From an optimization exercise on the open Yosys and OpenROAD flow, aimed at small area; shortcuts taken in it are not production practice. At most, simulation tests tie the RTL to the original design; equivalence was not proved. The series may have gaps, and a smaller design here may also do less where the tests do not look. The RTL of run 5 was laid out without a check of its function. Power is estimated from default activity; no workload was simulated.

$ cat flow/config.mk
export PLATFORM = sky130hd
export DESIGN_NAME = air_defense_top
export DESIGN_NICKNAME = air_defense_top
export VERILOG_FILES = /design/flow/design.v
export SDC_FILE = /design/flow/constraint.sdc
export NUM_CORES = 4
export LEC_CHECK = 0
export CAP_MARGIN = 20
export CORE_MARGIN = 2
export CORE_UTILIZATION = 40
export SLEW_MARGIN = 20
$ cat flow/constraint.sdc
create_clock -name core_clock -period 6.5 [get_ports {clk}]
set_input_delay 1.3000 -clock core_clock [delete_from_list [all_inputs] [get_ports {clk}]]
set_output_delay 1.3000 -clock core_clock [all_outputs]
set_load 0.01 [all_outputs]
$ cat flow/design.v
`timescale 1ns / 1ps
module coord_parser (
    input  wire         clk,             
    input  wire         reset_n,         
    input  wire [47:0]  data_in,         
    input  wire         data_in_valid,   
    output wire [15:0]  x_coord,         
    output wire [15:0]  y_coord,         
    output wire [15:0]  z_coord,         
    output wire         data_valid,      
    input  wire         data_ready       
);
    reg [15:0] x_buffer_bin;
    reg [15:0] y_buffer_bin;
    reg [15:0] z_buffer_bin;
    reg        buffer_valid;
    wire [15:0] x_gray, y_gray, z_gray;
    assign x_gray = x_buffer_bin ^ (x_buffer_bin >> 1);
    assign y_gray = y_buffer_bin ^ (y_buffer_bin >> 1);
    assign z_gray = z_buffer_bin ^ (z_buffer_bin >> 1);
    always @(posedge clk or negedge reset_n) begin
        if (!reset_n) begin
            x_buffer_bin <= 16'd0;
            y_buffer_bin <= 16'd0;
            z_buffer_bin <= 16'd0;
            buffer_valid <= 1'b0;
        end else begin
            if (data_in_valid && !buffer_valid) begin
                x_buffer_bin <= data_in[47:32];
                y_buffer_bin <= data_in[31:16];
                z_buffer_bin <= data_in[15:0];
                buffer_valid <= 1'b1;
            end else if (buffer_valid && data_ready) begin
                buffer_valid <= 1'b0;
            end
        end
    end
    assign x_coord    = x_gray;
    assign y_coord    = y_gray;
    assign z_coord    = z_gray;
    assign data_valid = buffer_valid;
endmodule
`timescale 1ns / 1ps
module coord_cleaner (
    input  wire         clk,             
    input  wire         reset_n,         
    input  wire [15:0]  x_in,            
    input  wire [15:0]  y_in,            
    input  wire [15:0]  z_in,            
    input  wire         data_in_valid,   
    output wire         data_in_ready,   
    output wire [15:0]  x_out,           
    output wire [15:0]  y_out,           
    output wire [15:0]  z_out,           
    output wire         data_out_valid,  
    input  wire         data_out_ready   
);   
    parameter [15:0] THRESHOLD_X = 16'd4;
    parameter [15:0] THRESHOLD_Y = 16'd4;
    parameter [15:0] THRESHOLD_Z = 16'd4;
    reg [15:0] prev_x;
    reg [15:0] prev_y;
    reg [15:0] prev_z;
    reg [15:0] x_buffer;
    reg [15:0] y_buffer;
    reg [15:0] z_buffer;
    reg        buffer_valid;   
    wire [15:0] delta_x = (x_in > prev_x) ? (x_in - prev_x) : (prev_x - x_in);
    wire [15:0] delta_y = (y_in > prev_y) ? (y_in - prev_y) : (prev_y - y_in);
    wire [15:0] delta_z = (z_in > prev_z) ? (z_in - prev_z) : (prev_z - z_in);
    assign data_in_ready = ~buffer_valid;
    always @(posedge clk or negedge reset_n) begin
        if (!reset_n) begin
            prev_x       <= 16'd0;
            prev_y       <= 16'd0;
	    prev_z       <= 16'd0;
            x_buffer     <= 16'd0;
            y_buffer     <= 16'd0;
            z_buffer     <= 16'd0;
            buffer_valid <= 1'b0;
        end else begin
            if (data_in_valid && ~buffer_valid) begin
                if ((delta_x <= THRESHOLD_X) && (delta_y <= THRESHOLD_Y) && (delta_z <= THRESHOLD_Z)) begin
                    x_buffer     <= x_in;
                    y_buffer     <= y_in;
                    z_buffer     <= z_in;
                    buffer_valid <= 1'b1;
                    prev_x       <= x_in;
                    prev_y       <= y_in;
		            prev_z       <= z_in;
                end
            end
            else if (buffer_valid && data_out_ready) begin
                buffer_valid <= 1'b0;
            end
        end
    end
    assign x_out          = x_buffer;
    assign y_out          = y_buffer;
    assign z_out          = z_buffer;
    assign data_out_valid = buffer_valid;
endmodule
`timescale 1ns / 1ps
module target_acq (
    input  wire         clk,               
    input  wire         reset_n,           
    input  wire [15:0]  x_in,              
    input  wire [15:0]  y_in,              
    input  wire [15:0]  z_in,              
    input  wire         data_in_valid,     
    output wire         data_in_ready,     
    output wire [15:0]  x_out,             
    output wire [15:0]  y_out,             
    output wire [15:0]  z_out,             
    output wire         target_found,      
    output wire         data_out_valid,    
    input  wire         data_out_ready     
);
    parameter [15:0] TRACK_THRESHOLD = 16'd3;    
    parameter        LOCK_COUNT      = 4;        
    reg [15:0] prev_x;
    reg [15:0] prev_y;
    reg [15:0] prev_z;
    reg [15:0] x_buffer;
    reg [15:0] y_buffer;
    reg [15:0] z_buffer;
    reg [2:0]  lock_counter;          
    reg        buffer_valid;
    reg        target_acquired;
    wire [15:0] delta_x = (x_in > prev_x) ? (x_in - prev_x) : (prev_x - x_in);
    wire [15:0] delta_y = (y_in > prev_y) ? (y_in - prev_y) : (prev_y - y_in);
    wire [15:0] delta_z = (z_in > prev_z) ? (z_in - prev_z) : (prev_z - z_in);
    assign data_in_ready  = ~buffer_valid;       
    assign data_out_valid = buffer_valid;
    assign target_found   = target_acquired;
    assign x_out = x_buffer;
    assign y_out = y_buffer;
    assign z_out = z_buffer;
    always @(posedge clk or negedge reset_n) begin
        if (!reset_n) begin
            prev_x           <= 16'd0;
            prev_y           <= 16'd0;
            prev_z           <= 16'd0;
            x_buffer         <= 16'd0;
            y_buffer         <= 16'd0;
            z_buffer         <= 16'd0;
            lock_counter     <= 3'd0;
            buffer_valid     <= 1'b0;
            target_acquired  <= 1'b0;
        end else begin
            if (data_in_valid && ~buffer_valid) begin
                if ((delta_x <= TRACK_THRESHOLD) && (delta_y <= TRACK_THRESHOLD) && (delta_z <= TRACK_THRESHOLD))begin
                    if (lock_counter < LOCK_COUNT)
                        lock_counter <= lock_counter + 1'b1;
                    if (lock_counter + 1 >= LOCK_COUNT)
                        target_acquired <= 1'b1;
                end else begin
                    lock_counter    <= 3'd0;
                    target_acquired <= 1'b0;
                end
                prev_x <= x_in;
                prev_y <= y_in;
                prev_z <= z_in;
                x_buffer     <= x_in;
                y_buffer     <= y_in;
                z_buffer     <= z_in;
                buffer_valid <= 1'b1;
            end
            else if (buffer_valid && data_out_ready) begin
                buffer_valid <= 1'b0;
            end
        end
    end
endmodule
`timescale 1ns / 1ps
module lock_fsm (
    input  wire clk,                
    input  wire reset_n,            
    input  wire target_found,       
    input  wire data_valid,         
    output reg  lock_active         
);
    localparam [2:0] STATE_IDLE    = 3'd0,
                     STATE_ACQUIRE = 3'd1,
                     STATE_VERIFY  = 3'd2,
                     STATE_LOCKED  = 3'd3,
                     STATE_LOST    = 3'd4;
    reg [2:0] state, next_state;
    parameter TIMEOUT_MAX = 16'd50000;   
    reg [15:0] timeout_counter;
    always @(posedge clk or negedge reset_n) begin
        if (!reset_n)
            state <= STATE_IDLE;
        else
            state <= next_state;
    end
    always @(*) begin
        next_state = state;
        case (state)
            STATE_IDLE: begin
                if (target_found)
                    next_state = STATE_ACQUIRE;
            end
            STATE_ACQUIRE: begin
                if (target_found)
                    next_state = STATE_VERIFY;
                else
                    next_state = STATE_IDLE;
            end
            STATE_VERIFY: begin
                if (target_found)
                    next_state = STATE_LOCKED;
                else
                    next_state = STATE_IDLE;
            end
            STATE_LOCKED: begin
                if (timeout_counter >= TIMEOUT_MAX)
                    next_state = STATE_LOST;
            end
            STATE_LOST: begin
                next_state = STATE_IDLE;
            end
            default: next_state = STATE_IDLE;
        endcase
    end
    always @(posedge clk or negedge reset_n) begin
        if (!reset_n)
            timeout_counter <= 16'd0;
        else if (state == STATE_LOCKED) begin
            if (data_valid)
                timeout_counter <= 16'd0;  
            else
                timeout_counter <= timeout_counter + 1'b1;
        end else
            timeout_counter <= 16'd0;
    end
    always @(posedge clk or negedge reset_n) begin
        if (!reset_n)
            lock_active <= 1'b0;
        else begin
            if (state == STATE_LOCKED)
                lock_active <= 1'b1;
            else
                lock_active <= 1'b0;
        end
    end
endmodule
`timescale 1ns / 1ps
module tracker_core (
    input  wire         clk,
    input  wire         reset_n,
    input  wire         lock_active,       
    input  wire [15:0]  x_in,              
    input  wire [15:0]  y_in,              
    input  wire [15:0]  z_in,              
    input  wire         data_in_valid,     
    output wire         data_in_ready,     
    output wire [15:0]  x_curr,            
    output wire [15:0]  y_curr,            
    output wire [15:0]  z_curr,            
    output wire [15:0]  x_pred,            
    output wire [15:0]  y_pred,            
    output wire [15:0]  z_pred,            
    output wire         data_out_valid,    
    input  wire         data_out_ready,    
    output wire         target_moving      
);
    parameter [15:0] VELOCITY_THRESHOLD = 16'd2;
    reg [15:0] prev_x;
    reg [15:0] prev_y;
    reg [15:0] prev_z;
    reg [15:0] dx;
    reg [15:0] dy;
    reg [15:0] dz;
    reg [15:0] x_reg;
    reg [15:0] y_reg;
    reg [15:0] z_reg;
    reg [15:0] x_predict;
    reg [15:0] y_predict;
    reg [15:0] z_predict;
    reg        buffer_valid;
    wire [15:0] delta_x = (x_in > prev_x) ? (x_in - prev_x) : (prev_x - x_in);
    wire [15:0] delta_y = (y_in > prev_y) ? (y_in - prev_y) : (prev_y - y_in);
    wire [15:0] delta_z = (z_in > prev_z) ? (z_in - prev_z) : (prev_z - z_in);
    assign target_moving = (delta_x >= VELOCITY_THRESHOLD) || (delta_y >= VELOCITY_THRESHOLD) || (delta_z >= VELOCITY_THRESHOLD);
    assign data_in_ready  = ~buffer_valid && lock_active;
    assign data_out_valid = buffer_valid;
    assign x_curr = x_reg;
    assign y_curr = y_reg;
    assign z_curr = z_reg;
    assign x_pred = x_predict;
    assign y_pred = y_predict;
    assign z_pred = z_predict;
    always @(posedge clk or negedge reset_n) begin
        if (!reset_n) begin
            prev_x        <= 16'd0;
            prev_y        <= 16'd0;
            prev_z        <= 16'd0;
            dx            <= 16'd0;
            dy            <= 16'd0;
            dz            <= 16'd0;
            x_reg         <= 16'd0;
            y_reg         <= 16'd0;
            z_reg         <= 16'd0;
            x_predict     <= 16'd0;
            y_predict     <= 16'd0;
            z_predict     <= 16'd0;
            buffer_valid  <= 1'b0;
        end else begin
            if (data_in_valid && data_in_ready) begin
                dx <= x_in - prev_x;
                dy <= y_in - prev_y;
                dz <= z_in - prev_z;
                x_reg <= x_in;
                y_reg <= y_in;
                z_reg <= z_in;
                x_predict <= x_in + dx;
                y_predict <= y_in + dy;
                z_predict <= z_in + dz;
                prev_x <= x_in;
                prev_y <= y_in;
                prev_z <= z_in;
                buffer_valid <= 1'b1;
            end else if (buffer_valid && data_out_ready) begin
                buffer_valid <= 1'b0;  
            end
        end
    end
endmodule
`timescale 1ns / 1ps
module fire_ctrl (
    input  wire         clk,
    input  wire         reset_n,
    input  wire         lock_active,       
    input  wire         target_moving,     
    input  wire [15:0]  x_curr,            
    input  wire [15:0]  y_curr,            
    input  wire [15:0]  z_curr,            
    input  wire [15:0]  x_pred,            
    input  wire [15:0]  y_pred,            
    input  wire [15:0]  z_pred,            
    output reg          fire_pulse         
);
    parameter [15:0] STRIKE_TOLERANCE = 16'd3;
    wire [15:0] dx = (x_curr > x_pred) ? (x_curr - x_pred) : (x_pred - x_curr);
    wire [15:0] dy = (y_curr > y_pred) ? (y_curr - y_pred) : (y_pred - y_curr);
    wire [15:0] dz = (z_curr > z_pred) ? (z_curr - z_pred) : (z_pred - z_curr);
    wire within_strike_window = (dx <= STRIKE_TOLERANCE) && (dy <= STRIKE_TOLERANCE) && (dz <= STRIKE_TOLERANCE);
    reg fire_armed;
    always @(posedge clk or negedge reset_n) begin
        if (!reset_n) begin
            fire_pulse <= 1'b0;
            fire_armed <= 1'b0;
        end else begin
            if (lock_active && within_strike_window && target_moving && ~fire_armed) begin
                fire_pulse <= 1'b1;     
                fire_armed <= 1'b1;     
            end else begin
                fire_pulse <= 1'b0;     
                if (!within_strike_window)
                    fire_armed <= 1'b0;
            end
        end
    end
endmodule
`timescale 1ns / 1ps
module air_defense_top (
    input  wire         clk,
    input  wire         reset_n,         
    input  wire [47:0]  data_in,         
    input  wire         data_in_valid,
    output wire         in_ready,        
    output wire [15:0]  x_curr,
    output wire [15:0]  y_curr,
    output wire [15:0]  z_curr,
    output wire [15:0]  x_pred,
    output wire [15:0]  y_pred,
    output wire [15:0]  z_pred,
    output wire         track_valid,
    input  wire         track_ready,
    output wire         target_moving,
    output wire         lock_active,
    output wire         fire_pulse
);
    wire [15:0] p_x, p_y, p_z;
    wire        p_valid, p_ready;
    wire [15:0] c_x, c_y, c_z;
    wire        c_valid, c_ready;
    wire [15:0] a_x, a_y, a_z;
    wire        a_valid, a_ready;
    wire        target_found;
    wire        t_ready;
    coord_parser u_parser (
        .clk           (clk),
        .reset_n       (reset_n),
        .data_in       (data_in),
        .data_in_valid (data_in_valid),
        .x_coord       (p_x),
        .y_coord       (p_y),
        .z_coord       (p_z),
        .data_valid    (p_valid),
        .data_ready    (p_ready)
    );
    assign in_ready = ~p_valid;
    coord_cleaner u_cleaner (
        .clk            (clk),
        .reset_n        (reset_n),
        .x_in           (p_x),
        .y_in           (p_y),
        .z_in           (p_z),
        .data_in_valid  (p_valid),
        .data_in_ready  (p_ready),
        .x_out          (c_x),
        .y_out          (c_y),
        .z_out          (c_z),
        .data_out_valid (c_valid),
        .data_out_ready (c_ready)
    );
    target_acq u_acq (
        .clk            (clk),
        .reset_n        (reset_n),
        .x_in           (c_x),
        .y_in           (c_y),
        .z_in           (c_z),
        .data_in_valid  (c_valid),
        .data_in_ready  (c_ready),
        .x_out          (a_x),
        .y_out          (a_y),
        .z_out          (a_z),
        .target_found   (target_found),
        .data_out_valid (a_valid),
        .data_out_ready (a_ready)
    );
    lock_fsm u_lock (
        .clk          (clk),
        .reset_n      (reset_n),
        .target_found (target_found),
        .data_valid   (a_valid),
        .lock_active  (lock_active)
    );
    assign a_ready = t_ready | ~lock_active;
    tracker_core u_tracker (
        .clk            (clk),
        .reset_n        (reset_n),
        .lock_active    (lock_active),
        .x_in           (a_x),
        .y_in           (a_y),
        .z_in           (a_z),
        .data_in_valid  (a_valid),
        .data_in_ready  (t_ready),
        .x_curr         (x_curr),
        .y_curr         (y_curr),
        .z_curr         (z_curr),
        .x_pred         (x_pred),
        .y_pred         (y_pred),
        .z_pred         (z_pred),
        .data_out_valid (track_valid),
        .data_out_ready (track_ready),
        .target_moving  (target_moving)
    );
    fire_ctrl u_fire (
        .clk           (clk),
        .reset_n       (reset_n),
        .lock_active   (lock_active),
        .target_moving (target_moving),
        .x_curr        (x_curr),
        .y_curr        (y_curr),
        .z_curr        (z_curr),
        .x_pred        (x_pred),
        .y_pred        (y_pred),
        .z_pred        (z_pred),
        .fire_pulse    (fire_pulse)
    );
endmodule
$ cat flow/run.sh
#!/bin/bash
# synth_recipe.tcl (not shown) runs the flow's synth.tcl, then flattens the netlist and writes it again
# the make line also repeats each setting of config.mk as NAME=value (left out here)
make -C /OpenROAD-flow-scripts/flow DESIGN_CONFIG=/design/flow/config.mk WORK_HOME=/design/flow/orfs CLKGATE_MAP_FILE= SYNTH_SCRIPT=/design/flow/synth_recipe.tcl finish
==> notes.md, run 1 <==
* Synth unique cells at 92
* Routed wl met3 at 5.37 mm
* I/O pins at 153
* Worst setup EP type: primary output
* Vias/cell at 5.59
* Antenna Cells at 0
* Met2 Use GR at 0.332
* Sw Pwr at 1.79 mW
* CTS Buffer Depth at 3
* Adder-cell area share of the yosys netlist at 0.176
* PnR worst setup slack at 0.263 ns
* Fillcell total at 8025
* Critical-path cell list: inv_1 -> ha_1 -> inv_1 -> fa_1 -> a21o_1 -> a21oi_2 -> o32ai_1 -> nor3_1 -> nand2_1 -> a2111oi_0 -> a21oi_1 -> nor4_2 -> buf_4 -> o22ai_1 -> or2_2 -> clkdlybuf4s50_1
* CP Max Fanout at 6
* Yosys Warn Count at 6
* Reg-to-reg slack, setup at 0.88 ns
* Nets at 4482
* Pleak at 17.0 nW
* Vias in the first global route at 26146
* CP startpoint: u_tracker.prev_x[0]$_DFFE_PN0P_
* Seq pwr share at 0.360
* Setup crit end: target_moving
* Req. time, crit path at 5.20 ns
* Clk pin slew, worst setup/hold paths at 0.05 ns
* Crit path launch type: flop
* Peak supply drop at 0.148 mV
* Critical path class: flop to primary output
* Hpwl dp at 77.8 mm
* Post-synth top cells: ha_1 (420), inv_1 (383), nand2_1 (374), o21ai_0 (328), dfrtp_1 (318)
* Worst slew pin tran at 1.24 ns
* Die X at 288 um
* H-tree depth at 2
* MaxCap Viol Count at 0
* Top power group: the clock network
* CP Depth at 16
* Gr ovfl total at 0
* Core ar. at 0.0803 mm^2
* Commonest non-fill, non-tap cell in the layout: ha_1
* Async set or reset register ratio after synthesis at 1.00
* Sw Share at 0.311
* Total CTS buffers at 41
* Count leader, synth: ha_1
* Highest Signal Layer: met4
* Combinational family with the most area after synthesis: compound AO/OA/AOI/OAI gates
* Crit-path leading delay family: simple AND/OR/NAND/NOR gates
* Dpl cells at 5006
* Met3 Use GR at 0.0276
* Final hold vios at 0
* Fin crit period at 6.24 ns
* WL met1 at 48.5 mm
* Worst hold start: u_fire.fire_armed$_DFFE_PN0P_
* Reg area at 0.00796 mm^2
* CTS tree: yes
* Critical R2R Launch: u_parser.y_buffer_bin[6]$_DFFE_PN0P_
* Syn Nets at 4452
* Hold WC Path Type: flop to flop
* CTS sink cnt at 318
* GP Congestion at 0.954
* Final Cycle Share at 0.960
* DR WL/cell at 19.1 um
* R2r worst-path depth at 15
* Layout area overhead at 11.5%
* Top cell type's share of synthesized area at 0.246
* Commonest non-fill, non-tap cells in the layout: ha_1 (420), inv_1 (383), nand2_1 (374), o21ai_0 (328), dfrtp_1 (316)
* Simple-gate area share of the yosys netlist at 0.153
* Area contributors post-synth: dfrtp_1 (25%), ha_1 (16%), o21ai_0 (5.1%)
* Slew Viols, Final at 0
* DRC violations left at 0
* Syn avg cell area at 8.16 um^2
* Hold Path Stages at 1
* Non-filler cells, final at 5079
* Pre-antenna DRT Iters at 5
* PwrDens at 160 mW/mm^2
* Post-Syn Area at 0.0323 mm^2
* Post-synthesis mux area share at 0.0597
* Worst Hold Path EP: u_fire.fire_pulse$_DFF_PN0_
* Most Used Layer, Global Route: met1
* P_comb at 1.41 mW
* Post-synthesis sequential area ratio at 0.246
* Pin count of the biggest net entering global routing at 151
* Internal at 3.98 mW
* DRT iter0 DRCs at 1907
* First-pass GRT wire length at 150 mm
* Post-synthesis instance total at 3959
* Area leader, netlist: dfrtp_1
* Final WL at 96.9 mm
* Dpl cell area at 0.0347 mm^2
* Worst rel slew slack at 0.152
* Grt met1 use at 0.347
* Status: timing/DRC/antenna clean
* Seq pwr at 2.08 mW
* Root buffer cell: clkbuf_16
* Total Power at 5.77 mW
* RR Endpoint: u_cleaner.x_buffer[6]$_DFFE_PN0P_
* Ratio of cells with drive above 1 in the final layout at 0.0523
* Yosys reg bits at 318
* Fmax at 0.160 GHz
* Setup-failing EPs final at 0
* CP bufs+invs at 4
* Routed met2 length at 39.9 mm
* Starting density of the core at 0.402
* Combinational share of power at 0.245
* Die area at 0.0831 mm^2
## run 1: logic make-up after synthesis
group	Yosys count
AO/OA/AOI/OAI	1173
AND/OR/NAND/NOR	1034
buffers and inverters	564
adder cells (fa/ha/maj)	441
flip-flops	318
XOR/XNOR	247
multiplexers	182
## run 1: repair_timing
item,in CTS,in global routing
hold buffers,0,0
resized for setup,1,6
setup endpoints to repair,1,1
buffers inserted,0,0
## run 1: metrics by stage
stage / hold WS (ns) / setup TNS (ns) / util
finish: 0.459 / 0 / 0.449
global route: 0.473 / -0.00725 / 0.449
CTS: 0.455 / 0 / 0.448
detailed placement: 0.443 / 0 / 0.432
global placement: 0.420 / 0 / 0.432
floorplan: 0.410 / 0 / -
## run 1: final cells by class
cell class,instances,area share
multi-input combinational,3077,0.618
clock buffer,64,0.0343
sequential,318,0.221
clock inverter,9,0.00292
tap,1060,0.0368
inverter,383,0.0399
timing repair buffer,168,0.0471
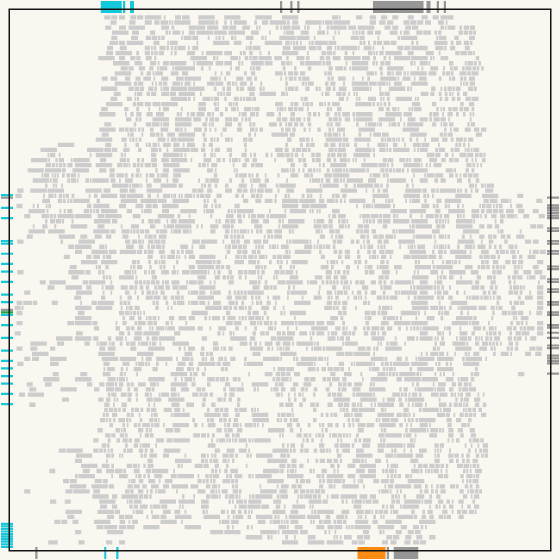
*Pin map, run 1*
Pins as bars across the die edge, other pins in grey.
data_in -> cyan  # pins 48, direction input, edge 31 left, 15 top, 2 bottom
in_ready -> green  # pins 1, direction output, edge left
x_curr -> orange  # pins 16, direction output, edge bottom
Port Buf Inserts: 152
die height: 288 um

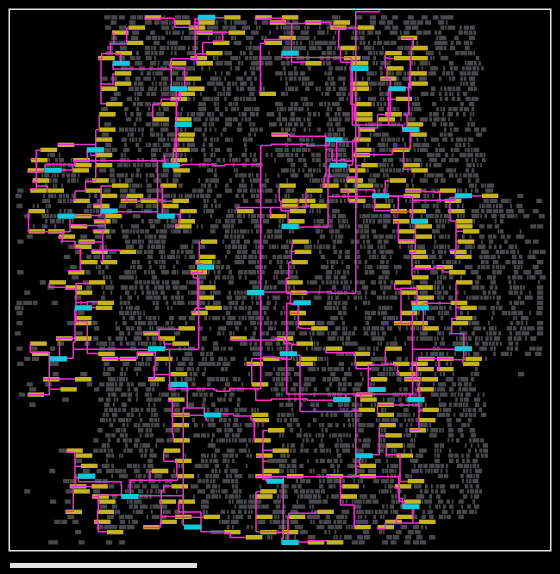
*Clock distribution, run 1*
Bar = 100 um.
clock wires -> magenta  # length 5210 um
clock drivers -> cyan  # count 41
flip-flops -> yellow  # count 318
flops lie = widely spread
Clock net power: 2.28 mW
clock network power share: 0.395
Clock Latency Late Sink: 0.58 ns
skew final: 0.0240 ns

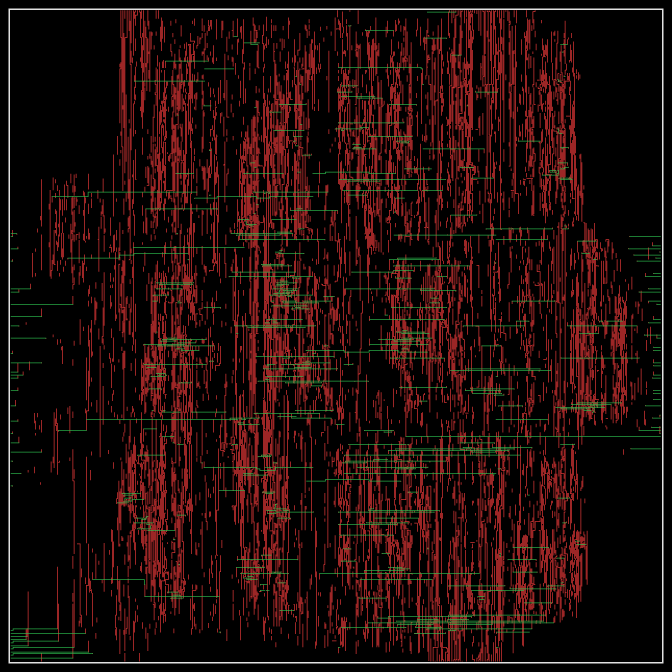
*Routed metal, one colour a layer, run 1*
Only two layers are drawn.
metal 3 -> green  # wire length 5370 um
metal 2 -> red  # wire length 39.9 mm
vias: 28371
total track usage: 0.228

### Signal wires on met3, run 1

Bar = 100 um.
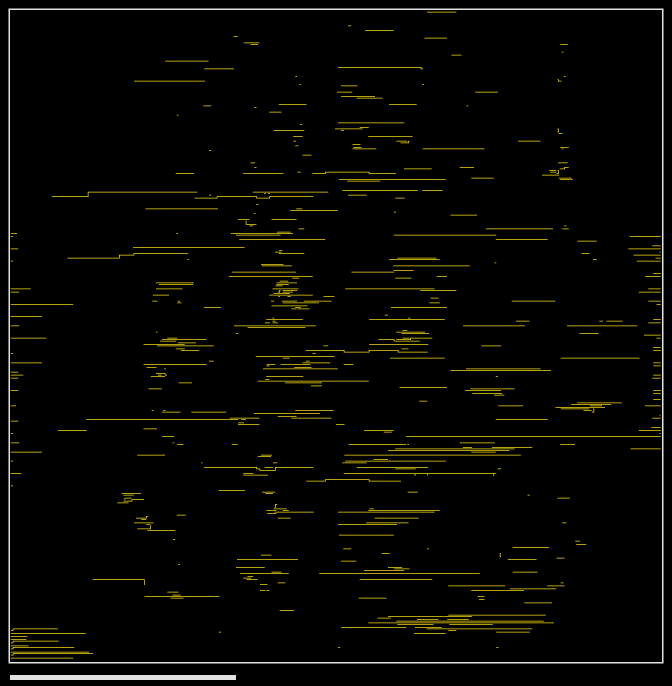

==> run 2: a larger rewrite; changed files in full <==
==> flow/design.v <==
`timescale 1ns / 1ps
module air_defense_top (
    input  wire         clk,
    input  wire         reset_n,
    input  wire [47:0]  data_in,
    input  wire         data_in_valid,
    output wire         in_ready,
    output wire [15:0]  x_curr,
    output wire [15:0]  y_curr,
    output wire [15:0]  z_curr,
    output wire [15:0]  x_pred,
    output wire [15:0]  y_pred,
    output wire [15:0]  z_pred,
    output wire         track_valid,
    input  wire         track_ready,
    output wire         target_moving,
    output wire         lock_active,
    output wire         fire_pulse
);
    reg         p_valid, p_pass;
    reg  [3:0]  pd_x, pd_y, pd_z;       
    reg         c_valid;
    reg  [3:0]  cd_x, cd_y, cd_z;       
    reg         a_valid;
    reg  [15:0] a_x, a_y, a_z;          
    reg  [2:0]  lock_cnt;               
    reg  [2:0]  st;                     
    reg  [15:0] tmo;
    reg         t_valid;
    reg  [15:0] t_x, t_y, t_z;          
    reg  [15:0] v_x, v_y, v_z;          
    reg  [15:0] q_x, q_y, q_z;          
    reg         win;                    
    reg         armed, fire;
    wire la = st[2];
    wire [15:0] cm_x = c_valid ? {{12{cd_x[3]}}, cd_x} : 16'd0;
    wire [15:0] cm_y = c_valid ? {{12{cd_y[3]}}, cd_y} : 16'd0;
    wire [15:0] cm_z = c_valid ? {{12{cd_z[3]}}, cd_z} : 16'd0;
    wire [15:0] cr_x = a_x + cm_x;
    wire [15:0] cr_y = a_y + cm_y;
    wire [15:0] cr_z = a_z + cm_z;
    wire [15:0] b_x = data_in[47:32];
    wire [15:0] b_y = data_in[31:16];
    wire [15:0] b_z = data_in[15:0];
    wire [15:0] g_x = b_x ^ (b_x >> 1);
    wire [15:0] g_y = b_y ^ (b_y >> 1);
    wire [15:0] g_z = b_z ^ (b_z >> 1);
    wire [16:0] e_x = {1'b0, g_x} - {1'b0, cr_x};
    wire [16:0] e_y = {1'b0, g_y} - {1'b0, cr_y};
    wire [16:0] e_z = {1'b0, g_z} - {1'b0, cr_z};
    function in4(input [16:0] e);
        in4 = (e[16:3] == 14'd0 && e[2:0] <= 3'd4) ||
              (e[16:3] == 14'h3fff && e[2:0] >= 3'd4);
    endfunction
    wire pass_now = in4(e_x) & in4(e_y) & in4(e_z);
    wire p_take = data_in_valid & ~p_valid;
    wire c_take = p_valid & ~c_valid;
    wire a_take = c_valid & ~a_valid;
    wire t_take = a_valid & ~t_valid & la;
    wire a_drop = a_valid & (~t_valid | ~la);
    assign in_ready = ~p_valid;
    wire near3 = (cd_x[2:0] != 3'b100) & (cd_y[2:0] != 3'b100) & (cd_z[2:0] != 3'b100);
    wire [16:0] d_x = {1'b0, a_x} - {1'b0, t_x};
    wire [16:0] d_y = {1'b0, a_y} - {1'b0, t_y};
    wire [16:0] d_z = {1'b0, a_z} - {1'b0, t_z};
    function in1(input [16:0] d);
        in1 = (d[16:1] == 16'd0) || (d == 17'h1ffff);
    endfunction
    assign target_moving = ~(in1(d_x) & in1(d_y) & in1(d_z));
    wire [16:0] s_x = {1'b0, a_x} + {1'b0, v_x};
    wire [16:0] s_y = {1'b0, a_y} + {1'b0, v_y};
    wire [16:0] s_z = {1'b0, a_z} + {1'b0, v_z};
    function winf(input [15:0] v, input c);
        winf = (~c & (v[15:2] == 14'd0)) | (c & (v[15:2] == 14'h3fff) & (v[1:0] != 2'd0));
    endfunction
    wire win_next = winf(v_x, s_x[16]) & winf(v_y, s_y[16]) & winf(v_z, s_z[16]);
    wire found   = lock_cnt[2];
    wire locked  = (st == 3'b011) | (st == 3'b100);
    wire timeout = (tmo[15] & tmo[14] & tmo[9] & tmo[8] & tmo[6] & tmo[4]);  
    reg [2:0] st_n;
    always @(*) begin
        case (st)
            3'b000:  st_n = found ? 3'b001 : 3'b000;
            3'b001:  st_n = found ? 3'b010 : 3'b000;
            3'b010:  st_n = found ? 3'b011 : 3'b000;
            3'b011:  st_n = 3'b100;
            3'b100:  st_n = timeout ? 3'b101 : 3'b100;
            default: st_n = 3'b000;
        endcase
    end
    wire fire_now = la & win & target_moving & ~armed;
    always @(posedge clk or negedge reset_n) begin
        if (!reset_n) begin
            p_valid  <= 1'b0;
            p_pass   <= 1'b0;
            pd_x     <= 4'd0;
            pd_y     <= 4'd0;
            pd_z     <= 4'd0;
            c_valid  <= 1'b0;
            cd_x     <= 4'd0;
            cd_y     <= 4'd0;
            cd_z     <= 4'd0;
            a_valid  <= 1'b0;
            a_x      <= 16'd0;
            a_y      <= 16'd0;
            a_z      <= 16'd0;
            lock_cnt <= 3'd0;
            st       <= 3'd0;
            tmo      <= 16'd0;
            t_valid  <= 1'b0;
            t_x      <= 16'd0;
            t_y      <= 16'd0;
            t_z      <= 16'd0;
            v_x      <= 16'd0;
            v_y      <= 16'd0;
            v_z      <= 16'd0;
            q_x      <= 16'd0;
            q_y      <= 16'd0;
            q_z      <= 16'd0;
            win      <= 1'b1;
            armed    <= 1'b0;
            fire     <= 1'b0;
        end else begin
            if (p_take) begin
                p_valid <= 1'b1;
                p_pass  <= pass_now;
                pd_x    <= e_x[3:0];
                pd_y    <= e_y[3:0];
                pd_z    <= e_z[3:0];
            end else if (c_take) begin
                p_valid <= 1'b0;
            end
            if (c_take) begin
                if (p_pass) begin
                    c_valid <= 1'b1;
                    cd_x    <= pd_x;
                    cd_y    <= pd_y;
                    cd_z    <= pd_z;
                end
            end else if (a_take) begin
                c_valid <= 1'b0;
            end
            if (a_take) begin
                a_valid <= 1'b1;
                a_x     <= cr_x;
                a_y     <= cr_y;
                a_z     <= cr_z;
                if (near3) begin
                    if (!lock_cnt[2]) lock_cnt <= lock_cnt + 3'd1;
                end else begin
                    lock_cnt <= 3'd0;
                end
            end else if (a_drop) begin
                a_valid <= 1'b0;
            end
            st  <= st_n;
            tmo <= (locked & ~a_valid) ? tmo + 16'd1 : 16'd0;
            if (t_take) begin
                t_valid <= 1'b1;
                t_x     <= a_x;
                t_y     <= a_y;
                t_z     <= a_z;
                v_x     <= d_x[15:0];
                v_y     <= d_y[15:0];
                v_z     <= d_z[15:0];
                q_x     <= s_x[15:0];
                q_y     <= s_y[15:0];
                q_z     <= s_z[15:0];
                win     <= win_next;
            end else if (t_valid && track_ready) begin
                t_valid <= 1'b0;
            end
            fire  <= fire_now;
            armed <= fire_now | (armed & win);
        end
    end
    assign lock_active = la;
    assign track_valid = t_valid;
    assign fire_pulse  = fire;
    assign x_curr = t_x;
    assign y_curr = t_y;
    assign z_curr = t_z;
    assign x_pred = q_x;
    assign y_pred = q_y;
    assign z_pred = q_z;
endmodule
==> flow/config.mk <==
export PLATFORM = sky130hd
export DESIGN_NAME = air_defense_top
export DESIGN_NICKNAME = air_defense_top
export VERILOG_FILES = /design/flow/design.v
export SDC_FILE = /design/flow/constraint.sdc
export NUM_CORES = 4
export LEC_CHECK = 0
export ABC_AREA = 1
export CAP_MARGIN = 20
export CORE_MARGIN = 2
export CORE_UTILIZATION = 40
export SLEW_MARGIN = 20
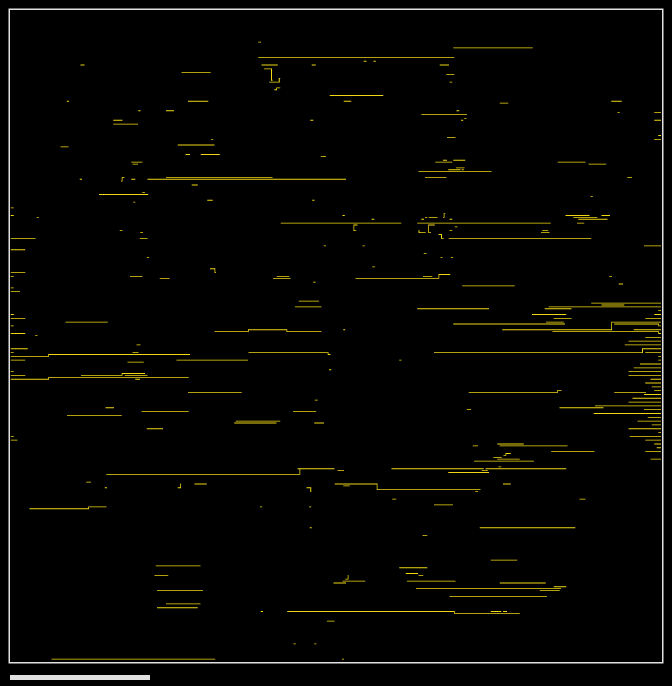
*Signal wires on met3, run 2*
Bar = 50 um.
nets with wire on the layer = 197
share of all routed wire = 4.2%
wire length on this layer = 2640 um
main direction = horizontal
met3 Use GR: 0.0240
vias: 20627
final WL: 63.2 mm

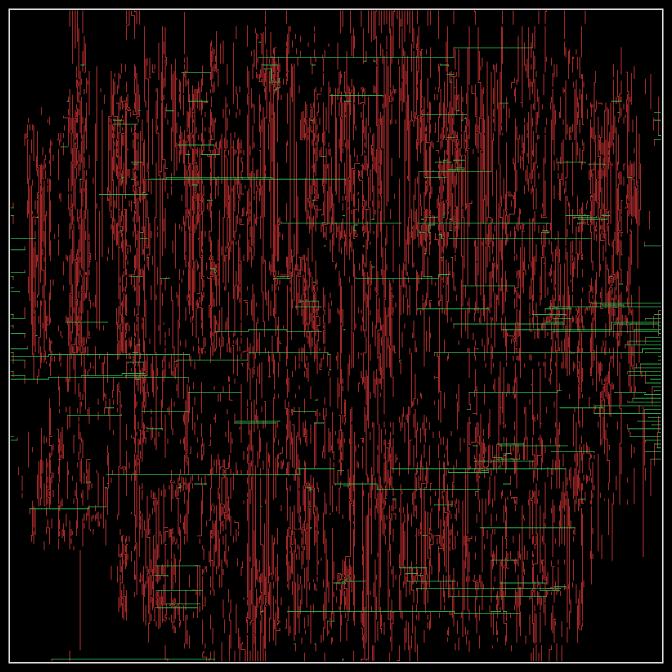
*Routed metal, one colour a layer, run 2*
Only two layers are drawn.
metal 3 -> green  # wire length 2640 um
metal 2 -> red  # wire length 30.2 mm
total track usage: 0.234
DR WL/cell: 15.8 um

==> notes.md, run 2 <==
* Total Power at 3.94 mW
* Worst setup EP type: primary output
* Pin count of the biggest net entering global routing at 174
* DRC violations left at 0
* PwrDens at 162 mW/mm^2
* Routed wl met3 at 2.64 mm
* Setup-failing EPs final at 0
* Slew Viols, Final at 0
* Die height at 233 um
* Port Buf Inserts at 152
* Post-synthesis sequential area ratio at 0.294
* PnR worst setup slack at 1.39 ns
* Critical-path cell list: inv_1 -> ha_1 -> inv_1 -> fa_1 -> nand3_1 -> nand2_1 -> nand2_1 -> nand2_1 -> nand2_1 -> nand2_1 -> nand2_1 -> nand2_1 -> nor3_1 -> nand3b_1 -> nand2_1 -> nand3_1 -> clkdlybuf4s50_1
* Vias/cell at 5.15
* Hpwl dp at 49.9 mm
* Sw Pwr at 1.04 mW
* Worst hold start: tmo[15]$_DFF_PN0_
* Setup TNS at 0 ns
* Util after Layout at 0.472
* Status: timing/DRC/antenna clean
* Met2 Use GR at 0.408
* Syn avg cell area at 6.63 um^2
* Critical R2R Launch: c_valid$_DFFE_PN0P_
* Top cell type's share of synthesized area at 0.293
* WL met1 at 28.4 mm
* MaxCap Viol Count at 0
* Count leader, synth: nand2_1
* Critical path class: flop to primary output
* Clock Latency Late Sink at 0.60 ns
* RR Endpoint: p_pass$_DFFE_PN0P_
* Core ar. at 0.0515 mm^2
* Area leader, netlist: dfrtp_1
* Fillcell total at 5364
* Area contributors post-synth: dfrtp_1 (29%), nand2_1 (18%), ha_1 (9.4%)
* Hold Path Stages at 1
* Synth unique cells at 50
* Hold_ws at 0.465 ns
* Antenna Cells at 0
* Ratio of cells with drive above 1 in the final layout at 0.0343
* Hold WC Path Type: flop to flop
* Crit-path leading delay family: simple AND/OR/NAND/NOR gates
* Highest Signal Layer: met4
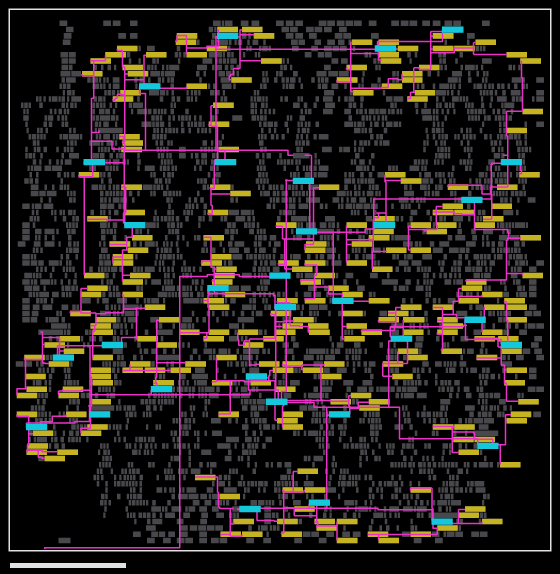
*Clock distribution, run 2*
Bar = 50 um.
clock drivers -> cyan  # count 31
flip-flops -> yellow  # count 246
clock wires -> magenta  # length 3930 um
routed clock nets = 32
flops lie = widely spread
Clock net power: 1.91 mW
clock network power share: 0.484
skew final: 0.0172 ns

[run 2: logic make-up after synthesis]
logic type,Yosys count,synth area share
AND/OR/NAND/NOR,1657,0.331
buffers and inverters,476,0.0871
flip-flops,246,0.294
XOR/XNOR,138,0.0588
multiplexers,6,0.00323
adder cells (fa/ha/maj),170,0.106
AO/OA/AOI/OAI,467,0.121
[run 2: how the worst max path moves through the flow]
stage / startpoint / to / slack [ns] / cells after the start
finish: a_z[0]$_DFFE_PN0P_ / target_moving / 1.39 / 17
global route: c_valid$_DFFE_PN0P_ / p_pass$_DFFE_PN0P_ / 0.95 / 24
CTS: a_z[0]$_DFFE_PN0P_ / target_moving / 1.36 / 17
detailed placement: c_valid$_DFFE_PN0P_ / p_pass$_DFFE_PN0P_ / 1.44 / 24
global placement: c_valid$_DFFE_PN0P_ / p_pass$_DFFE_PN0P_ / 1.44 / 24
floorplan: c_valid$_DFFE_PN0P_ / p_pass$_DFFE_PN0P_ / 2.80 / 27
[run 2: area by class of cell]
class	count	area share
Clock inverter	16	0.0107
Sequential cell	246	0.253
Inverter	423	0.0655
Clock buffer	41	0.0359
Multi-Input combinational cell	2438	0.534
Tap cell	680	0.0350
Timing Repair Buffer	158	0.0654
### Pin map, run 2

Pins as bars across the die edge, other pins in grey.
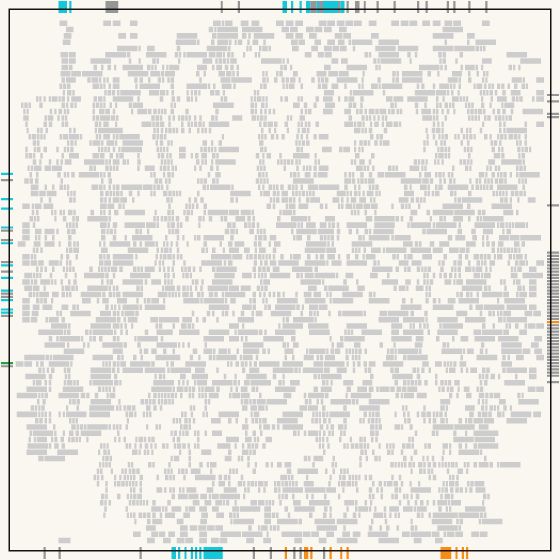

## Run 3: what changed since run 2
--- a/flow/config.mk
+++ b/flow/config.mk
@@ -6,5 +6,4 @@
 export NUM_CORES = 4
 export LEC_CHECK = 0
-export ABC_AREA = 1
 export CAP_MARGIN = 20
 export CORE_MARGIN = 2
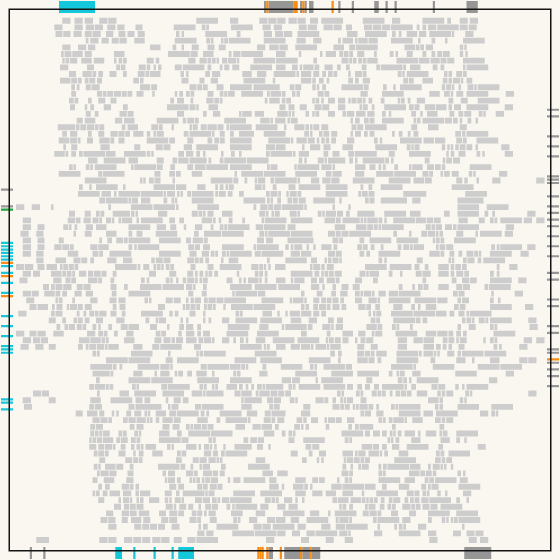
*Pin map, run 3*
Pins as bars across the die edge, other pins in grey.
die height: 221 um
Die X: 221 um

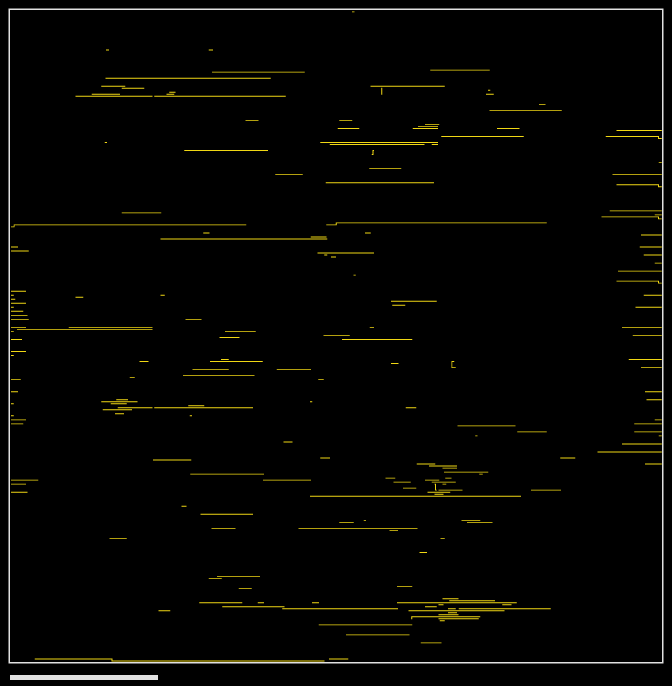
*Signal wires on met3, run 3*
Bar = 50 um.
final WL: 50.6 mm
vias: 15875
met3 Use GR: 0.0208

==> notes.md, run 3 <==
* Post-DRT Antenna Nets at 0
* Antenna Cells at 0
* PnR worst setup slack at 0.386 ns
* WL met1 at 25.4 mm
* Clk pin slew, worst setup/hold paths at 0.06 ns
* Adder-cell area share of the yosys netlist at 0.118
* Post-synthesis mux area share at 0.0438
* Sw Share at 0.251
* H-tree depth at 1
* RSZ-0062 raised after global routing: no
* Crit path launch type: flop
* Req. time, crit path at 5.20 ns
* Worst slew pin tran at 0.902 ns
* Setup-failing EPs final at 0
* CTS Buffer Depth at 3
* Total Power at 3.67 mW
* Nets at 2474
* Hold Path Stages at 2
* # rows at 79
* Final Cycle Share at 0.941
* Critical path class: flop to primary output
* Post-synth top cells: dfrtp_1 (245), nand2_1 (230), o21ai_0 (192), ha_1 (158)
* Layout area overhead at 16.9%
* Syn avg cell area at 8.82 um^2
* Total CTS buffers at 29
* Sw Pwr at 0.921 mW
* Pre-antenna DRT Iters at 5
* R2r worst-path depth at 25
* Synth unique cells at 81
* Clock Latency Late Sink at 0.56 ns
* Vias in the first global route at 14840
* Commonest non-fill, non-tap cells in the layout: dfrtp_1 (245), nand2_1 (230), o21ai_0 (192), ha_1 (158), clkdlybuf4s50_1 (150)
* Routed met2 length at 22.2 mm
* Vias/cell at 5.51
* Worst Hold Path EP: q_y[2]$_DFFE_PN0P_
* Die area at 0.0487 mm^2
* Worst hold start: q_y[2]$_DFFE_PN0P_
* Seq pwr at 1.55 mW
* Dpl cell area at 0.0209 mm^2
* Critical R2R Launch: c_valid$_DFFE_PN0P_
* Post-Syn Area at 0.0188 mm^2
* First-pass GRT wire length at 79.6 mm
* Non-filler cells, final at 2881
* Worst setup EP type: primary output
* Async set or reset register ratio after synthesis at 1.00
* XOR/XNOR Fraction of Synth Area at 0.104
* Core ar. at 0.0465 mm^2
* RR Endpoint: p_pass$_DFFE_PN0P_
* Top power group: the clock network
* GP Congestion at 0.881
* CTS tree: yes
* MaxCap Viol Count at 0
* Status: timing/DRC/antenna clean
* Yosys reg bits at 246
* DRT iter0 DRCs at 944
* CTS sink cnt at 246
* Util after Layout at 0.472
* Peak supply drop at 0.217 mV
* Synth Area in Compound Gates at 0.182
* Worst rel slew slack at 0.399
* Top FF cell, synth: dfrtp_1
* Setup crit end: target_moving
* Gr ovfl total at 0
* CP startpoint: a_y[0]$_DFFE_PN0P_
* Slew Viols, Final at 0
* Clock network power share at 0.465
* Post-synthesis instance total at 2127
* Starting density of the core at 0.404
* Seq pwr share at 0.423
* Grt met1 use at 0.307
* Yosys Warn Count at 1
* Dpl cells at 2828
* Hold-fix buffers, CTS at 0
* Hold WC Path Type: flop to flop
* Fmax at 0.164 GHz
* Internal at 2.75 mW
* Port Buf Inserts at 152
* Routed wl met3 at 2.24 mm
* Combinational family with the most area after synthesis: simple AND/OR/NAND/NOR gates
* P_comb at 0.410 mW
* Clock net power at 1.71 mW
* Setup TNS at 0 ns
* Combinational share of power at 0.112
* I/O pins at 153
* Fin crit period at 6.11 ns
* Root buffer cell: clkbuf_16
* Most Used Layer, Global Route: met2
* Cts repair resizes at 0
* Met2 Use GR at 0.320
* Final hold vios at 0
* Count leader, synth: dfrtp_1
* Pleak at 9.63 nW
* Area leader, netlist: dfrtp_1
* Commonest non-fill, non-tap cell in the layout: dfrtp_1
* Skew final at 0.00914 ns
* Reg-to-reg slack, setup at 0.79 ns
* Post-synthesis sequential area ratio at 0.328
* PwrDens at 168 mW/mm^2
* CP Max Fanout at 3
* Hpwl dp at 39.3 mm
* Area contributors post-synth: dfrtp_1 (33%), ha_1 (11%), xor2_1 (5.3%)
* Ratio of cells with drive above 1 in the final layout at 0.0704
* Pin count of the biggest net entering global routing at 139
* Top cell type's share of synthesized area at 0.327
* Simple-gate area share of the yosys netlist at 0.189
* DRC violations left at 0
* Syn Nets at 2349
* Postcts setup bufs at 0
* Hold_ws at 0.475 ns
* Highest Signal Layer: met4
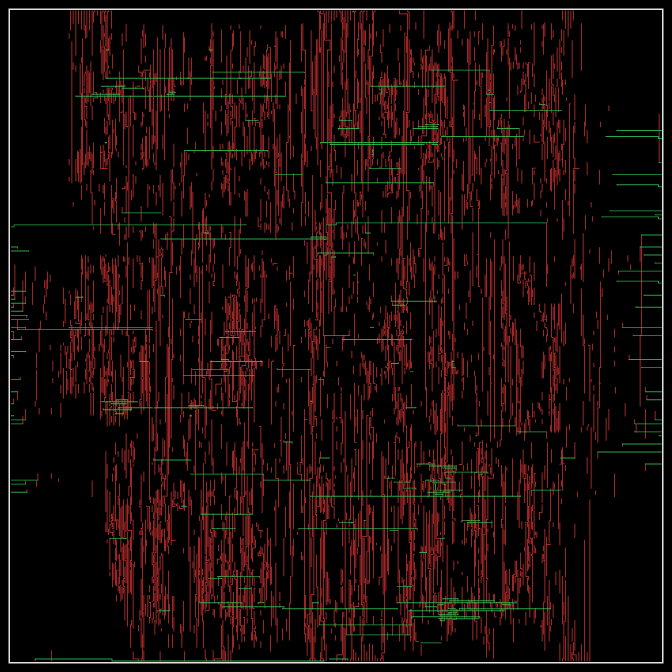
*Routed metal, one colour a layer, run 3*
Only two layers are drawn.
total track usage: 0.205
DR WL/cell: 17.6 um

-- run 3: cell count changes after synthesis, moves of 28 or more --
| cell | delta |
|---|---|
| o21ai_0 | -48 |
| mux2_2 | +59 |
| inv_1 | -318 |
| nand2_1 | -802 |
| nand3_1 | -176 |
| clkbuf_1 | +28 |
| a21oi_1 | -42 |
| a21o_1 | +37 |
| nor2_1 | -118 |
| xnor2_1 | +73 |
-- run 3: worst max-delay path, stage by stage, from the launching register on --
cell and delay, ns:
dfrtp_1 0.40, inv_1 0.10, ha_1 0.17, inv_1 0.06
fa_1 0.42, a21o_1 0.19, a21oi_1 0.22, xnor2_2 0.16
nand4_1 0.16, or4_1 0.53, or4_1 0.39, or4_1 0.40
or4_1 0.45, a22oi_2 0.22, nand2_1 0.15, dlymetal6s2s_1 0.23
-- run 3: final cells by class --
| class | instances | area [um^2] |
|---|---|---|
| Sequential cell | 246 | 6160 |
| Tap cell | 607 | 759 |
| Clock inverter | 18 | 241 |
| Fill cell | 4478 | 24500 |
| Multi-Input combinational cell | 1708 | 12000 |
| Clock buffer | 35 | 758 |
| Inverter | 97 | 364 |
| Timing Repair Buffer | 170 | 1680 |
### Clock distribution, run 3

Bar = 50 um.
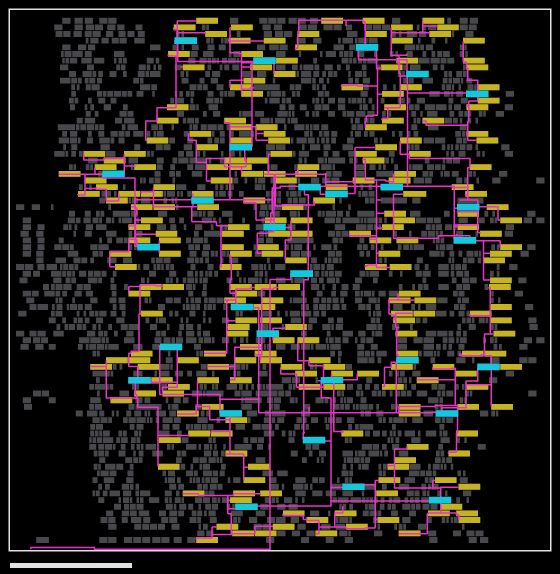

## Run 4: what changed since run 3
--- a/flow/config.mk
+++ b/flow/config.mk
@@ -6,6 +6,9 @@
 export NUM_CORES = 4
 export LEC_CHECK = 0
+export ABC_AREA = 1
 export CAP_MARGIN = 20
 export CORE_MARGIN = 2
-export CORE_UTILIZATION = 40
+export CORE_UTILIZATION = 70
+export CTS_BUF_LIST = sky130_fd_sc_hd__clkbuf_4 sky130_fd_sc_hd__clkbuf_8
+export PLACE_DENSITY = 0.8
 export SLEW_MARGIN = 20
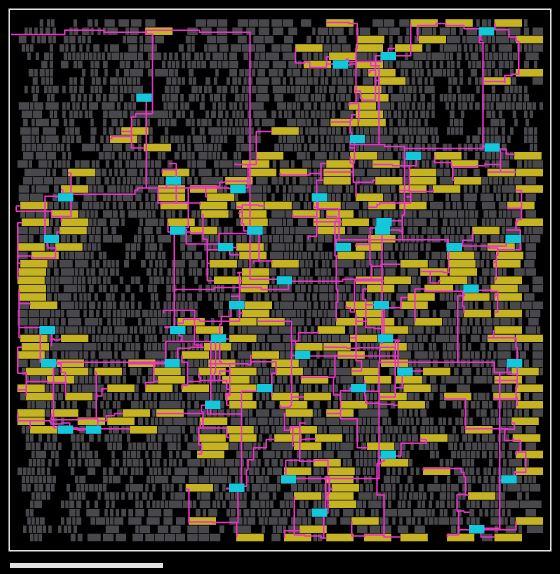
*Clock distribution, run 4*
Bar = 50 um.
clock wires -> magenta  # length 3610 um
clock drivers -> cyan  # count 44
flip-flops -> yellow  # count 246
routed clock nets = 45
skew final: 0.0460 ns
clock network power share: 0.437
Clock net power: 1.58 mW

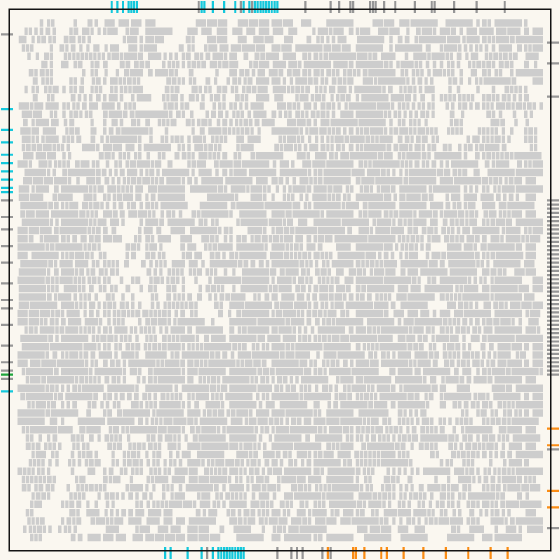
*Pin map, run 4*
Pins as bars across the die edge, other pins in grey.
data_in -> cyan  # pins 48, direction input, edge 23 top, 15 bottom, 10 left
in_ready -> green  # pins 1, direction output, edge left
x_curr -> orange  # pins 16, direction output, edge 12 bottom, 4 right
all pins by edge = 52 right, 42 top, 34 bottom, 25 left
Die X: 177 um
die height: 177 um

==> notes.md, run 4 <==
* # rows at 63
* Total Power at 3.62 mW
* Layout clock buffer count at 57
* Commonest non-fill, non-tap cells in the layout: nand2_1 (1032), inv_1 (414), dfrtp_1 (245), o21ai_0 (240), nor2_1 (230)
* Fraction of area in multi-input gates at 0.546
* Count leader, synth: nand2_1
* Total CTS buffers at 44
* Slew Viols, Final at 0
* Util after Layout at 0.804
* MaxCap Viol Count at 0
* Yosys reg bits at 246
* Status: timing/DRC/antenna clean
* Adder-cell area share of the yosys netlist at 0.106
* Synth unique cells at 50
* Critical-path cell list: nand2_2 -> inv_2 -> nand2_1 -> nand2_1 -> o21bai_1 -> a21boi_2 -> nor2_1 -> a21oi_1 -> xor2_1 -> inv_1 -> ha_1 -> nand2_1 -> inv_1 -> a21oi_1 -> nor2_1 -> nor2_1 -> nand3_1 -> nand2_1 -> nand2_1 -> nor2_1 -> nand2_1 -> a21oi_1 -> nand3_1 -> nand2_1
* Async set or reset register ratio after synthesis at 1.00
* Hold Path Stages at 1
* Peak supply drop at 0.167 mV
* Combinational share of power at 0.134
* Sw Share at 0.283
* DRC violations left at 0
* Clk pin slew, worst setup/hold paths at 0.07 ns
* Dominant kind of cell by area: multi-input gates
* H-tree depth at 2
* Worst setup EP type: flop
* Most Used Layer, Global Route: met2
* P_comb at 0.483 mW
* Final non-clock buffer share at 0.0675
* Vias/cell at 5.97
* Simple-gate area share of the yosys netlist at 0.331
* Critical path class: flop to flop
* Clock Latency Late Sink at 0.58 ns
* Hold-fix buffers, CTS at 0
* Cts repair resizes at 0
* XOR/XNOR Fraction of Synth Area at 0.0588
* Port Buf Inserts at 152
* Die area at 0.0313 mm^2
* Multi-input logic area at 0.0130 mm^2
* Top power group: the clock network
* Pin count of the biggest net entering global routing at 127
* Sw Pwr at 1.02 mW
* R2r worst-path depth at 24
* Gr ovfl total at 0
* Antenna Cells at 0
* Final hold vios at 0
* Critical R2R Launch: c_valid$_DFFE_PN0P_
* Seq pwr at 1.55 mW
* Vias in the first global route at 21234
* Synth Area in Compound Gates at 0.121
* Crit path launch type: flop
* Syn avg cell area at 6.63 um^2
* RSZ-0062 raised after global routing: no
* PnR worst setup slack at 1.28 ns
* Post-synthesis sequential area ratio at 0.294
* Post-DRT Antenna Nets at 0
* Reg area at 0.00616 mm^2
* Inverter count at 423
* Syn Nets at 3382
* Met2 Use GR at 0.648
* Multi-input comb cells at 2438
* DRT iter0 DRCs at 2409
* Worst Hold Path EP: tmo[15]$_DFF_PN0_
* Combinational family with the most area after synthesis: simple AND/OR/NAND/NOR gates
* Layout area overhead at 13.4%
* First-pass GRT wire length at 102 mm
* Hpwl dp at 47.2 mm
* Fin crit period at 5.22 ns
* Dpl cell area at 0.0228 mm^2
* FFs & Latches at 246
* Worst rel slew slack at 0.315
* GP Congestion at 1.00
* Top cell type's share of synthesized area at 0.293
* Post-synth top cells: nand2_1 (1032), inv_1 (414), dfrtp_1 (245), o21ai_0 (240), nor2_1 (232)
* Seq pwr share at 0.429
* Post-synthesis instance total at 3160
* Fraction of area in registers at 0.259
* Yosys Warn Count at 1
* Final WL at 63.3 mm
* Fmax at 0.192 GHz
* Worst slew pin tran at 1.03 ns
* CP Max Fanout at 16
* Root buffer cell: clkbuf_8
* Fillcell total at 2157
* CP max stage delay at 0.80 ns
* Postcts setup bufs at 0
* Hold_ws at 0.478 ns
* RR Endpoint: p_pass$_DFFE_PN0P_
* Post-synthesis mux area share at 0.00323
* Req. time, crit path at 6.98 ns
* CP bufs+invs at 3
* Top FF cell, synth: dfrtp_1
* Commonest non-fill, non-tap cell in the layout: nand2_1
* Area leader, netlist: dfrtp_1
* Core ar. at 0.0296 mm^2
* CTS tree: yes
* I/O pins at 153
* Reg-to-reg slack, setup at 1.28 ns
* Setup TNS at 0 ns
* Pre-antenna DRT Iters at 8
* PwrDens at 152 mW/mm^2
* Total track usage at 0.405
* Clock network area share at 0.0395
* Dpl cells at 3654
* CTS sink cnt at 246
* Non-filler cells, final at 3734
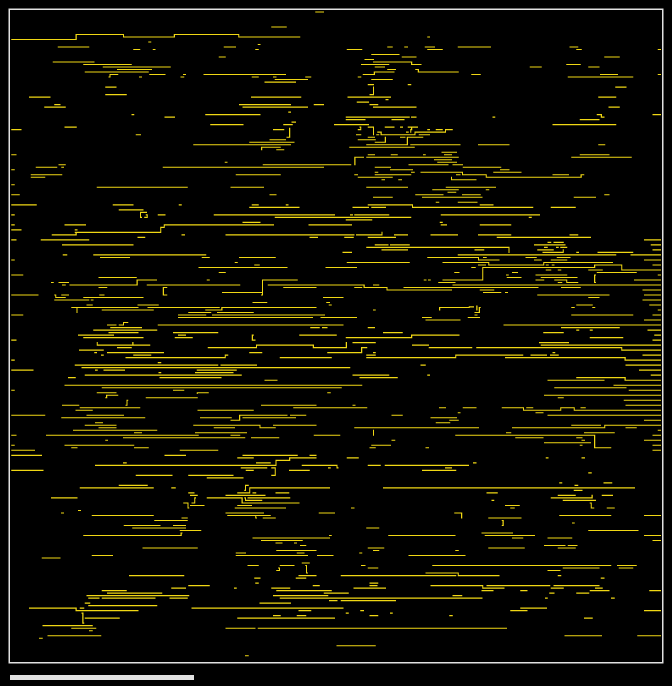
*Signal wires on met3, run 4*
Bar = 50 um.
main direction = horizontal
share of all routed wire = 9.7%
nets with wire on the layer = 505
vias: 22293
met3 Use GR: 0.0724

## run 4: changes by cell type after synthesis, moves of 37 or more
| cell | change |
|---|---|
| nand2_1 | +802 |
| xnor2_1 | -73 |
| nand3_1 | +176 |
| mux2_2 | -59 |
| nor2_1 | +118 |
| a21o_1 | -37 |
| inv_1 | +318 |
| o21ai_0 | +48 |
| a21oi_1 | +42 |
## run 4: how the worst max path moves through the flow
stage / from / endpoint / slack [ns] / cells past startpoint
after floorplan: c_valid$_DFFE_PN0P_ / p_pass$_DFFE_PN0P_ / 2.80 / 27
after CTS: c_valid$_DFFE_PN0P_ / p_pass$_DFFE_PN0P_ / 1.44 / 24
after global routing: c_valid$_DFFE_PN0P_ / p_pass$_DFFE_PN0P_ / 0.95 / 24
after detailed placement: c_valid$_DFFE_PN0P_ / p_pass$_DFFE_PN0P_ / 1.50 / 24
after global placement: c_valid$_DFFE_PN0P_ / p_pass$_DFFE_PN0P_ / 1.76 / 24
final: c_valid$_DFFE_PN0P_ / p_pass$_DFFE_PN0P_ / 1.28 / 24
## run 4: layer usage
layer,share of wire,vias up
li1,-,10588
met1,0.40,10224
met2,0.45,1205
met3,0.097,276
met4,0.054,0
met5,0,-
### Routed metal, one colour a layer, run 4

Only two layers are drawn.
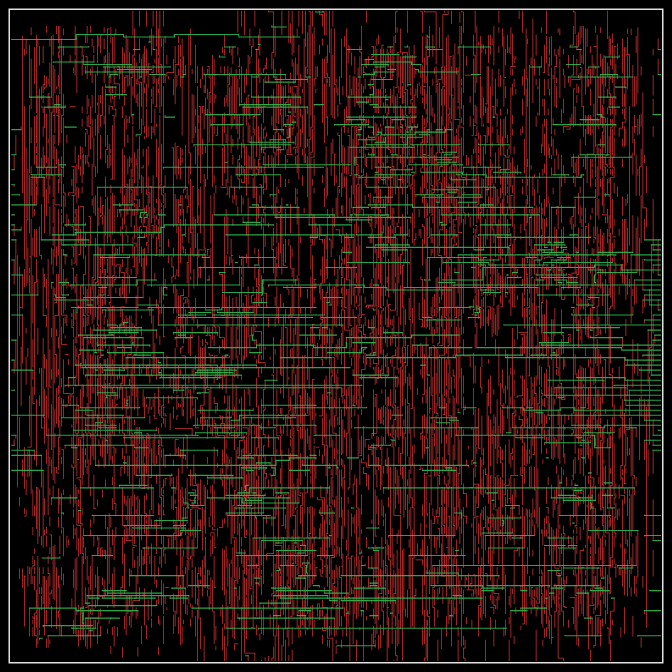

## Run 5: what changed since run 4
--- a/flow/design.v
+++ b/flow/design.v
@@ -34,10 +34,22 @@
     reg         armed, fire;
     wire la = st[2];
+    function [16:0] radd(input [15:0] a, input [15:0] b, input ci);
+        integer i;
+        reg c;
+        begin
+            c = ci;
+            for (i = 0; i < 16; i = i + 1) begin
+                radd[i] = a[i] ^ b[i] ^ c;
+                c = (a[i] & b[i]) | (c & (a[i] ^ b[i]));
+            end
+            radd[16] = c;
+        end
+    endfunction
     wire [15:0] cm_x = c_valid ? {{12{cd_x[3]}}, cd_x} : 16'd0;
     wire [15:0] cm_y = c_valid ? {{12{cd_y[3]}}, cd_y} : 16'd0;
     wire [15:0] cm_z = c_valid ? {{12{cd_z[3]}}, cd_z} : 16'd0;
-    wire [15:0] cr_x = a_x + cm_x;
-    wire [15:0] cr_y = a_y + cm_y;
-    wire [15:0] cr_z = a_z + cm_z;
+    wire [15:0] cr_x = radd(a_x, cm_x, 1'b0);
+    wire [15:0] cr_y = radd(a_y, cm_y, 1'b0);
+    wire [15:0] cr_z = radd(a_z, cm_z, 1'b0);
     wire [15:0] b_x = data_in[47:32];
     wire [15:0] b_y = data_in[31:16];
@@ -46,7 +58,10 @@
     wire [15:0] g_y = b_y ^ (b_y >> 1);
     wire [15:0] g_z = b_z ^ (b_z >> 1);
-    wire [16:0] e_x = {1'b0, g_x} - {1'b0, cr_x};
-    wire [16:0] e_y = {1'b0, g_y} - {1'b0, cr_y};
-    wire [16:0] e_z = {1'b0, g_z} - {1'b0, cr_z};
+    wire [16:0] e_x_c = radd(g_x, ~cr_x, 1'b1);
+    wire [16:0] e_x = {~e_x_c[16], e_x_c[15:0]};
+    wire [16:0] e_y_c = radd(g_y, ~cr_y, 1'b1);
+    wire [16:0] e_y = {~e_y_c[16], e_y_c[15:0]};
+    wire [16:0] e_z_c = radd(g_z, ~cr_z, 1'b1);
+    wire [16:0] e_z = {~e_z_c[16], e_z_c[15:0]};
     function in4(input [16:0] e);
         in4 = (e[16:3] == 14'd0 && e[2:0] <= 3'd4) ||
@@ -61,14 +76,17 @@
     assign in_ready = ~p_valid;
     wire near3 = (cd_x[2:0] != 3'b100) & (cd_y[2:0] != 3'b100) & (cd_z[2:0] != 3'b100);
-    wire [16:0] d_x = {1'b0, a_x} - {1'b0, t_x};
-    wire [16:0] d_y = {1'b0, a_y} - {1'b0, t_y};
-    wire [16:0] d_z = {1'b0, a_z} - {1'b0, t_z};
+    wire [16:0] d_x_c = radd(a_x, ~t_x, 1'b1);
+    wire [16:0] d_x = {~d_x_c[16], d_x_c[15:0]};
+    wire [16:0] d_y_c = radd(a_y, ~t_y, 1'b1);
+    wire [16:0] d_y = {~d_y_c[16], d_y_c[15:0]};
+    wire [16:0] d_z_c = radd(a_z, ~t_z, 1'b1);
+    wire [16:0] d_z = {~d_z_c[16], d_z_c[15:0]};
     function in1(input [16:0] d);
         in1 = (d[16:1] == 16'd0) || (d == 17'h1ffff);
     endfunction
     assign target_moving = ~(in1(d_x) & in1(d_y) & in1(d_z));
-    wire [16:0] s_x = {1'b0, a_x} + {1'b0, v_x};
-    wire [16:0] s_y = {1'b0, a_y} + {1'b0, v_y};
-    wire [16:0] s_z = {1'b0, a_z} + {1'b0, v_z};
+    wire [16:0] s_x = radd(a_x, v_x, 1'b0);
+    wire [16:0] s_y = radd(a_y, v_y, 1'b0);
+    wire [16:0] s_z = radd(a_z, v_z, 1'b0);
     function winf(input [15:0] v, input c);
         winf = (~c & (v[15:2] == 14'd0)) | (c & (v[15:2] == 14'h3fff) & (v[1:0] != 2'd0));
@@ -77,5 +95,6 @@
     wire found   = lock_cnt[2];
     wire locked  = (st == 3'b011) | (st == 3'b100);
-    wire timeout = (tmo[15] & tmo[14] & tmo[9] & tmo[8] & tmo[6] & tmo[4]);  
+    wire timeout = (tmo == 16'h290f);
+    wire [15:0] tmo_step = {tmo[14:0], ~(tmo[15] ^ tmo[14] ^ tmo[12] ^ tmo[3])};
     reg [2:0] st_n;
     always @(*) begin
@@ -155,5 +174,5 @@
             end
             st  <= st_n;
-            tmo <= (locked & ~a_valid) ? tmo + 16'd1 : 16'd0;
+            tmo <= (locked & ~a_valid) ? tmo_step : 16'd0;
             if (t_take) begin
                 t_valid <= 1'b1;
==> flow/config.mk (replaced) <==
export PLATFORM = sky130hd
export DESIGN_NAME = air_defense_top
export DESIGN_NICKNAME = air_defense_top
export VERILOG_FILES = /design/flow/design.v
export SDC_FILE = /design/flow/constraint.sdc
export NUM_CORES = 4
export LEC_CHECK = 0
export CAP_MARGIN = 20
export CORE_MARGIN = 2
export CORE_UTILIZATION = 40
export SLEW_MARGIN = 20
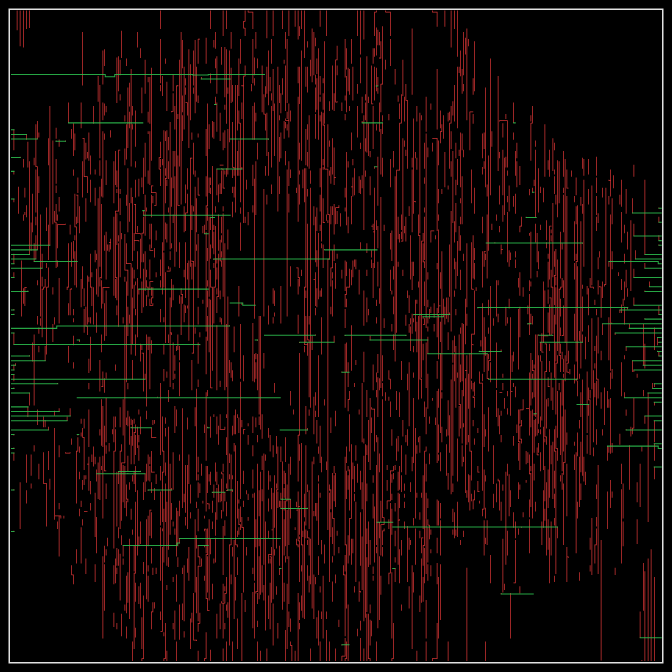
*Routed metal, one colour a layer, run 5*
Only two layers are drawn.
metal 3 -> green  # wire length 1280 um
metal 2 -> red  # wire length 17400 um
DR WL/cell: 18.1 um
total track usage: 0.203
vias: 9588
final WL: 35.4 mm

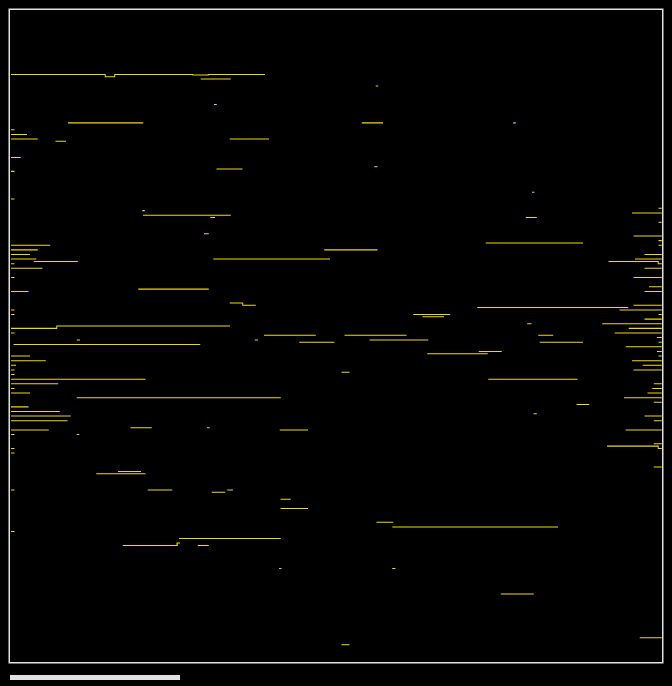
*Signal wires on met3, run 5*
Bar = 50 um.
met3 Use GR: 0.0301

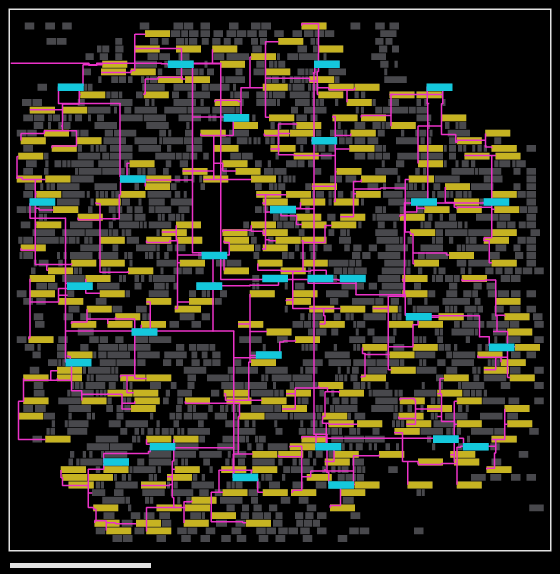
*Clock distribution, run 5*
Bar = 50 um.
flip-flops -> yellow  # count 246
clock wires -> magenta  # length 3470 um
clock drivers -> cyan  # count 29
routed clock nets = 30
Clock net power: 1.52 mW
Clock Latency Late Sink: 0.54 ns
skew final: 0.00770 ns
clock network power share: 0.465

==> notes.md, run 5 <==
* Total Power at 3.26 mW
* Fin crit period at 8.96 ns
* Dpl cells at 1892
* PnR worst setup slack at -2.46 ns
* Commonest non-fill, non-tap cells in the layout: dfrtp_1 (245), nand2_1 (178), clkdlybuf4s50_1 (147), buf_4 (147), fa_2 (146)
* GP Congestion at 0.878
* Core ar. at 0.0347 mm^2
* Ratio of cells with drive above 1 in the final layout at 0.309
* CP Max Fanout at 3
* R2r worst-path depth at 27
* Sw Pwr at 0.732 mW
* Non-filler cells, final at 1952
* Hold Path Stages at 2
* Port Buf Inserts at 152
* H-tree depth at 1
* Internal at 2.53 mW
* Final hold vios at 0
* Fraction of area in multi-input gates at 0.428
* Post-synth top cells: dfrtp_1 (245), nand2_1 (178), fa_1 (177), o21ai_0 (148), inv_1 (110)
* Worst Hold Path EP: a_x[1]$_DFFE_PN0P_
* Top FF cell, synth: dfrtp_1
* Final non-clock buffer share at 0.142
* Hold WC Path Type: flop to flop
* Fmax at 0.112 GHz
* Nets at 1721
* Dominant kind of cell by area: multi-input gates
* Layout Check Fails: setup timing
* Post-synthesis mux area share at 0.0557
* MaxCap Viol Count at 0
* Total CTS buffers at 29
* Slew Viols, Final at 0
* Critical R2R Launch: a_x[0]$_DFFE_PN0P_
* DRT iter0 DRCs at 441
* Routed met2 length at 17.4 mm
* CP bufs+invs at 4
* Layout clock buffer count at 45
* Hold-fix buffers, CTS at 0
* Syn avg cell area at 11.9 um^2
* Reg-to-reg slack, setup at -1.78 ns
* Worst rel slew slack at 0.384
* Fraction of area in registers at 0.330
* Top cell type's share of synthesized area at 0.434
* Grt met1 use at 0.276
* RR Endpoint: p_pass$_DFFE_PN0P_
* Inverter count at 110
* DRC violations left at 0
* Post-Syn Area at 0.0141 mm^2
* Cell mode on critical path: fa_2
* Highest Signal Layer: met4
* Pre-antenna DRT Iters at 4
* Root buffer cell: clkbuf_16
* Routed wl met3 at 1.28 mm
* Pleak at 8.18 nW
* Req. time, crit path at 5.20 ns
* Pin count of the biggest net entering global routing at 96
* Die height at 192 um
* Area contributors post-synth: dfrtp_1 (43%), fa_1 (25%), mux2_2 (5.5%)
* CTS tree: yes
* Crit path launch type: flop
* I/O pins at 153
* Synth unique cells at 44
* RSZ-0062 raised after global routing: yes
* Fillcell total at 3025
* Clock network area share at 0.0473
* Setup-failing EPs final at 7
* Post-DRT Antenna Nets at 0
* Area leader, netlist: dfrtp_1
* WL met1 at 15.9 mm
* Gr ovfl total at 0
* CP max stage delay at 0.47 ns
* Layout area overhead at 32.0%
* FFs & Latches at 246
* Combinational family with the most area after synthesis: adder cells
* Vias in the first global route at 10588
* # rows at 68
* Clk pin slew, worst setup/hold paths at 0.06 ns
* Sw Share at 0.225
* Non-clk bufs at 302
* Worst slew pin tran at 0.924 ns
* Dpl cell area at 0.0174 mm^2
* Status: finished with violations
* Number of well taps at 455
* Post-synthesis instance total at 1188
* Antenna Cells at 0
* Async set or reset register ratio after synthesis at 1.00
* Synth Area in Compound Gates at 0.0615
* Util after Layout at 0.538
* Peak supply drop at 0.201 mV
## run 5: changes by cell type after synthesis, sizes merged, moves of 27 or more
cell / delta
nand3: -219
ha: -144
a21oi: -141
nand2: -859
o21ai: -113
mux2: +64
nand4: -27
nor3: -35
nor2: -219
inv: -312
xor2: -99
fa: +165
## run 5: power groups by stage
stage	Sequential (mW)	Combinational, mW	Clock, mW
detailed placement	1.58	0.191	0
finish	1.55	0.191	1.52
global placement	1.58	0.190	0
global route	1.55	0.213	1.63
CTS	1.55	0.194	1.56
floorplan	1.58	0.0724	0
## run 5: worst max path at each step
stage                              end                from  slack (ns)  cells past startpoint
CTS                      target_moving  t_x[0]$_DFFE_PN0P_       -2.56                     24
floorplan           p_pass$_DFFE_PN0P_         data_in[32]       -1.68                     25
global placement    p_pass$_DFFE_PN0P_         data_in[33]       -2.46                     26
global route             target_moving  a_x[0]$_DFFE_PN0P_       -2.66                     25
detailed placement  p_pass$_DFFE_PN0P_         data_in[33]       -2.64                     26
finish                   target_moving  t_x[0]$_DFFE_PN0P_       -2.46                     24
## run 5: what timing repair did
action | in CTS | in global routing
pin swaps | 42 | 82
gates resized for setup | 69 | 68
buffers inserted | 8 | 4
endpoints found under the setup margin | 12 | 12
### Pin map, run 5

Pins as bars across the die edge, other pins in grey.
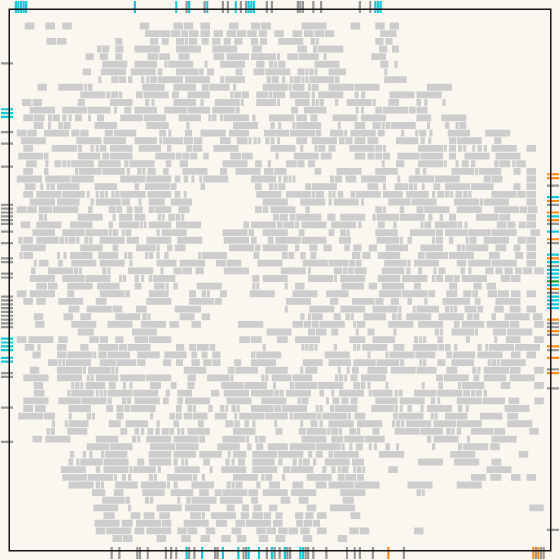

## Run 6: files that changed since run 5, shown whole
==> flow/design.v <==
`timescale 1ns / 1ps
module air_defense_top (
    input  wire         clk,
    input  wire         reset_n,
    input  wire [47:0]  data_in,
    input  wire         data_in_valid,
    output wire         in_ready,
    output wire [15:0]  x_curr,
    output wire [15:0]  y_curr,
    output wire [15:0]  z_curr,
    output wire [15:0]  x_pred,
    output wire [15:0]  y_pred,
    output wire [15:0]  z_pred,
    output wire         track_valid,
    input  wire         track_ready,
    output wire         target_moving,
    output wire         lock_active,
    output wire         fire_pulse
);
    reg         p_valid, p_pass;
    reg  [3:0]  pd_x, pd_y, pd_z;       
    reg         c_valid;
    reg  [3:0]  cd_x, cd_y, cd_z;       
    reg         a_valid;
    reg  [15:0] a_x, a_y, a_z;          
    reg  [2:0]  lock_cnt;               
    reg  [2:0]  st;                     
    reg  [15:0] tmo;
    reg         t_valid;
    reg  [15:0] t_x, t_y, t_z;          
    reg  [15:0] v_x, v_y, v_z;          
    reg  [15:0] q_x, q_y, q_z;          
    reg         win;                    
    reg         mv;                     
    reg         armed, fire;
    wire la = st[2];
    function [4:0] add4(input [3:0] a, input [3:0] b, input ci);
        integer i;
        reg c;
        begin
            c = ci;
            for (i = 0; i < 4; i = i + 1) begin
                add4[i] = a[i] ^ b[i] ^ c;
                c = (a[i] & b[i]) | (c & (a[i] ^ b[i]));
            end
            add4[4] = c;
        end
    endfunction
    function [5:0] add5(input [4:0] a, input [4:0] b, input ci);
        integer i;
        reg c;
        begin
            c = ci;
            for (i = 0; i < 5; i = i + 1) begin
                add5[i] = a[i] ^ b[i] ^ c;
                c = (a[i] & b[i]) | (c & (a[i] ^ b[i]));
            end
            add5[5] = c;
        end
    endfunction
    function [8:0] add8(input [7:0] a, input [7:0] b, input ci);
        integer i;
        reg c;
        begin
            c = ci;
            for (i = 0; i < 8; i = i + 1) begin
                add8[i] = a[i] ^ b[i] ^ c;
                c = (a[i] & b[i]) | (c & (a[i] ^ b[i]));
            end
            add8[8] = c;
        end
    endfunction
    function [12:0] add12(input [11:0] a, input [11:0] b, input ci);
        integer i;
        reg c;
        begin
            c = ci;
            for (i = 0; i < 12; i = i + 1) begin
                add12[i] = a[i] ^ b[i] ^ c;
                c = (a[i] & b[i]) | (c & (a[i] ^ b[i]));
            end
            add12[12] = c;
        end
    endfunction
    function [16:0] add16(input [15:0] a, input [15:0] b, input ci);
        integer i;
        reg c;
        begin
            c = ci;
            for (i = 0; i < 16; i = i + 1) begin
                add16[i] = a[i] ^ b[i] ^ c;
                c = (a[i] & b[i]) | (c & (a[i] ^ b[i]));
            end
            add16[16] = c;
        end
    endfunction
    function [4:0] pcheck(input [15:0] g, input [15:0] a, input [4:0] cm);
        reg [8:0] lo, hi;
        reg       hz, ho, fz, fo;
        reg [5:0] r;
        begin
            lo = add8(g[7:0],  ~a[7:0],  1'b1);    
            hi = add8(g[15:8], ~a[15:8], 1'b1);    
            hz = lo[8] ? (hi[8] & (hi[7:0] == 8'h00))
                       : (hi[8] & (hi[7:0] == 8'h01));
            ho = lo[8] ? (~hi[8] & (hi[7:0] == 8'hff))
                       : (hi[8] & (hi[7:0] == 8'h00));
            fz = hz & (lo[7:4] == 4'h0);
            fo = ho & (lo[7:4] == 4'hf);
            r  = add5(lo[4:0], ~cm, 1'b1);         
            r[5] = lo[4] ^ ~cm[4] ^ r[5];
            pcheck[4]   = (fz | fo) &
                          (((r[5:3] == 3'b000) & (r[2:0] <= 3'd4)) |
                           ((r[5:3] == 3'b111) & (r[2:0] >= 3'd4)));
            pcheck[3:0] = r[3:0];
        end
    endfunction
    wire [15:0] b_x = data_in[47:32];
    wire [15:0] b_y = data_in[31:16];
    wire [15:0] b_z = data_in[15:0];
    wire [15:0] g_x = b_x ^ (b_x >> 1);
    wire [15:0] g_y = b_y ^ (b_y >> 1);
    wire [15:0] g_z = b_z ^ (b_z >> 1);
    wire [4:0] cm_x = c_valid ? {cd_x[3], cd_x} : 5'd0;
    wire [4:0] cm_y = c_valid ? {cd_y[3], cd_y} : 5'd0;
    wire [4:0] cm_z = c_valid ? {cd_z[3], cd_z} : 5'd0;
    wire [4:0] pc_x = pcheck(g_x, a_x, cm_x);
    wire [4:0] pc_y = pcheck(g_y, a_y, cm_y);
    wire [4:0] pc_z = pcheck(g_z, a_z, cm_z);
    wire pass_now = pc_x[4] & pc_y[4] & pc_z[4];
    wire [15:0] cr_x = add16(a_x, {{11{cm_x[4]}}, cm_x}, 1'b0);
    wire [15:0] cr_y = add16(a_y, {{11{cm_y[4]}}, cm_y}, 1'b0);
    wire [15:0] cr_z = add16(a_z, {{11{cm_z[4]}}, cm_z}, 1'b0);
    wire p_take = data_in_valid & ~p_valid;
    wire c_take = p_valid & ~c_valid;
    wire a_take = c_valid & ~a_valid;
    wire t_take = a_valid & ~t_valid & la;
    wire a_drop = a_valid & (~t_valid | ~la);
    assign in_ready = ~p_valid;
    wire near3 = (cd_x[2:0] != 3'b100) & (cd_y[2:0] != 3'b100) & (cd_z[2:0] != 3'b100);
    function [16:0] dcalc(input [15:0] a, input [15:0] t, input [3:0] cd);
        reg [12:0] lo;
        reg [4:0]  hv, hi, r;
        reg        hz, ho, sm;
        begin
            lo = add12(a[11:0],  ~t[11:0],  1'b1);
            hv = add4(a[15:12], ~t[15:12], lo[12]);
            hi = add4(a[15:12], ~t[15:12], 1'b1);      
            hz = lo[12] ? (hi[4] & (hi[3:0] == 4'h0))
                        : (hi[4] & (hi[3:0] == 4'h1));
            ho = lo[12] ? (~hi[4] & (hi[3:0] == 4'hf))
                        : (hi[4] & (hi[3:0] == 4'h0));
            sm = (hz & (lo[11:3] == 9'h000)) | (ho & (lo[11:3] == 9'h1ff));
            r  = add4(lo[3:0], cd, 1'b0);
            r[4] = lo[3] ^ cd[3] ^ r[4];                
            dcalc[16]   = ~(sm & ((r == 5'd0) | (r == 5'd1) | (r == 5'h1f)));
            dcalc[15:0] = {hv[3:0], lo[11:0]};
        end
    endfunction
    wire [16:0] dc_x = dcalc(a_x, t_x, cd_x);
    wire [16:0] dc_y = dcalc(a_y, t_y, cd_y);
    wire [16:0] dc_z = dcalc(a_z, t_z, cd_z);
    wire mv_next = dc_x[16] | dc_y[16] | dc_z[16];
    wire [15:0] s_x = add16(a_x, v_x, 1'b0);
    wire [15:0] s_y = add16(a_y, v_y, 1'b0);
    wire [15:0] s_z = add16(a_z, v_z, 1'b0);
    function winf(input [15:0] a, input [15:0] v);
        reg c2;
        begin
            c2 = (a[1] & v[1]) | ((a[1] | v[1]) & a[0] & v[0]);
            winf = ((v[15:2] == 14'd0) & ~((a[15:2] == 14'h3fff) & c2)) |
                   ((v[15:2] == 14'h3fff) & (v[1:0] != 2'd0) & ((a[15:2] != 14'd0) | c2));
        end
    endfunction
    wire win_next = winf(a_x, v_x) & winf(a_y, v_y) & winf(a_z, v_z);
    wire found   = lock_cnt[2];
    wire locked  = (st == 3'b011) | (st == 3'b100);
    wire timeout = (tmo == 16'h290f);
    wire [15:0] tmo_step = {tmo[14:0], ~(tmo[15] ^ tmo[14] ^ tmo[12] ^ tmo[3])};
    reg [2:0] st_n;
    always @(*) begin
        case (st)
            3'b000:  st_n = found ? 3'b001 : 3'b000;
            3'b001:  st_n = found ? 3'b010 : 3'b000;
            3'b010:  st_n = found ? 3'b011 : 3'b000;
            3'b011:  st_n = 3'b100;
            3'b100:  st_n = timeout ? 3'b101 : 3'b100;
            default: st_n = 3'b000;
        endcase
    end
    wire fire_now = la & win & mv & ~armed;
    always @(posedge clk or negedge reset_n) begin
        if (!reset_n) begin
            p_valid  <= 1'b0;
            p_pass   <= 1'b0;
            pd_x     <= 4'd0;
            pd_y     <= 4'd0;
            pd_z     <= 4'd0;
            c_valid  <= 1'b0;
            cd_x     <= 4'd0;
            cd_y     <= 4'd0;
            cd_z     <= 4'd0;
            a_valid  <= 1'b0;
            a_x      <= 16'd0;
            a_y      <= 16'd0;
            a_z      <= 16'd0;
            lock_cnt <= 3'd0;
            st       <= 3'd0;
            tmo      <= 16'd0;
            t_valid  <= 1'b0;
            t_x      <= 16'd0;
            t_y      <= 16'd0;
            t_z      <= 16'd0;
            v_x      <= 16'd0;
            v_y      <= 16'd0;
            v_z      <= 16'd0;
            q_x      <= 16'd0;
            q_y      <= 16'd0;
            q_z      <= 16'd0;
            win      <= 1'b1;
            mv       <= 1'b0;
            armed    <= 1'b0;
            fire     <= 1'b0;
        end else begin
            if (p_take) begin
                p_valid <= 1'b1;
                p_pass  <= pass_now;
                pd_x    <= pc_x[3:0];
                pd_y    <= pc_y[3:0];
                pd_z    <= pc_z[3:0];
            end else if (c_take) begin
                p_valid <= 1'b0;
            end
            if (c_take) begin
                if (p_pass) begin
                    c_valid <= 1'b1;
                    cd_x    <= pd_x;
                    cd_y    <= pd_y;
                    cd_z    <= pd_z;
                end
            end else if (a_take) begin
                c_valid <= 1'b0;
            end
            if (a_take) begin
                a_valid <= 1'b1;
                a_x     <= cr_x;
                a_y     <= cr_y;
                a_z     <= cr_z;
                if (near3) begin
                    if (!lock_cnt[2]) lock_cnt <= lock_cnt + 3'd1;
                end else begin
                    lock_cnt <= 3'd0;
                end
            end else if (a_drop) begin
                a_valid <= 1'b0;
            end
            st  <= st_n;
            tmo <= (locked & ~a_valid) ? tmo_step : 16'd0;
            if (t_take) begin
                t_valid <= 1'b1;
                t_x     <= a_x;
                t_y     <= a_y;
                t_z     <= a_z;
                v_x     <= dc_x[15:0];
                v_y     <= dc_y[15:0];
                v_z     <= dc_z[15:0];
                q_x     <= s_x;
                q_y     <= s_y;
                q_z     <= s_z;
                win     <= win_next;
            end else if (t_valid && track_ready) begin
                t_valid <= 1'b0;
            end
            if (a_take)
                mv <= mv_next;
            else if (t_take)
                mv <= 1'b0;
            fire  <= fire_now;
            armed <= fire_now | (armed & win);
        end
    end
    assign target_moving = mv;
    assign lock_active   = la;
    assign track_valid   = t_valid;
    assign fire_pulse    = fire;
    assign x_curr = t_x;
    assign y_curr = t_y;
    assign z_curr = t_z;
    assign x_pred = q_x;
    assign y_pred = q_y;
    assign z_pred = q_z;
endmodule
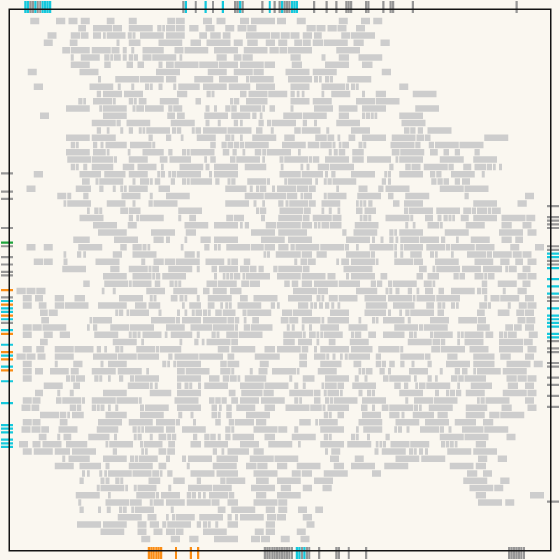
*Pin map, run 6*
Pins as bars across the die edge, other pins in grey.
in_ready -> green  # pins 1, direction output, edge left
x_curr -> orange  # pins 16, direction output, edge 9 bottom, 7 left
data_in -> cyan  # pins 48, direction input, edge 16 top, 16 left, 13 right, 3 bottom
all pins by edge = 45 top, 39 bottom, 35 left, 34 right
Die X: 201 um
die height: 201 um

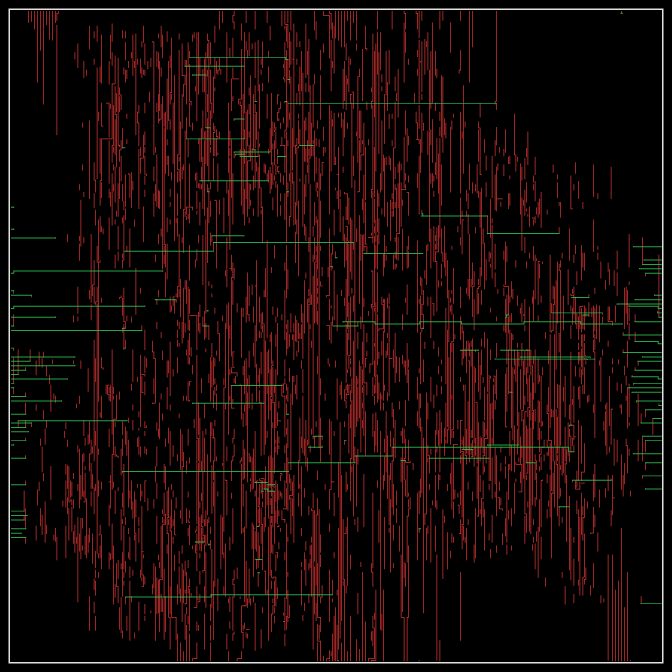
*Routed metal, one colour a layer, run 6*
Only two layers are drawn.
metal 3 -> green  # wire length 1430 um
metal 2 -> red  # wire length 18300 um
vias: 10403
total track usage: 0.192

==> notes.md, run 6 <==
* Status: timing/DRC/antenna clean
* Async set or reset register ratio after synthesis at 1.00
* Fraction of area in registers at 0.324
* Antenna Cells at 0
* FFs & Latches at 247
* Util after Layout at 0.495
* Fraction of area in multi-input gates at 0.464
* Hpwl dp at 29.0 mm
* Worst hold start: armed$_DFF_PN0_
* Multi-input comb cells at 908
* Count leader, synth: dfrtp_1
* Core ar. at 0.0386 mm^2
* Worst Hold Path EP: armed$_DFF_PN0_
* Crit path launch type: flop
* CTS Buffer Depth at 3
* H-tree depth at 1
* Layout area overhead at 22.6%
* Top cell type's share of synthesized area at 0.395
* Final hold vios at 0
* Final Cycle Share at 0.981
* CP startpoint: c_valid$_DFFE_PN0P_
* Yosys reg bits at 247
* Ratio of cells with drive above 1 in the final layout at 0.154
* PnR worst setup slack at 0.123 ns
* Die area at 0.0405 mm^2
* Syn avg cell area at 11.5 um^2
* Setup TNS at 0 ns
* Pleak at 8.58 nW
* # rows at 72
* Critical R2R Launch: c_valid$_DFFE_PN0P_
* R2r worst-path depth at 20
* Post-synthesis instance total at 1353
* Reg-to-reg slack, setup at 0.12 ns
* Pre-antenna DRT Iters at 4
* Final non-clock buffer share at 0.0959
* Fillcell total at 3531
* MaxCap Viol Count at 0
* Vias/cell at 5.02
* Clock Latency Late Sink at 0.54 ns
* Critical Path Slowest Stage Cell: dfrtp_2
* Nets at 1821
* Multi-input logic area at 0.00885 mm^2
* RR Endpoint: a_y[15]$_DFFE_PN0P_
* Hold-fix buffers, CTS at 0
* Non-clk bufs at 191
* Worst setup EP type: flop
* Yosys Warn Count at 1
* Hold WC Path Type: flop to flop
* Commonest non-fill, non-tap cell in the layout: dfrtp_1
* First-pass GRT wire length at 61.8 mm
* PwrDens at 180 mW/mm^2
* Area leader, netlist: dfrtp_1
* DRT iter0 DRCs at 472
* Total Power at 3.44 mW
* Peak supply drop at 0.178 mV
* Non-filler cells, final at 2071
* Cell mode on critical path: fa_2
* Critical path class: flop to flop
* Final WL at 37.8 mm
* Critical-path cell list: buf_4 -> and2_4 -> ha_2 -> fa_2 -> fa_2 -> fa_2 -> fa_2 -> fa_2 -> fa_2 -> fa_2 -> fa_2 -> fa_2 -> fa_2 -> fa_2 -> fa_2 -> fa_2 -> fa_2 -> xnor2_1 -> nor2_1 -> xnor2_1
* CP max stage delay at 0.42 ns
* Total CTS buffers at 29
* Post-DRT Antenna Nets at 0
* I/O pins at 153
* Synth unique cells at 49
* GP Congestion at 0.855
* Top FF cell, synth: dfrtp_1
* Vias in the first global route at 11232
* Setup crit end: a_y[15]$_DFFE_PN0P_
* Worst slew pin tran at 0.936 ns
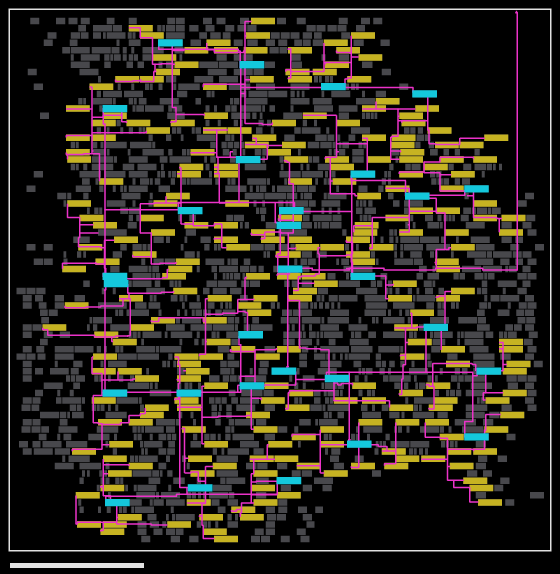
*Clock distribution, run 6*
Bar = 50 um.
flip-flops -> yellow  # count 247
clock drivers -> cyan  # count 29
clock wires -> magenta  # length 3550 um
flops lie = widely spread
clock network power share: 0.494
Clock net power: 1.70 mW
skew final: 0.0132 ns

-- run 6: power by group --
part | internal [mW] | total, mW | switching (mW) | leakage [nW]
sequential | 1.55 | 1.56 | 0.00743 | 3.42
clock | 1.05 | 1.70 | 0.654 | 0.483
combinational | 0.0831 | 0.184 | 0.101 | 4.67
total | 2.68 | 3.44 | 0.762 | 8.58
-- run 6: kinds of logic after synthesis --
family                     share of synthesized area
adders and majority gates                      0.285
buffers and inverters                         0.0477
AOI/OAI and AO/OA                             0.0661
xor gates and xnor gates                      0.0377
and+or+nand+nor                                0.113
muxes                                         0.0534
DFF                                            0.397
-- run 6: what timing repair did --
item                                    CTS  global route
endpoints found under the setup margin   12            12
resized for setup                        22            18
pin swaps                                10            35
buffers inserted                          2             2
-- run 6: worst max-delay path: cells and delay by family (launching register included) --
family	cells	cell delay (ns)
DFF	1	0.42
buffers and inverters	1	0.15
xor gates and xnor gates	2	0.31
and+or+nand+nor	2	0.20
adders and majority gates	15	5.17
-- run 6: routing by layer --
metal	routed length, um	up-vias	GRT usage
li1	-	4819	-
met1	17400	5347	0.272
met2	18300	191	0.320
met3	1430	46	0.0245
met4	663	0	0.0425
met5	0	-	0
### Signal wires on met3, run 6

Bar = 50 um.
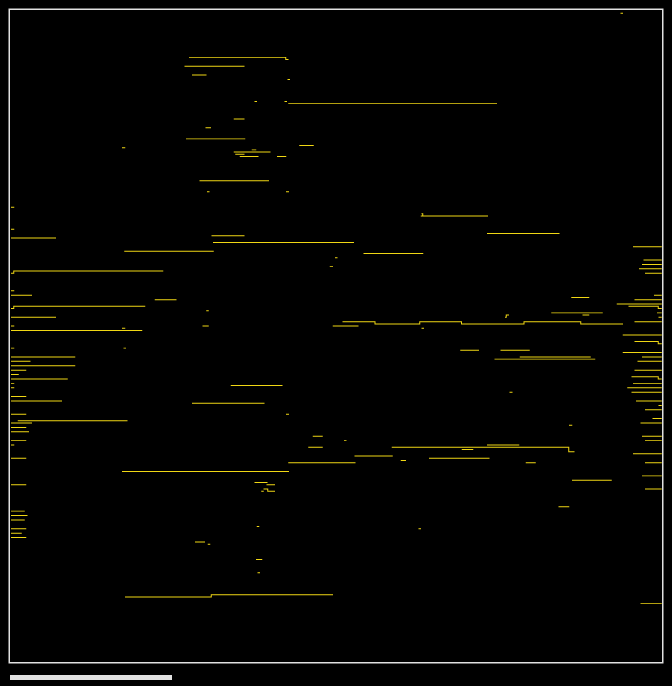

## Run 7: what changed since run 6
==> flow/flow/run.sh (new file) <==
#!/bin/bash
# Standard layout (standard.sh) with smaller port buffers, a clock
# tree without dummy loads, and power recovery (downsizing) after routing.
set -euo pipefail
export BUFFER_PORTS_ARGS="-buffer_cell sky130_fd_sc_hd__buf_1"
export CTS_ARGS="-sink_clustering_enable -repair_clock_nets -dont_use_dummy_load -sink_clustering_size 24 -sink_clustering_max_diameter 60 -buf_list {sky130_fd_sc_hd__clkbuf_4 sky130_fd_sc_hd__clkbuf_8}"
export RECOVER_POWER=0
bash standard.sh > standard.log 2>&1
==> flow/standard.sh (new file) <==
#!/bin/bash
# synth_recipe.tcl (not shown) runs the flow's synth.tcl, then flattens the netlist and writes it again
# the make line also repeats each setting of config.mk as NAME=value (left out here)
make -C /OpenROAD-flow-scripts/flow DESIGN_CONFIG=/design/flow/config.mk WORK_HOME=/design/flow/orfs CLKGATE_MAP_FILE= SYNTH_SCRIPT=/design/flow/synth_recipe.tcl "${@:-finish}"
--- a/flow/config.mk
+++ b/flow/config.mk
@@ -8,4 +8,4 @@
 export CAP_MARGIN = 20
 export CORE_MARGIN = 2
-export CORE_UTILIZATION = 40
+export CORE_UTILIZATION = 55
 export SLEW_MARGIN = 20
removed: flow/run.sh
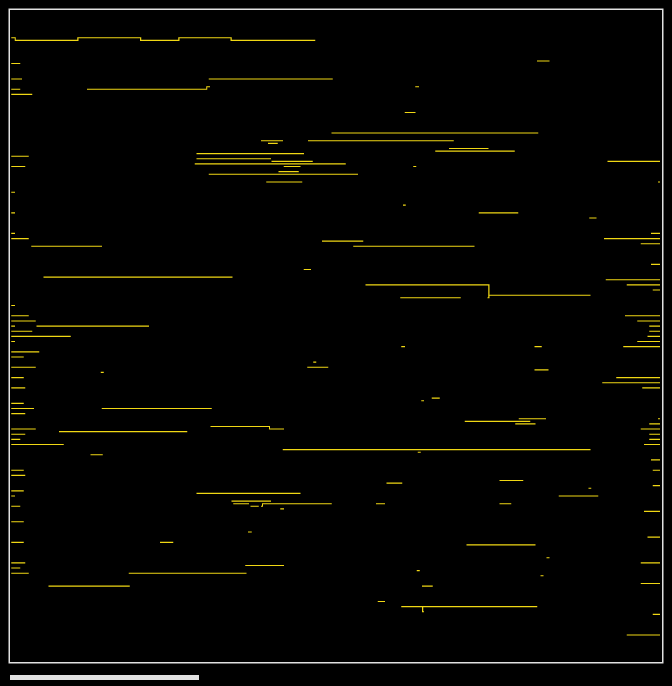
*Signal wires on met3, run 7*
Bar = 50 um.
main direction = horizontal
nets with wire on the layer = 115
share of all routed wire = 3.9%
vias: 10263
met3 Use GR: 0.0304

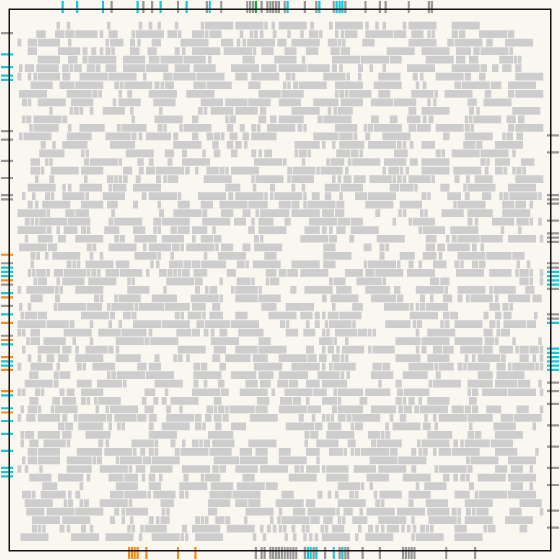
*Pin map, run 7*
Pins as bars across the die edge, other pins in grey.
x_curr -> orange  # pins 16, direction output, edge 9 left, 7 bottom
data_in -> cyan  # pins 48, direction input, edge 20 left, 12 top, 11 right, 5 bottom
in_ready -> green  # pins 1, direction output, edge top
all pins by edge = 40 left, 40 bottom, 39 top, 34 right
Die X: 172 um
die height: 172 um

==> notes.md, run 7 <==
* Vias in the first global route at 10578
* Simple-gate area share of the yosys netlist at 0.113
* Core ar. at 0.0279 mm^2
* Status: timing/DRC/antenna clean
* CTS Buffer Depth at 3
* CTS sink cnt at 247
* Async set or reset register ratio after synthesis at 1.00
* Clock net power at 0.936 mW
* Pleak at 7.95 nW
* DRC violations left at 0
* R2r worst-path depth at 16
* Slew Viols, Final at 0
* Skew final at 0.0597 ns
* DRT iter0 DRCs at 555
* Final Cycle Share at 0.978
* Top FF cell, synth: dfrtp_1
* CP Max Fanout at 3
* Layout clock buffer count at 29
* Worst setup EP type: flop
* Yosys Warn Count at 1
* Cell mode on critical path: fa_1
* Reg area at 0.00618 mm^2
* Top power group: sequential cells
* Root buffer cell: clkbuf_8
* Clock network area share at 0.0230
* Crit-path leading delay family: adder cells
* Pin count of the biggest net entering global routing at 108
* Setup crit end: q_z[14]$_DFFE_PN0P_
* I/O pins at 153
* Critical Path Slowest Stage Cell: fa_1
* Fmax at 0.157 GHz
* Multi-input comb cells at 908
* Post-synthesis mux area share at 0.0534
* Critical R2R Launch: a_z[0]$_DFFE_PN0P_
* Non-filler cells, final at 1908
* MaxCap Viol Count at 0
* Setup TNS at 0 ns
* Adder-cell area share of the yosys netlist at 0.285
* Fraction of area in multi-input gates at 0.510
* Final hold vios at 0
* Peak supply drop at 0.146 mV
* Count leader, synth: dfrtp_1
* Commonest non-fill, non-tap cells in the layout: dfrtp_1 (245), nand2_1 (177), inv_1 (156), buf_1 (151), o21ai_0 (145)
* Inverter count at 156
* Antenna Cells at 0
* Port Buf Inserts at 152
* Seq pwr at 1.56 mW
* PwrDens at 153 mW/mm^2
* Hpwl dp at 27.8 mm
* Commonest non-fill, non-tap cell in the layout: dfrtp_1
* Critical-path cell list: ha_1 -> fa_1 -> fa_1 -> fa_1 -> fa_2 -> fa_1 -> fa_1 -> fa_1 -> fa_1 -> fa_1 -> fa_1 -> fa_2 -> fa_1 -> fa_1 -> fa_1 -> mux2_2
* Yosys reg bits at 247
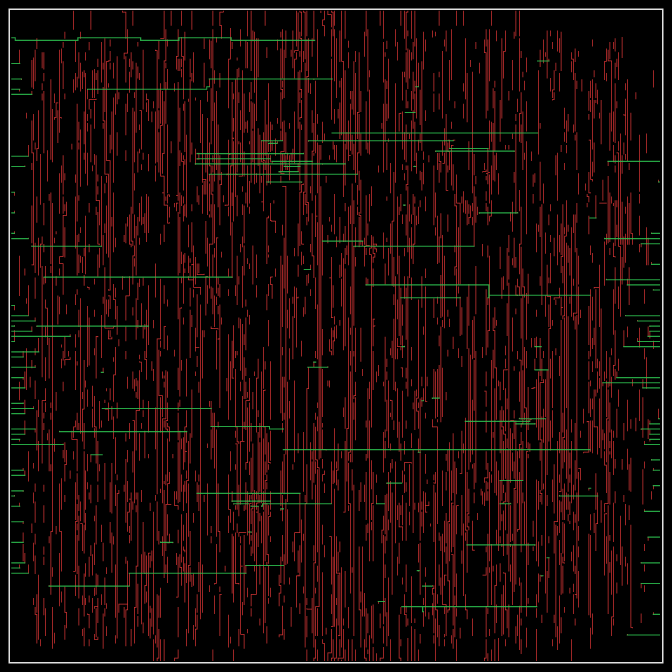
*Routed metal, one colour a layer, run 7*
Only two layers are drawn.
metal 2 -> red  # wire length 17300 um
metal 3 -> green  # wire length 1420 um
DR WL/cell: 18.9 um
total track usage: 0.255

## run 7: worst min-delay path by stage
stage               depth (start not counted)           startpoint                   to  slack [ns]
CTS                                         1  pd_z[2]$_DFFE_PN0P_  cd_z[2]$_DFFE_PN0P_        0.47
floorplan                                   1    tmo[10]$_DFF_PN0_    tmo[11]$_DFF_PN0_        0.44
detailed placement                          1      armed$_DFF_PN0_      armed$_DFF_PN0_        0.47
global placement                            1      armed$_DFF_PN0_      armed$_DFF_PN0_        0.46
finish                                      1  pd_z[2]$_DFFE_PN0P_  cd_z[2]$_DFFE_PN0P_        0.48
global route                                1  pd_y[2]$_DFFE_PN0P_  cd_y[2]$_DFFE_PN0P_        0.50
## run 7: repair_timing
| action | 4_1_cts | 5_1_grt |
|---|---|---|
| setup endpoints to repair | 10 | 11 |
| buffers inserted | 1 | 1 |
| hold endpoints to repair | 0 | 0 |
| gates resized for setup | 21 | 17 |
| pin swaps | 13 | 50 |
## run 7: per-layer routing
metal	routed length, um	global-route usage	vias to the layer above
met4	611	0.0533	0
met2	17300	0.413	190
met5	0	0	-
met1	16800	0.378	5230
li1	-	-	4802
met3	1420	0.0304	41
### Clock distribution, run 7

Bar = 50 um.
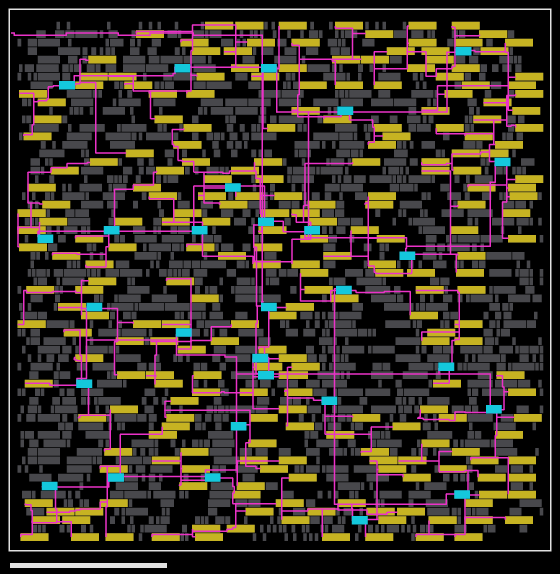

## Run 8: what changed since run 7
--- a/flow/flow/run.sh
+++ b/flow/flow/run.sh
@@ -5,4 +5,4 @@
 export BUFFER_PORTS_ARGS="-buffer_cell sky130_fd_sc_hd__buf_1"
 export CTS_ARGS="-sink_clustering_enable -repair_clock_nets -dont_use_dummy_load -sink_clustering_size 24 -sink_clustering_max_diameter 60 -buf_list {sky130_fd_sc_hd__clkbuf_4 sky130_fd_sc_hd__clkbuf_8}"
-export RECOVER_POWER=0
+
 bash standard.sh > standard.log 2>&1
--- a/flow/config.mk
+++ b/flow/config.mk
@@ -8,4 +8,4 @@
 export CAP_MARGIN = 20
 export CORE_MARGIN = 2
-export CORE_UTILIZATION = 55
+export CORE_UTILIZATION = 70
 export SLEW_MARGIN = 20
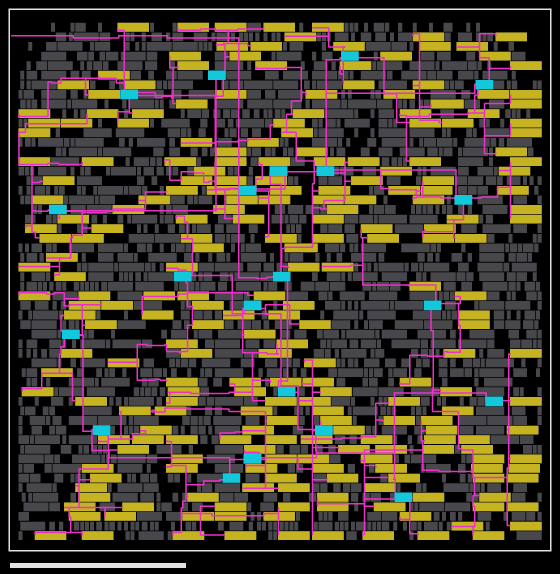
*Clock distribution, run 8*
Bar = 50 um.
flip-flops -> yellow  # count 247
clock drivers -> cyan  # count 21
clock wires -> magenta  # length 2950 um
routed clock nets = 22
flops lie = widely spread
Clock net power: 0.783 mW
Clock Latency Late Sink: 0.56 ns
skew final: 0.0491 ns

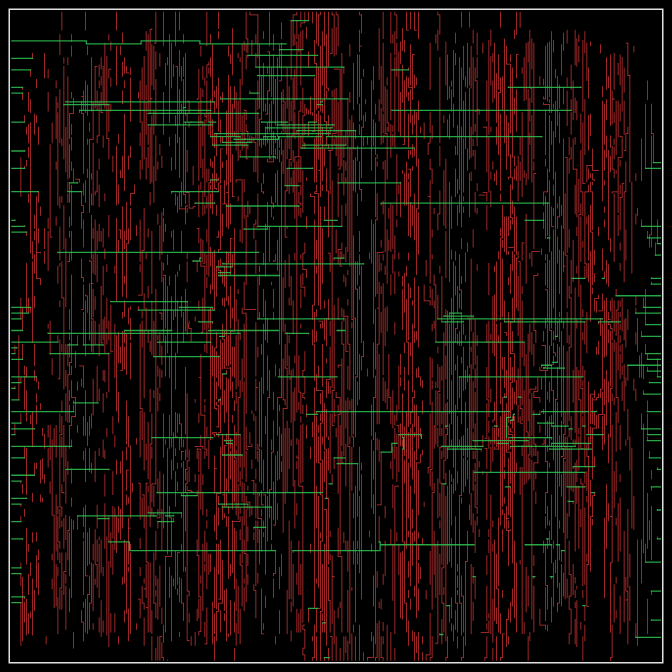
*Routed metal, one colour a layer, run 8*
Only two layers are drawn.
metal 3 -> green  # wire length 1870 um
metal 2 -> red  # wire length 18200 um
DR WL/cell: 19.8 um
final WL: 35.7 mm
vias: 10619
total track usage: 0.321

==> notes.md, run 8 <==
* CP startpoint: c_valid$_DFFE_PN0P_
* Syn Nets at 1641
* CP bufs+invs at 0
* Reg-to-reg slack, setup at 0.13 ns
* Clk pin slew, worst setup/hold paths at 0.10 ns
* Sw Share at 0.239
* Combinational family with the most area after synthesis: adder cells
* Dpl cell area at 0.0167 mm^2
* Critical-path cell list: and2_4 -> ha_1 -> fa_2 -> fa_2 -> fa_2 -> fa_2 -> fa_2 -> fa_2 -> fa_2 -> fa_2 -> fa_2 -> fa_2 -> fa_2 -> fa_2 -> fa_2 -> fa_2 -> xnor2_1 -> nor2_1 -> xnor2_1
* Cell mode on critical path: fa_2
* Syn avg cell area at 11.5 um^2
* Setup crit end: a_x[15]$_DFFE_PN0P_
* Adder-cell area share of the yosys netlist at 0.285
* CTS Buffer Depth at 3
* Status: timing/DRC/antenna clean
* Fillcell total at 1446
* PwrDens at 146 mW/mm^2
* CP Depth at 19
* Gr ovfl total at 0
* Critical Path Slowest Stage Cell: dfrtp_2
* Hold-fix buffers, CTS at 0
* Top cell type's share of synthesized area at 0.395
* Async set or reset register ratio after synthesis at 1.00
* Pleak at 7.87 nW
* Util after Layout at 0.785
* Ratio of cells with drive above 1 in the final layout at 0.141
* GP Congestion at 0.897
* P_comb at 0.161 mW
* Simple-gate area share of the yosys netlist at 0.113
* Worst rel slew slack at 0.355
* Critical path class: flop to flop
* Seq pwr at 1.56 mW
* Worst setup EP type: flop
* Count leader, synth: dfrtp_1
* PnR worst setup slack at 0.133 ns
* Commonest non-fill, non-tap cells in the layout: dfrtp_1 (244), nand2_1 (177), inv_1 (155), buf_1 (151), o21ai_0 (146)
* Die area at 0.0235 mm^2
* MaxCap Viol Count at 0
* Crit-path leading delay family: adder cells
* Req. time, crit path at 6.94 ns
* Slew Viols, Final at 0
* Nets at 1810
* # rows at 54
* Worst hold start: tmo[2]$_DFF_PN0_
* Post-Syn Area at 0.0156 mm^2
* First-pass GRT wire length at 59.0 mm
* Post-synth top cells: dfrtp_1 (246), fa_1 (198), nand2_1 (178), inv_1 (156), o21ai_0 (146)
* I/O pins at 153
* Layout area overhead at 10.0%
* Clock network power share at 0.313
* Combinational share of power at 0.064
* Post-synthesis instance total at 1353
* Post-synthesis sequential area ratio at 0.397
* Port Buf Inserts at 152
* Total Power at 2.50 mW
* Total CTS buffers at 21
* Top FF cell, synth: dfrtp_1
* Dpl cells at 1774
* Setup TNS at 0 ns
* Post-DRT Antenna Nets at 0
* Peak supply drop at 0.181 mV
* Vias in the first global route at 11276
* RSZ-0062 raised after global routing: yes
* Hpwl dp at 27.7 mm
* Non-filler cells, final at 1800
* Core ar. at 0.0218 mm^2
* Worst slew pin tran at 0.967 ns
* R2r worst-path depth at 19
* DRT iter0 DRCs at 710
* Hold_ws at 0.465 ns
* Pin count of the biggest net entering global routing at 126
* Setup-failing EPs final at 0
* H-tree depth at 1
* Sw Pwr at 0.599 mW
* Hold WC Path Type: flop to flop
* Seq pwr share at 0.622
* Yosys reg bits at 247
* CP Max Fanout at 6
* CTS tree: yes
* Area contributors post-synth: dfrtp_1 (40%), fa_1 (25%), mux2_2 (5.2%)
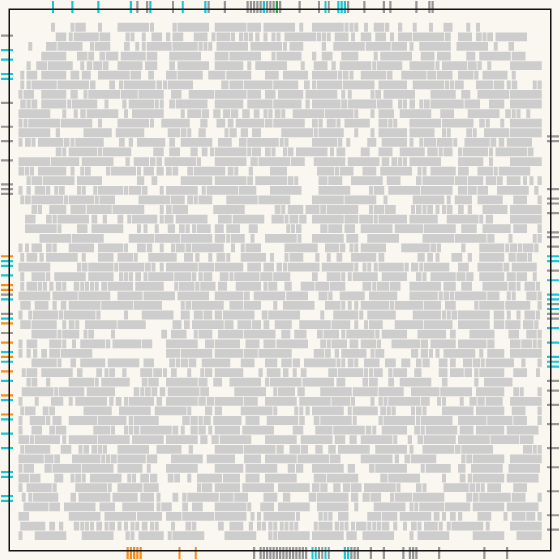
*Pin map, run 8*
Pins as bars across the die edge, other pins in grey.
x_curr -> orange  # pins 16, direction output, edge 9 left, 7 bottom
data_in -> cyan  # pins 48, direction input, edge 20 left, 12 top, 11 right, 5 bottom
in_ready -> green  # pins 1, direction output, edge top
Die X: 153 um
die height: 153 um

## run 8: cell count changes in the layout (fill, tap and decap cells not counted), moves of 2 or more
cell      change
ha_2          +2
xnor2_1       +2
ha_1          -2
fa_2          +7
clkbuf_8      -8
xnor2_2       -2
fa_1          -7
buf_4         -3
## run 8: metal layers
layer / GRT usage / routed length [um] / up-vias
li1: - / - / 4780
met1: 0.444 / 14700 / 5424
met3: 0.0405 / 1870 / 78
met2: 0.544 / 18200 / 337
met4: 0.0988 / 1030 / 0
met5: 0 / 0 / -
## run 8: final cells by class
class | instances | area, um^2 | area share
inverter | 156 | 586 | 0.0342
clock buffer | 21 | 289 | 0.0169
multi-input combinational | 908 | 8850 | 0.517
sequential | 247 | 6180 | 0.361
timing repair buffer | 188 | 865 | 0.0505
tap | 280 | 350 | 0.0205
## run 8: cell families after synthesis
kind of cell,count (synthesis)
and+or+nand+nor,346
DFF,247
adders and majority gates,236
buffers and inverters,198
AOI/OAI and AO/OA,185
muxes,74
xor gates and xnor gates,67
## run 8: repair_timing
action                                  in CTS  in global routing
endpoints found under the setup margin      12                 13
pin swaps                                   12                 45
gates resized for setup                     25                 22
setup buffers                                4                  1
### Signal wires on met3, run 8

Bar = 50 um.
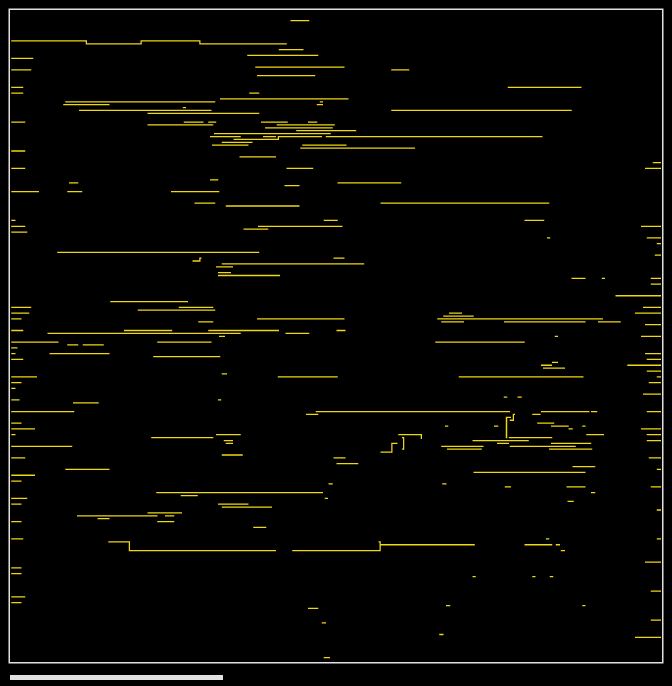

## Run 9: what changed since run 8
==> flow/flow/run.sh (replaced) <==
#!/bin/bash
# Standard layout (standard.sh) with smaller port buffers, a clock
# tree without dummy loads, and power recovery (downsizing) after routing.
set -euo pipefail
export BUFFER_PORTS_ARGS="-buffer_cell sky130_fd_sc_hd__buf_1"
export CTS_ARGS="-sink_clustering_enable -repair_clock_nets -dont_use_dummy_load -sink_clustering_size 16 -sink_clustering_max_diameter 50 -buf_list {sky130_fd_sc_hd__clkbuf_4 sky130_fd_sc_hd__clkbuf_8}"
export RECOVER_POWER=100
bash standard.sh > standard.log 2>&1
--- a/flow/config.mk
+++ b/flow/config.mk
@@ -8,4 +8,4 @@
 export CAP_MARGIN = 20
 export CORE_MARGIN = 2
-export CORE_UTILIZATION = 70
+export CORE_UTILIZATION = 55
 export SLEW_MARGIN = 20
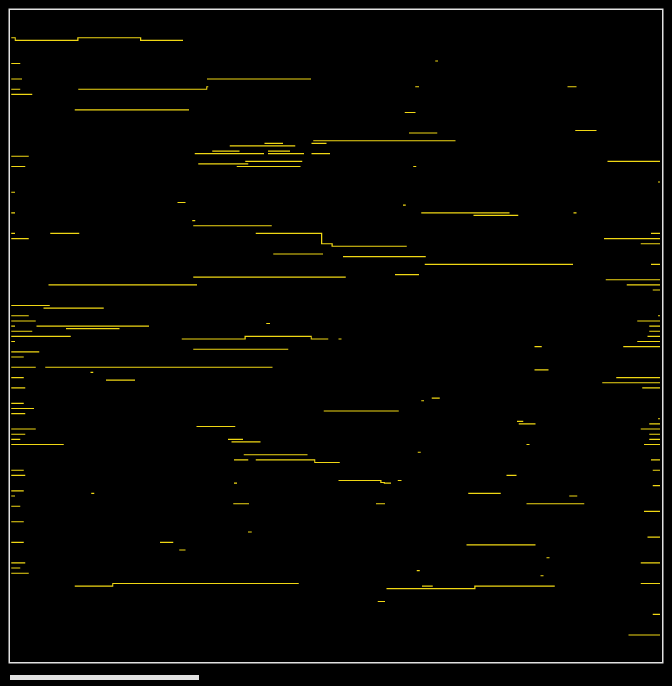
*Signal wires on met3, run 9*
Bar = 50 um.
longest straight run = 59.8 um
wire length on this layer = 1370 um
main direction = horizontal
share of all routed wire = 3.8%
nets with wire on the layer = 122
final WL: 36.2 mm
vias: 10306
met3 Use GR: 0.0373

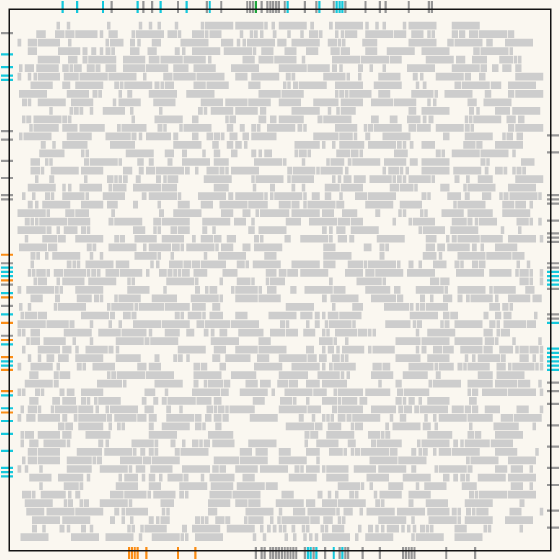
*Pin map, run 9*
Pins as bars across the die edge, other pins in grey.
data_in -> cyan  # pins 48, direction input, edge 20 left, 12 top, 11 right, 5 bottom
in_ready -> green  # pins 1, direction output, edge top
x_curr -> orange  # pins 16, direction output, edge 9 left, 7 bottom
all pins by edge = 40 left, 40 bottom, 39 top, 34 right
Die X: 172 um
die height: 172 um

==> notes.md, run 9 <==
* CP max stage delay at 0.43 ns
* Status: finished with violations
* Gr ovfl total at 0
* CP bufs+invs at 0
* Core ar. at 0.0279 mm^2
* Slew Viols, Final at 303
* Layout Check Fails: capacitance limit, slew limit
* # rows at 61
* Final Cycle Share at 0.981
* Hold WC Path Type: flop to flop
* Crit path launch type: flop
* Worst hold start: armed$_DFF_PN0_
* Pin count of the biggest net entering global routing at 108
* Critical Path Slowest Stage Cell: fa_1
* Req. time, crit path at 6.93 ns
* PwrDens at 158 mW/mm^2
* Post-synthesis instance total at 1353
* Vias in the first global route at 10655
* Top cell type's share of synthesized area at 0.395
* Reg-to-reg slack, setup at 0.12 ns
* Pre-antenna DRT Iters at 4
* Post-synth top cells: dfrtp_1 (246), fa_1 (198), nand2_1 (178), inv_1 (156), o21ai_0 (146)
* MaxCap Viol Count at 4
* CTS tree: yes
* CTS sink cnt at 247
* Syn Nets at 1641
* Fin crit period at 6.38 ns
* Skew final at 0.0459 ns
* Critical path class: flop to flop
* CP Depth at 16
* Yosys Warn Count at 1
* Combinational family with the most area after synthesis: adder cells
* Antenna Cells at 0
* Seq pwr share at 0.567
* Count leader, synth: dfrtp_1
* Sw Share at 0.240
* PnR worst setup slack at 0.123 ns
* Layout area overhead at 11.9%
* Setup crit end: q_z[14]$_DFFE_PN0P_
* Top FF cell, synth: dfrtp_1
* RR Endpoint: q_z[14]$_DFFE_PN0P_
* Combinational share of power at 0.058
* Postcts setup bufs at 1
* Clk pin slew, worst setup/hold paths at 0.08 ns
* Top power group: sequential cells
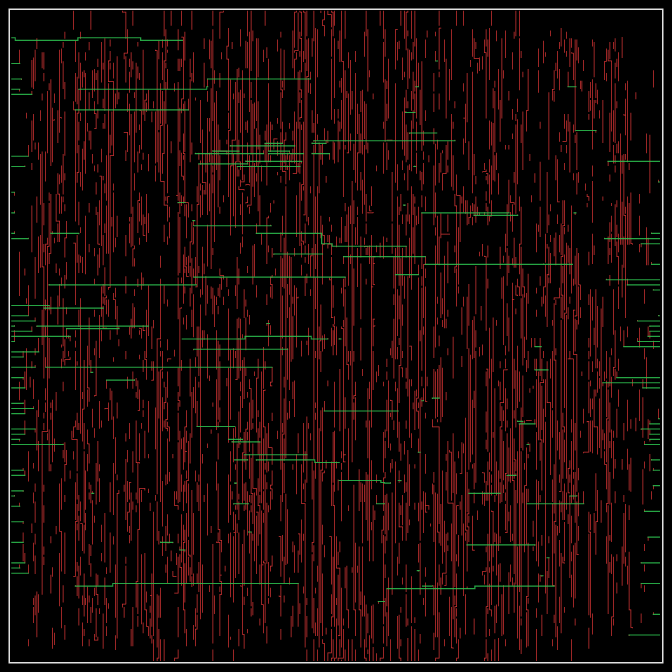
*Routed metal, one colour a layer, run 9*
Only two layers are drawn.
metal 2 -> red  # wire length 17300 um
metal 3 -> green  # wire length 1370 um
DR WL/cell: 18.9 um
total track usage: 0.257

## run 9: cell counts after synthesis
No cell type changed its count.
## run 9: routing by layer
| metal | GRT usage | part of all wire |
|---|---|---|
| met3 | 0.0373 | 0.038 |
| met1 | 0.376 | 0.46 |
| met4 | 0.0617 | 0.021 |
| met5 | 0 | 0 |
| met2 | 0.411 | 0.48 |
## run 9: cell families (layout without fill, tap and decap cells)
family                     Yosys count  in the layout
and+or+nand+nor                    346            346
DFF                                247            247
adders and majority gates          236            236
buffers and inverters              198            381
AOI/OAI and AO/OA                  185            185
muxes                               74             74
xor gates and xnor gates            67             67
## run 9: cell type report
class	count	area [um^2]	area share
Timing Repair Buffer	190	842	0.0484
Inverter	156	586	0.0336
Sequential cell	247	6180	0.355
Multi-Input combinational cell	908	8850	0.508
Tap cell	378	473	0.0272
Clock buffer	35	482	0.0277
## run 9: stage by stage
stage,hold WS (ns),setup TNS [ns],utilization
floorplan,0.443,0,-
global placement,0.461,-1.18,0.605
detailed placement,0.468,-1.82,0.605
CTS,0.477,0,0.624
global route,0.506,-0.00883,0.625
finish,0.474,0,0.625
### Clock distribution, run 9

Bar = 50 um.
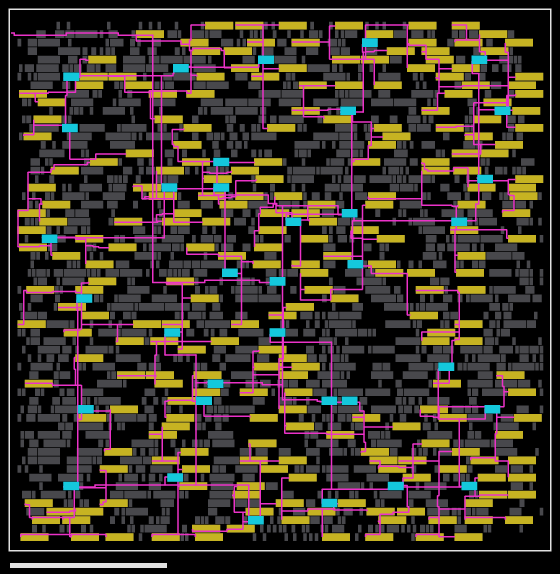

## Run 10: what changed since run 9
==> flow/flow/run.sh (replaced) <==
#!/bin/bash
# Standard layout (standard.sh) with smaller port buffers and a clock
# tree of small buffers without dummy loads.
set -euo pipefail
export BUFFER_PORTS_ARGS="-buffer_cell sky130_fd_sc_hd__buf_1"
export CTS_ARGS="-sink_clustering_enable -repair_clock_nets -dont_use_dummy_load -sink_clustering_size 12 -sink_clustering_max_diameter 40 -buf_list {sky130_fd_sc_hd__clkbuf_4}"
bash standard.sh > standard.log 2>&1
--- a/flow/config.mk
+++ b/flow/config.mk
@@ -8,4 +8,4 @@
 export CAP_MARGIN = 20
 export CORE_MARGIN = 2
-export CORE_UTILIZATION = 55
+export CORE_UTILIZATION = 70
 export SLEW_MARGIN = 20
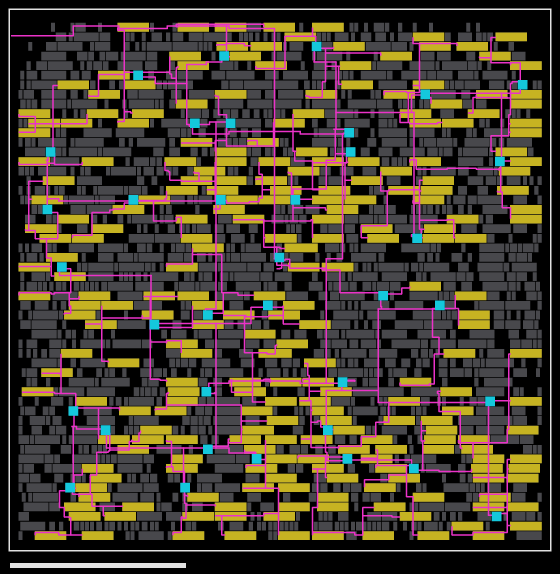
*Clock distribution, run 10*
Bar = 50 um.
clock wires -> magenta  # length 3170 um
flip-flops -> yellow  # count 247
clock drivers -> cyan  # count 36
routed clock nets = 37
flops lie = widely spread
clock network power share: 0.310
skew final: 0.0905 ns

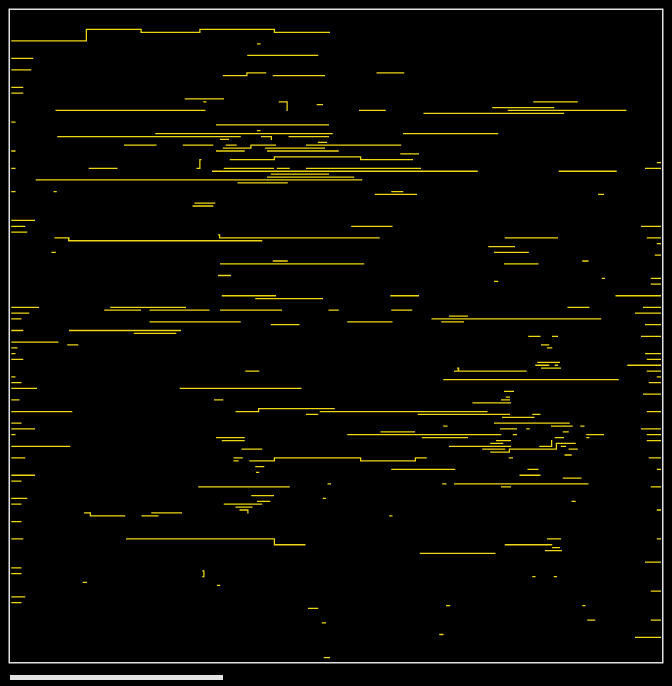
*Signal wires on met3, run 10*
Bar = 50 um.
longest straight run = 76.4 um
main direction = horizontal
nets with wire on the layer = 185
share of all routed wire = 5.9%
wire length on this layer = 2100 um
vias: 10737
met3 Use GR: 0.0493

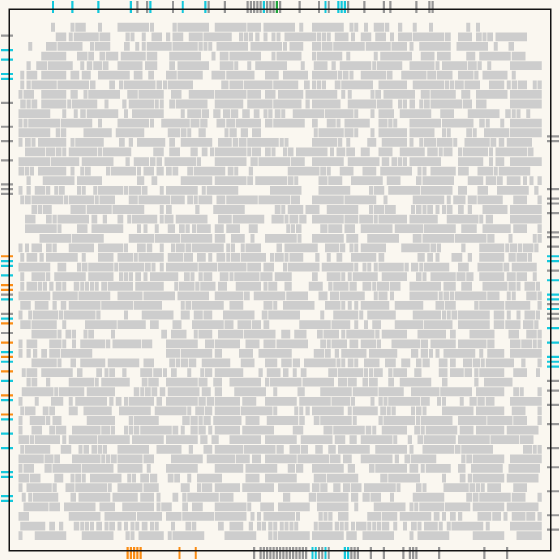
*Pin map, run 10*
Pins as bars across the die edge, other pins in grey.
in_ready -> green  # pins 1, direction output, edge top
x_curr -> orange  # pins 16, direction output, edge 9 left, 7 bottom
data_in -> cyan  # pins 48, direction input, edge 20 left, 12 top, 11 right, 5 bottom
all pins by edge = 43 bottom, 40 left, 37 top, 33 right
Die X: 153 um
die height: 153 um

==> notes.md, run 10 <==
* Status: timing/DRC/antenna clean
* Top power group: sequential cells
* Sw Pwr at 0.622 mW
* Sw Share at 0.250
* Most Used Layer, Global Route: met2
* CP Depth at 19
* Total track usage at 0.323
* Hold-fix buffers, CTS at 0
* PnR worst setup slack at 0.146 ns
* Setup crit end: a_x[15]$_DFFE_PN0P_
* Critical-path cell list: and2_4 -> ha_2 -> fa_2 -> fa_2 -> fa_2 -> fa_2 -> fa_2 -> fa_2 -> fa_2 -> fa_2 -> fa_2 -> fa_2 -> fa_2 -> fa_2 -> fa_2 -> fa_2 -> xnor2_1 -> nor2_1 -> xnor2_1
* XOR/XNOR Fraction of Synth Area at 0.0377
* Fmax at 0.157 GHz
* I/O pins at 153
* Clock net power at 0.772 mW
* Worst slew pin tran at 0.996 ns
* Internal at 1.87 mW
* Reg area at 0.00618 mm^2
* Critical Path Slowest Stage Cell: dfrtp_2
* Hpwl dp at 27.7 mm
* Combinational share of power at 0.065
* Fillcell total at 1472
* Synth unique cells at 49
* Final WL at 35.7 mm
* Total Power at 2.49 mW
* Worst setup EP type: flop
* Syn Nets at 1641
* RR Endpoint: a_x[15]$_DFFE_PN0P_
* Critical R2R Launch: c_valid$_DFFE_PN0P_
* Multi-input logic area at 0.00885 mm^2
* Grt met1 use at 0.445
* Async set or reset register ratio after synthesis at 1.00
* Total CTS buffers at 36
* Core ar. at 0.0218 mm^2
* Adder-cell area share of the yosys netlist at 0.285
* Post-synthesis mux area share at 0.0534
* Reg-to-reg slack, setup at 0.15 ns
* Worst rel slew slack at 0.327
* Area leader, netlist: dfrtp_1
* Post-Syn Area at 0.0156 mm^2
* Met2 Use GR at 0.539
* Dpl cell area at 0.0167 mm^2
* CP Max Fanout at 6
* Seq pwr share at 0.625
* Root buffer cell: clkbuf_4
* GP Congestion at 0.897
* Area contributors post-synth: dfrtp_1 (40%), fa_1 (25%), mux2_2 (5.2%)
* First-pass GRT wire length at 59.0 mm
* Util after Layout at 0.784
* Die area at 0.0235 mm^2
* Peak supply drop at 0.127 mV
* Pre-antenna DRT Iters at 5
* Syn avg cell area at 11.5 um^2
* DRT iter0 DRCs at 614
* Yosys Warn Count at 1
* Vias/cell at 5.91
* Simple-gate area share of the yosys netlist at 0.113
* Setup-failing EPs final at 0
* Vias in the first global route at 11407
* P_comb at 0.161 mW
* Post-synth top cells: dfrtp_1 (246), fa_1 (198), nand2_1 (178), inv_1 (156), o21ai_0 (146)
* Seq pwr at 1.56 mW
* MaxCap Viol Count at 0
* Clock Latency Late Sink at 0.68 ns
* Final Cycle Share at 0.978
* Starting density of the core at 0.713
* Pin count of the biggest net entering global routing at 126
* Post-synthesis instance total at 1353
* Commonest non-fill, non-tap cells in the layout: dfrtp_1 (245), nand2_1 (177), inv_1 (156), buf_1 (151), o21ai_0 (146)
* CTS Buffer Depth at 3
==> run 10: cell counts after synthesis <==
No cell type changed its count.
==> run 10: layout make-up <==
cell class	instances	share of cell area
Clock buffer	36	0.0158
Tap cell	280	0.0205
Multi-Input combinational cell	908	0.517
Antenna cell	1	0.000146
Inverter	156	0.0342
Timing Repair Buffer	189	0.0507
Sequential cell	247	0.361
==> run 10: metal layers <==
layer  part of all wire  wire (um)  vias to the layer above
li1                   -          -                     4829
met5                  0          0                        -
met1               0.41      14500                     5449
met3              0.059       2100                       90
met4              0.034       1210                        0
met2               0.50      17900                      369
==> run 10: through the flow <==
step | hold WS, ns | TNS (ns) | cells
final | 0.468 | 0 | 1817
after CTS | 0.456 | 0 | 1813
after floorplan | 0.443 | 0 | 1353
after detailed placement | 0.463 | -2.37 | 1774
after global placement | 0.451 | -1.51 | 1774
after global routing | 0.486 | -0.0195 | 1817
==> run 10: repair_timing <==
item,CTS,global route
cloned,0,0
buffers inserted,3,3
resized for setup,20,23
pin swaps,15,42
endpoints found under the setup margin,11,13

afterwards: timing with drivers on the ports:
The results above use ideal ports. As a check the final layouts listed here were re-extracted and re-timed, cells and wires unchanged. Step 1 assumes that a clkbuf_16 drives the clock port and a buf_2 every other input. Step 2 moves the port delays by t, midway between the first and last clock arrival at a register: inputs arrive t later, outputs are due t later. That takes back most of the time a late clock gives input paths. Three values: no drivers, after step 1, after step 2; two values: the first two.
| run | t, ns | setup slack, ns | worst setup path at the end | worst data-port slew with drivers (ns) |
|---|---|---|---|---|
| run 1 | 0.625 | 0.263 / 0.201 / 0.826 | register to output | 0.07 |
| run 2 | 0.649 | 1.389 / 1.333 / 1.502 | register to register | 0.05 |
| run 3 | 0.611 | 0.386 / 0.332 / 0.794 | register to register | 0.05 |
| run 4 | 0.607 | 1.284 / 1.284 / 1.284 | register to register | 0.06 |
| run 5 | 0.583 | -2.456 / -2.505 / -2.223 | input to register | 0.05 |
| run 6 | 0.588 | 0.123 / 0.123 / 0.025 | input to register | 0.05 |
| run 7 | 0.619 | 0.143 / 0.143 / 0.143 | register to register | 0.03 |
| run 8 | 0.579 | 0.133 / 0.133 / 0.133 | register to register | 0.03 |
| run 9 | 0.567 | 0.123 / 0.123 / 0.123 | register to register | 0.03 |
| run 10 | 0.684 | 0.146 / 0.146 / 0.146 | register to register | 0.03 |
The setup slack of run 6, which loses most, moves by 0.000 ns with the drivers and by -0.098 ns with both steps.
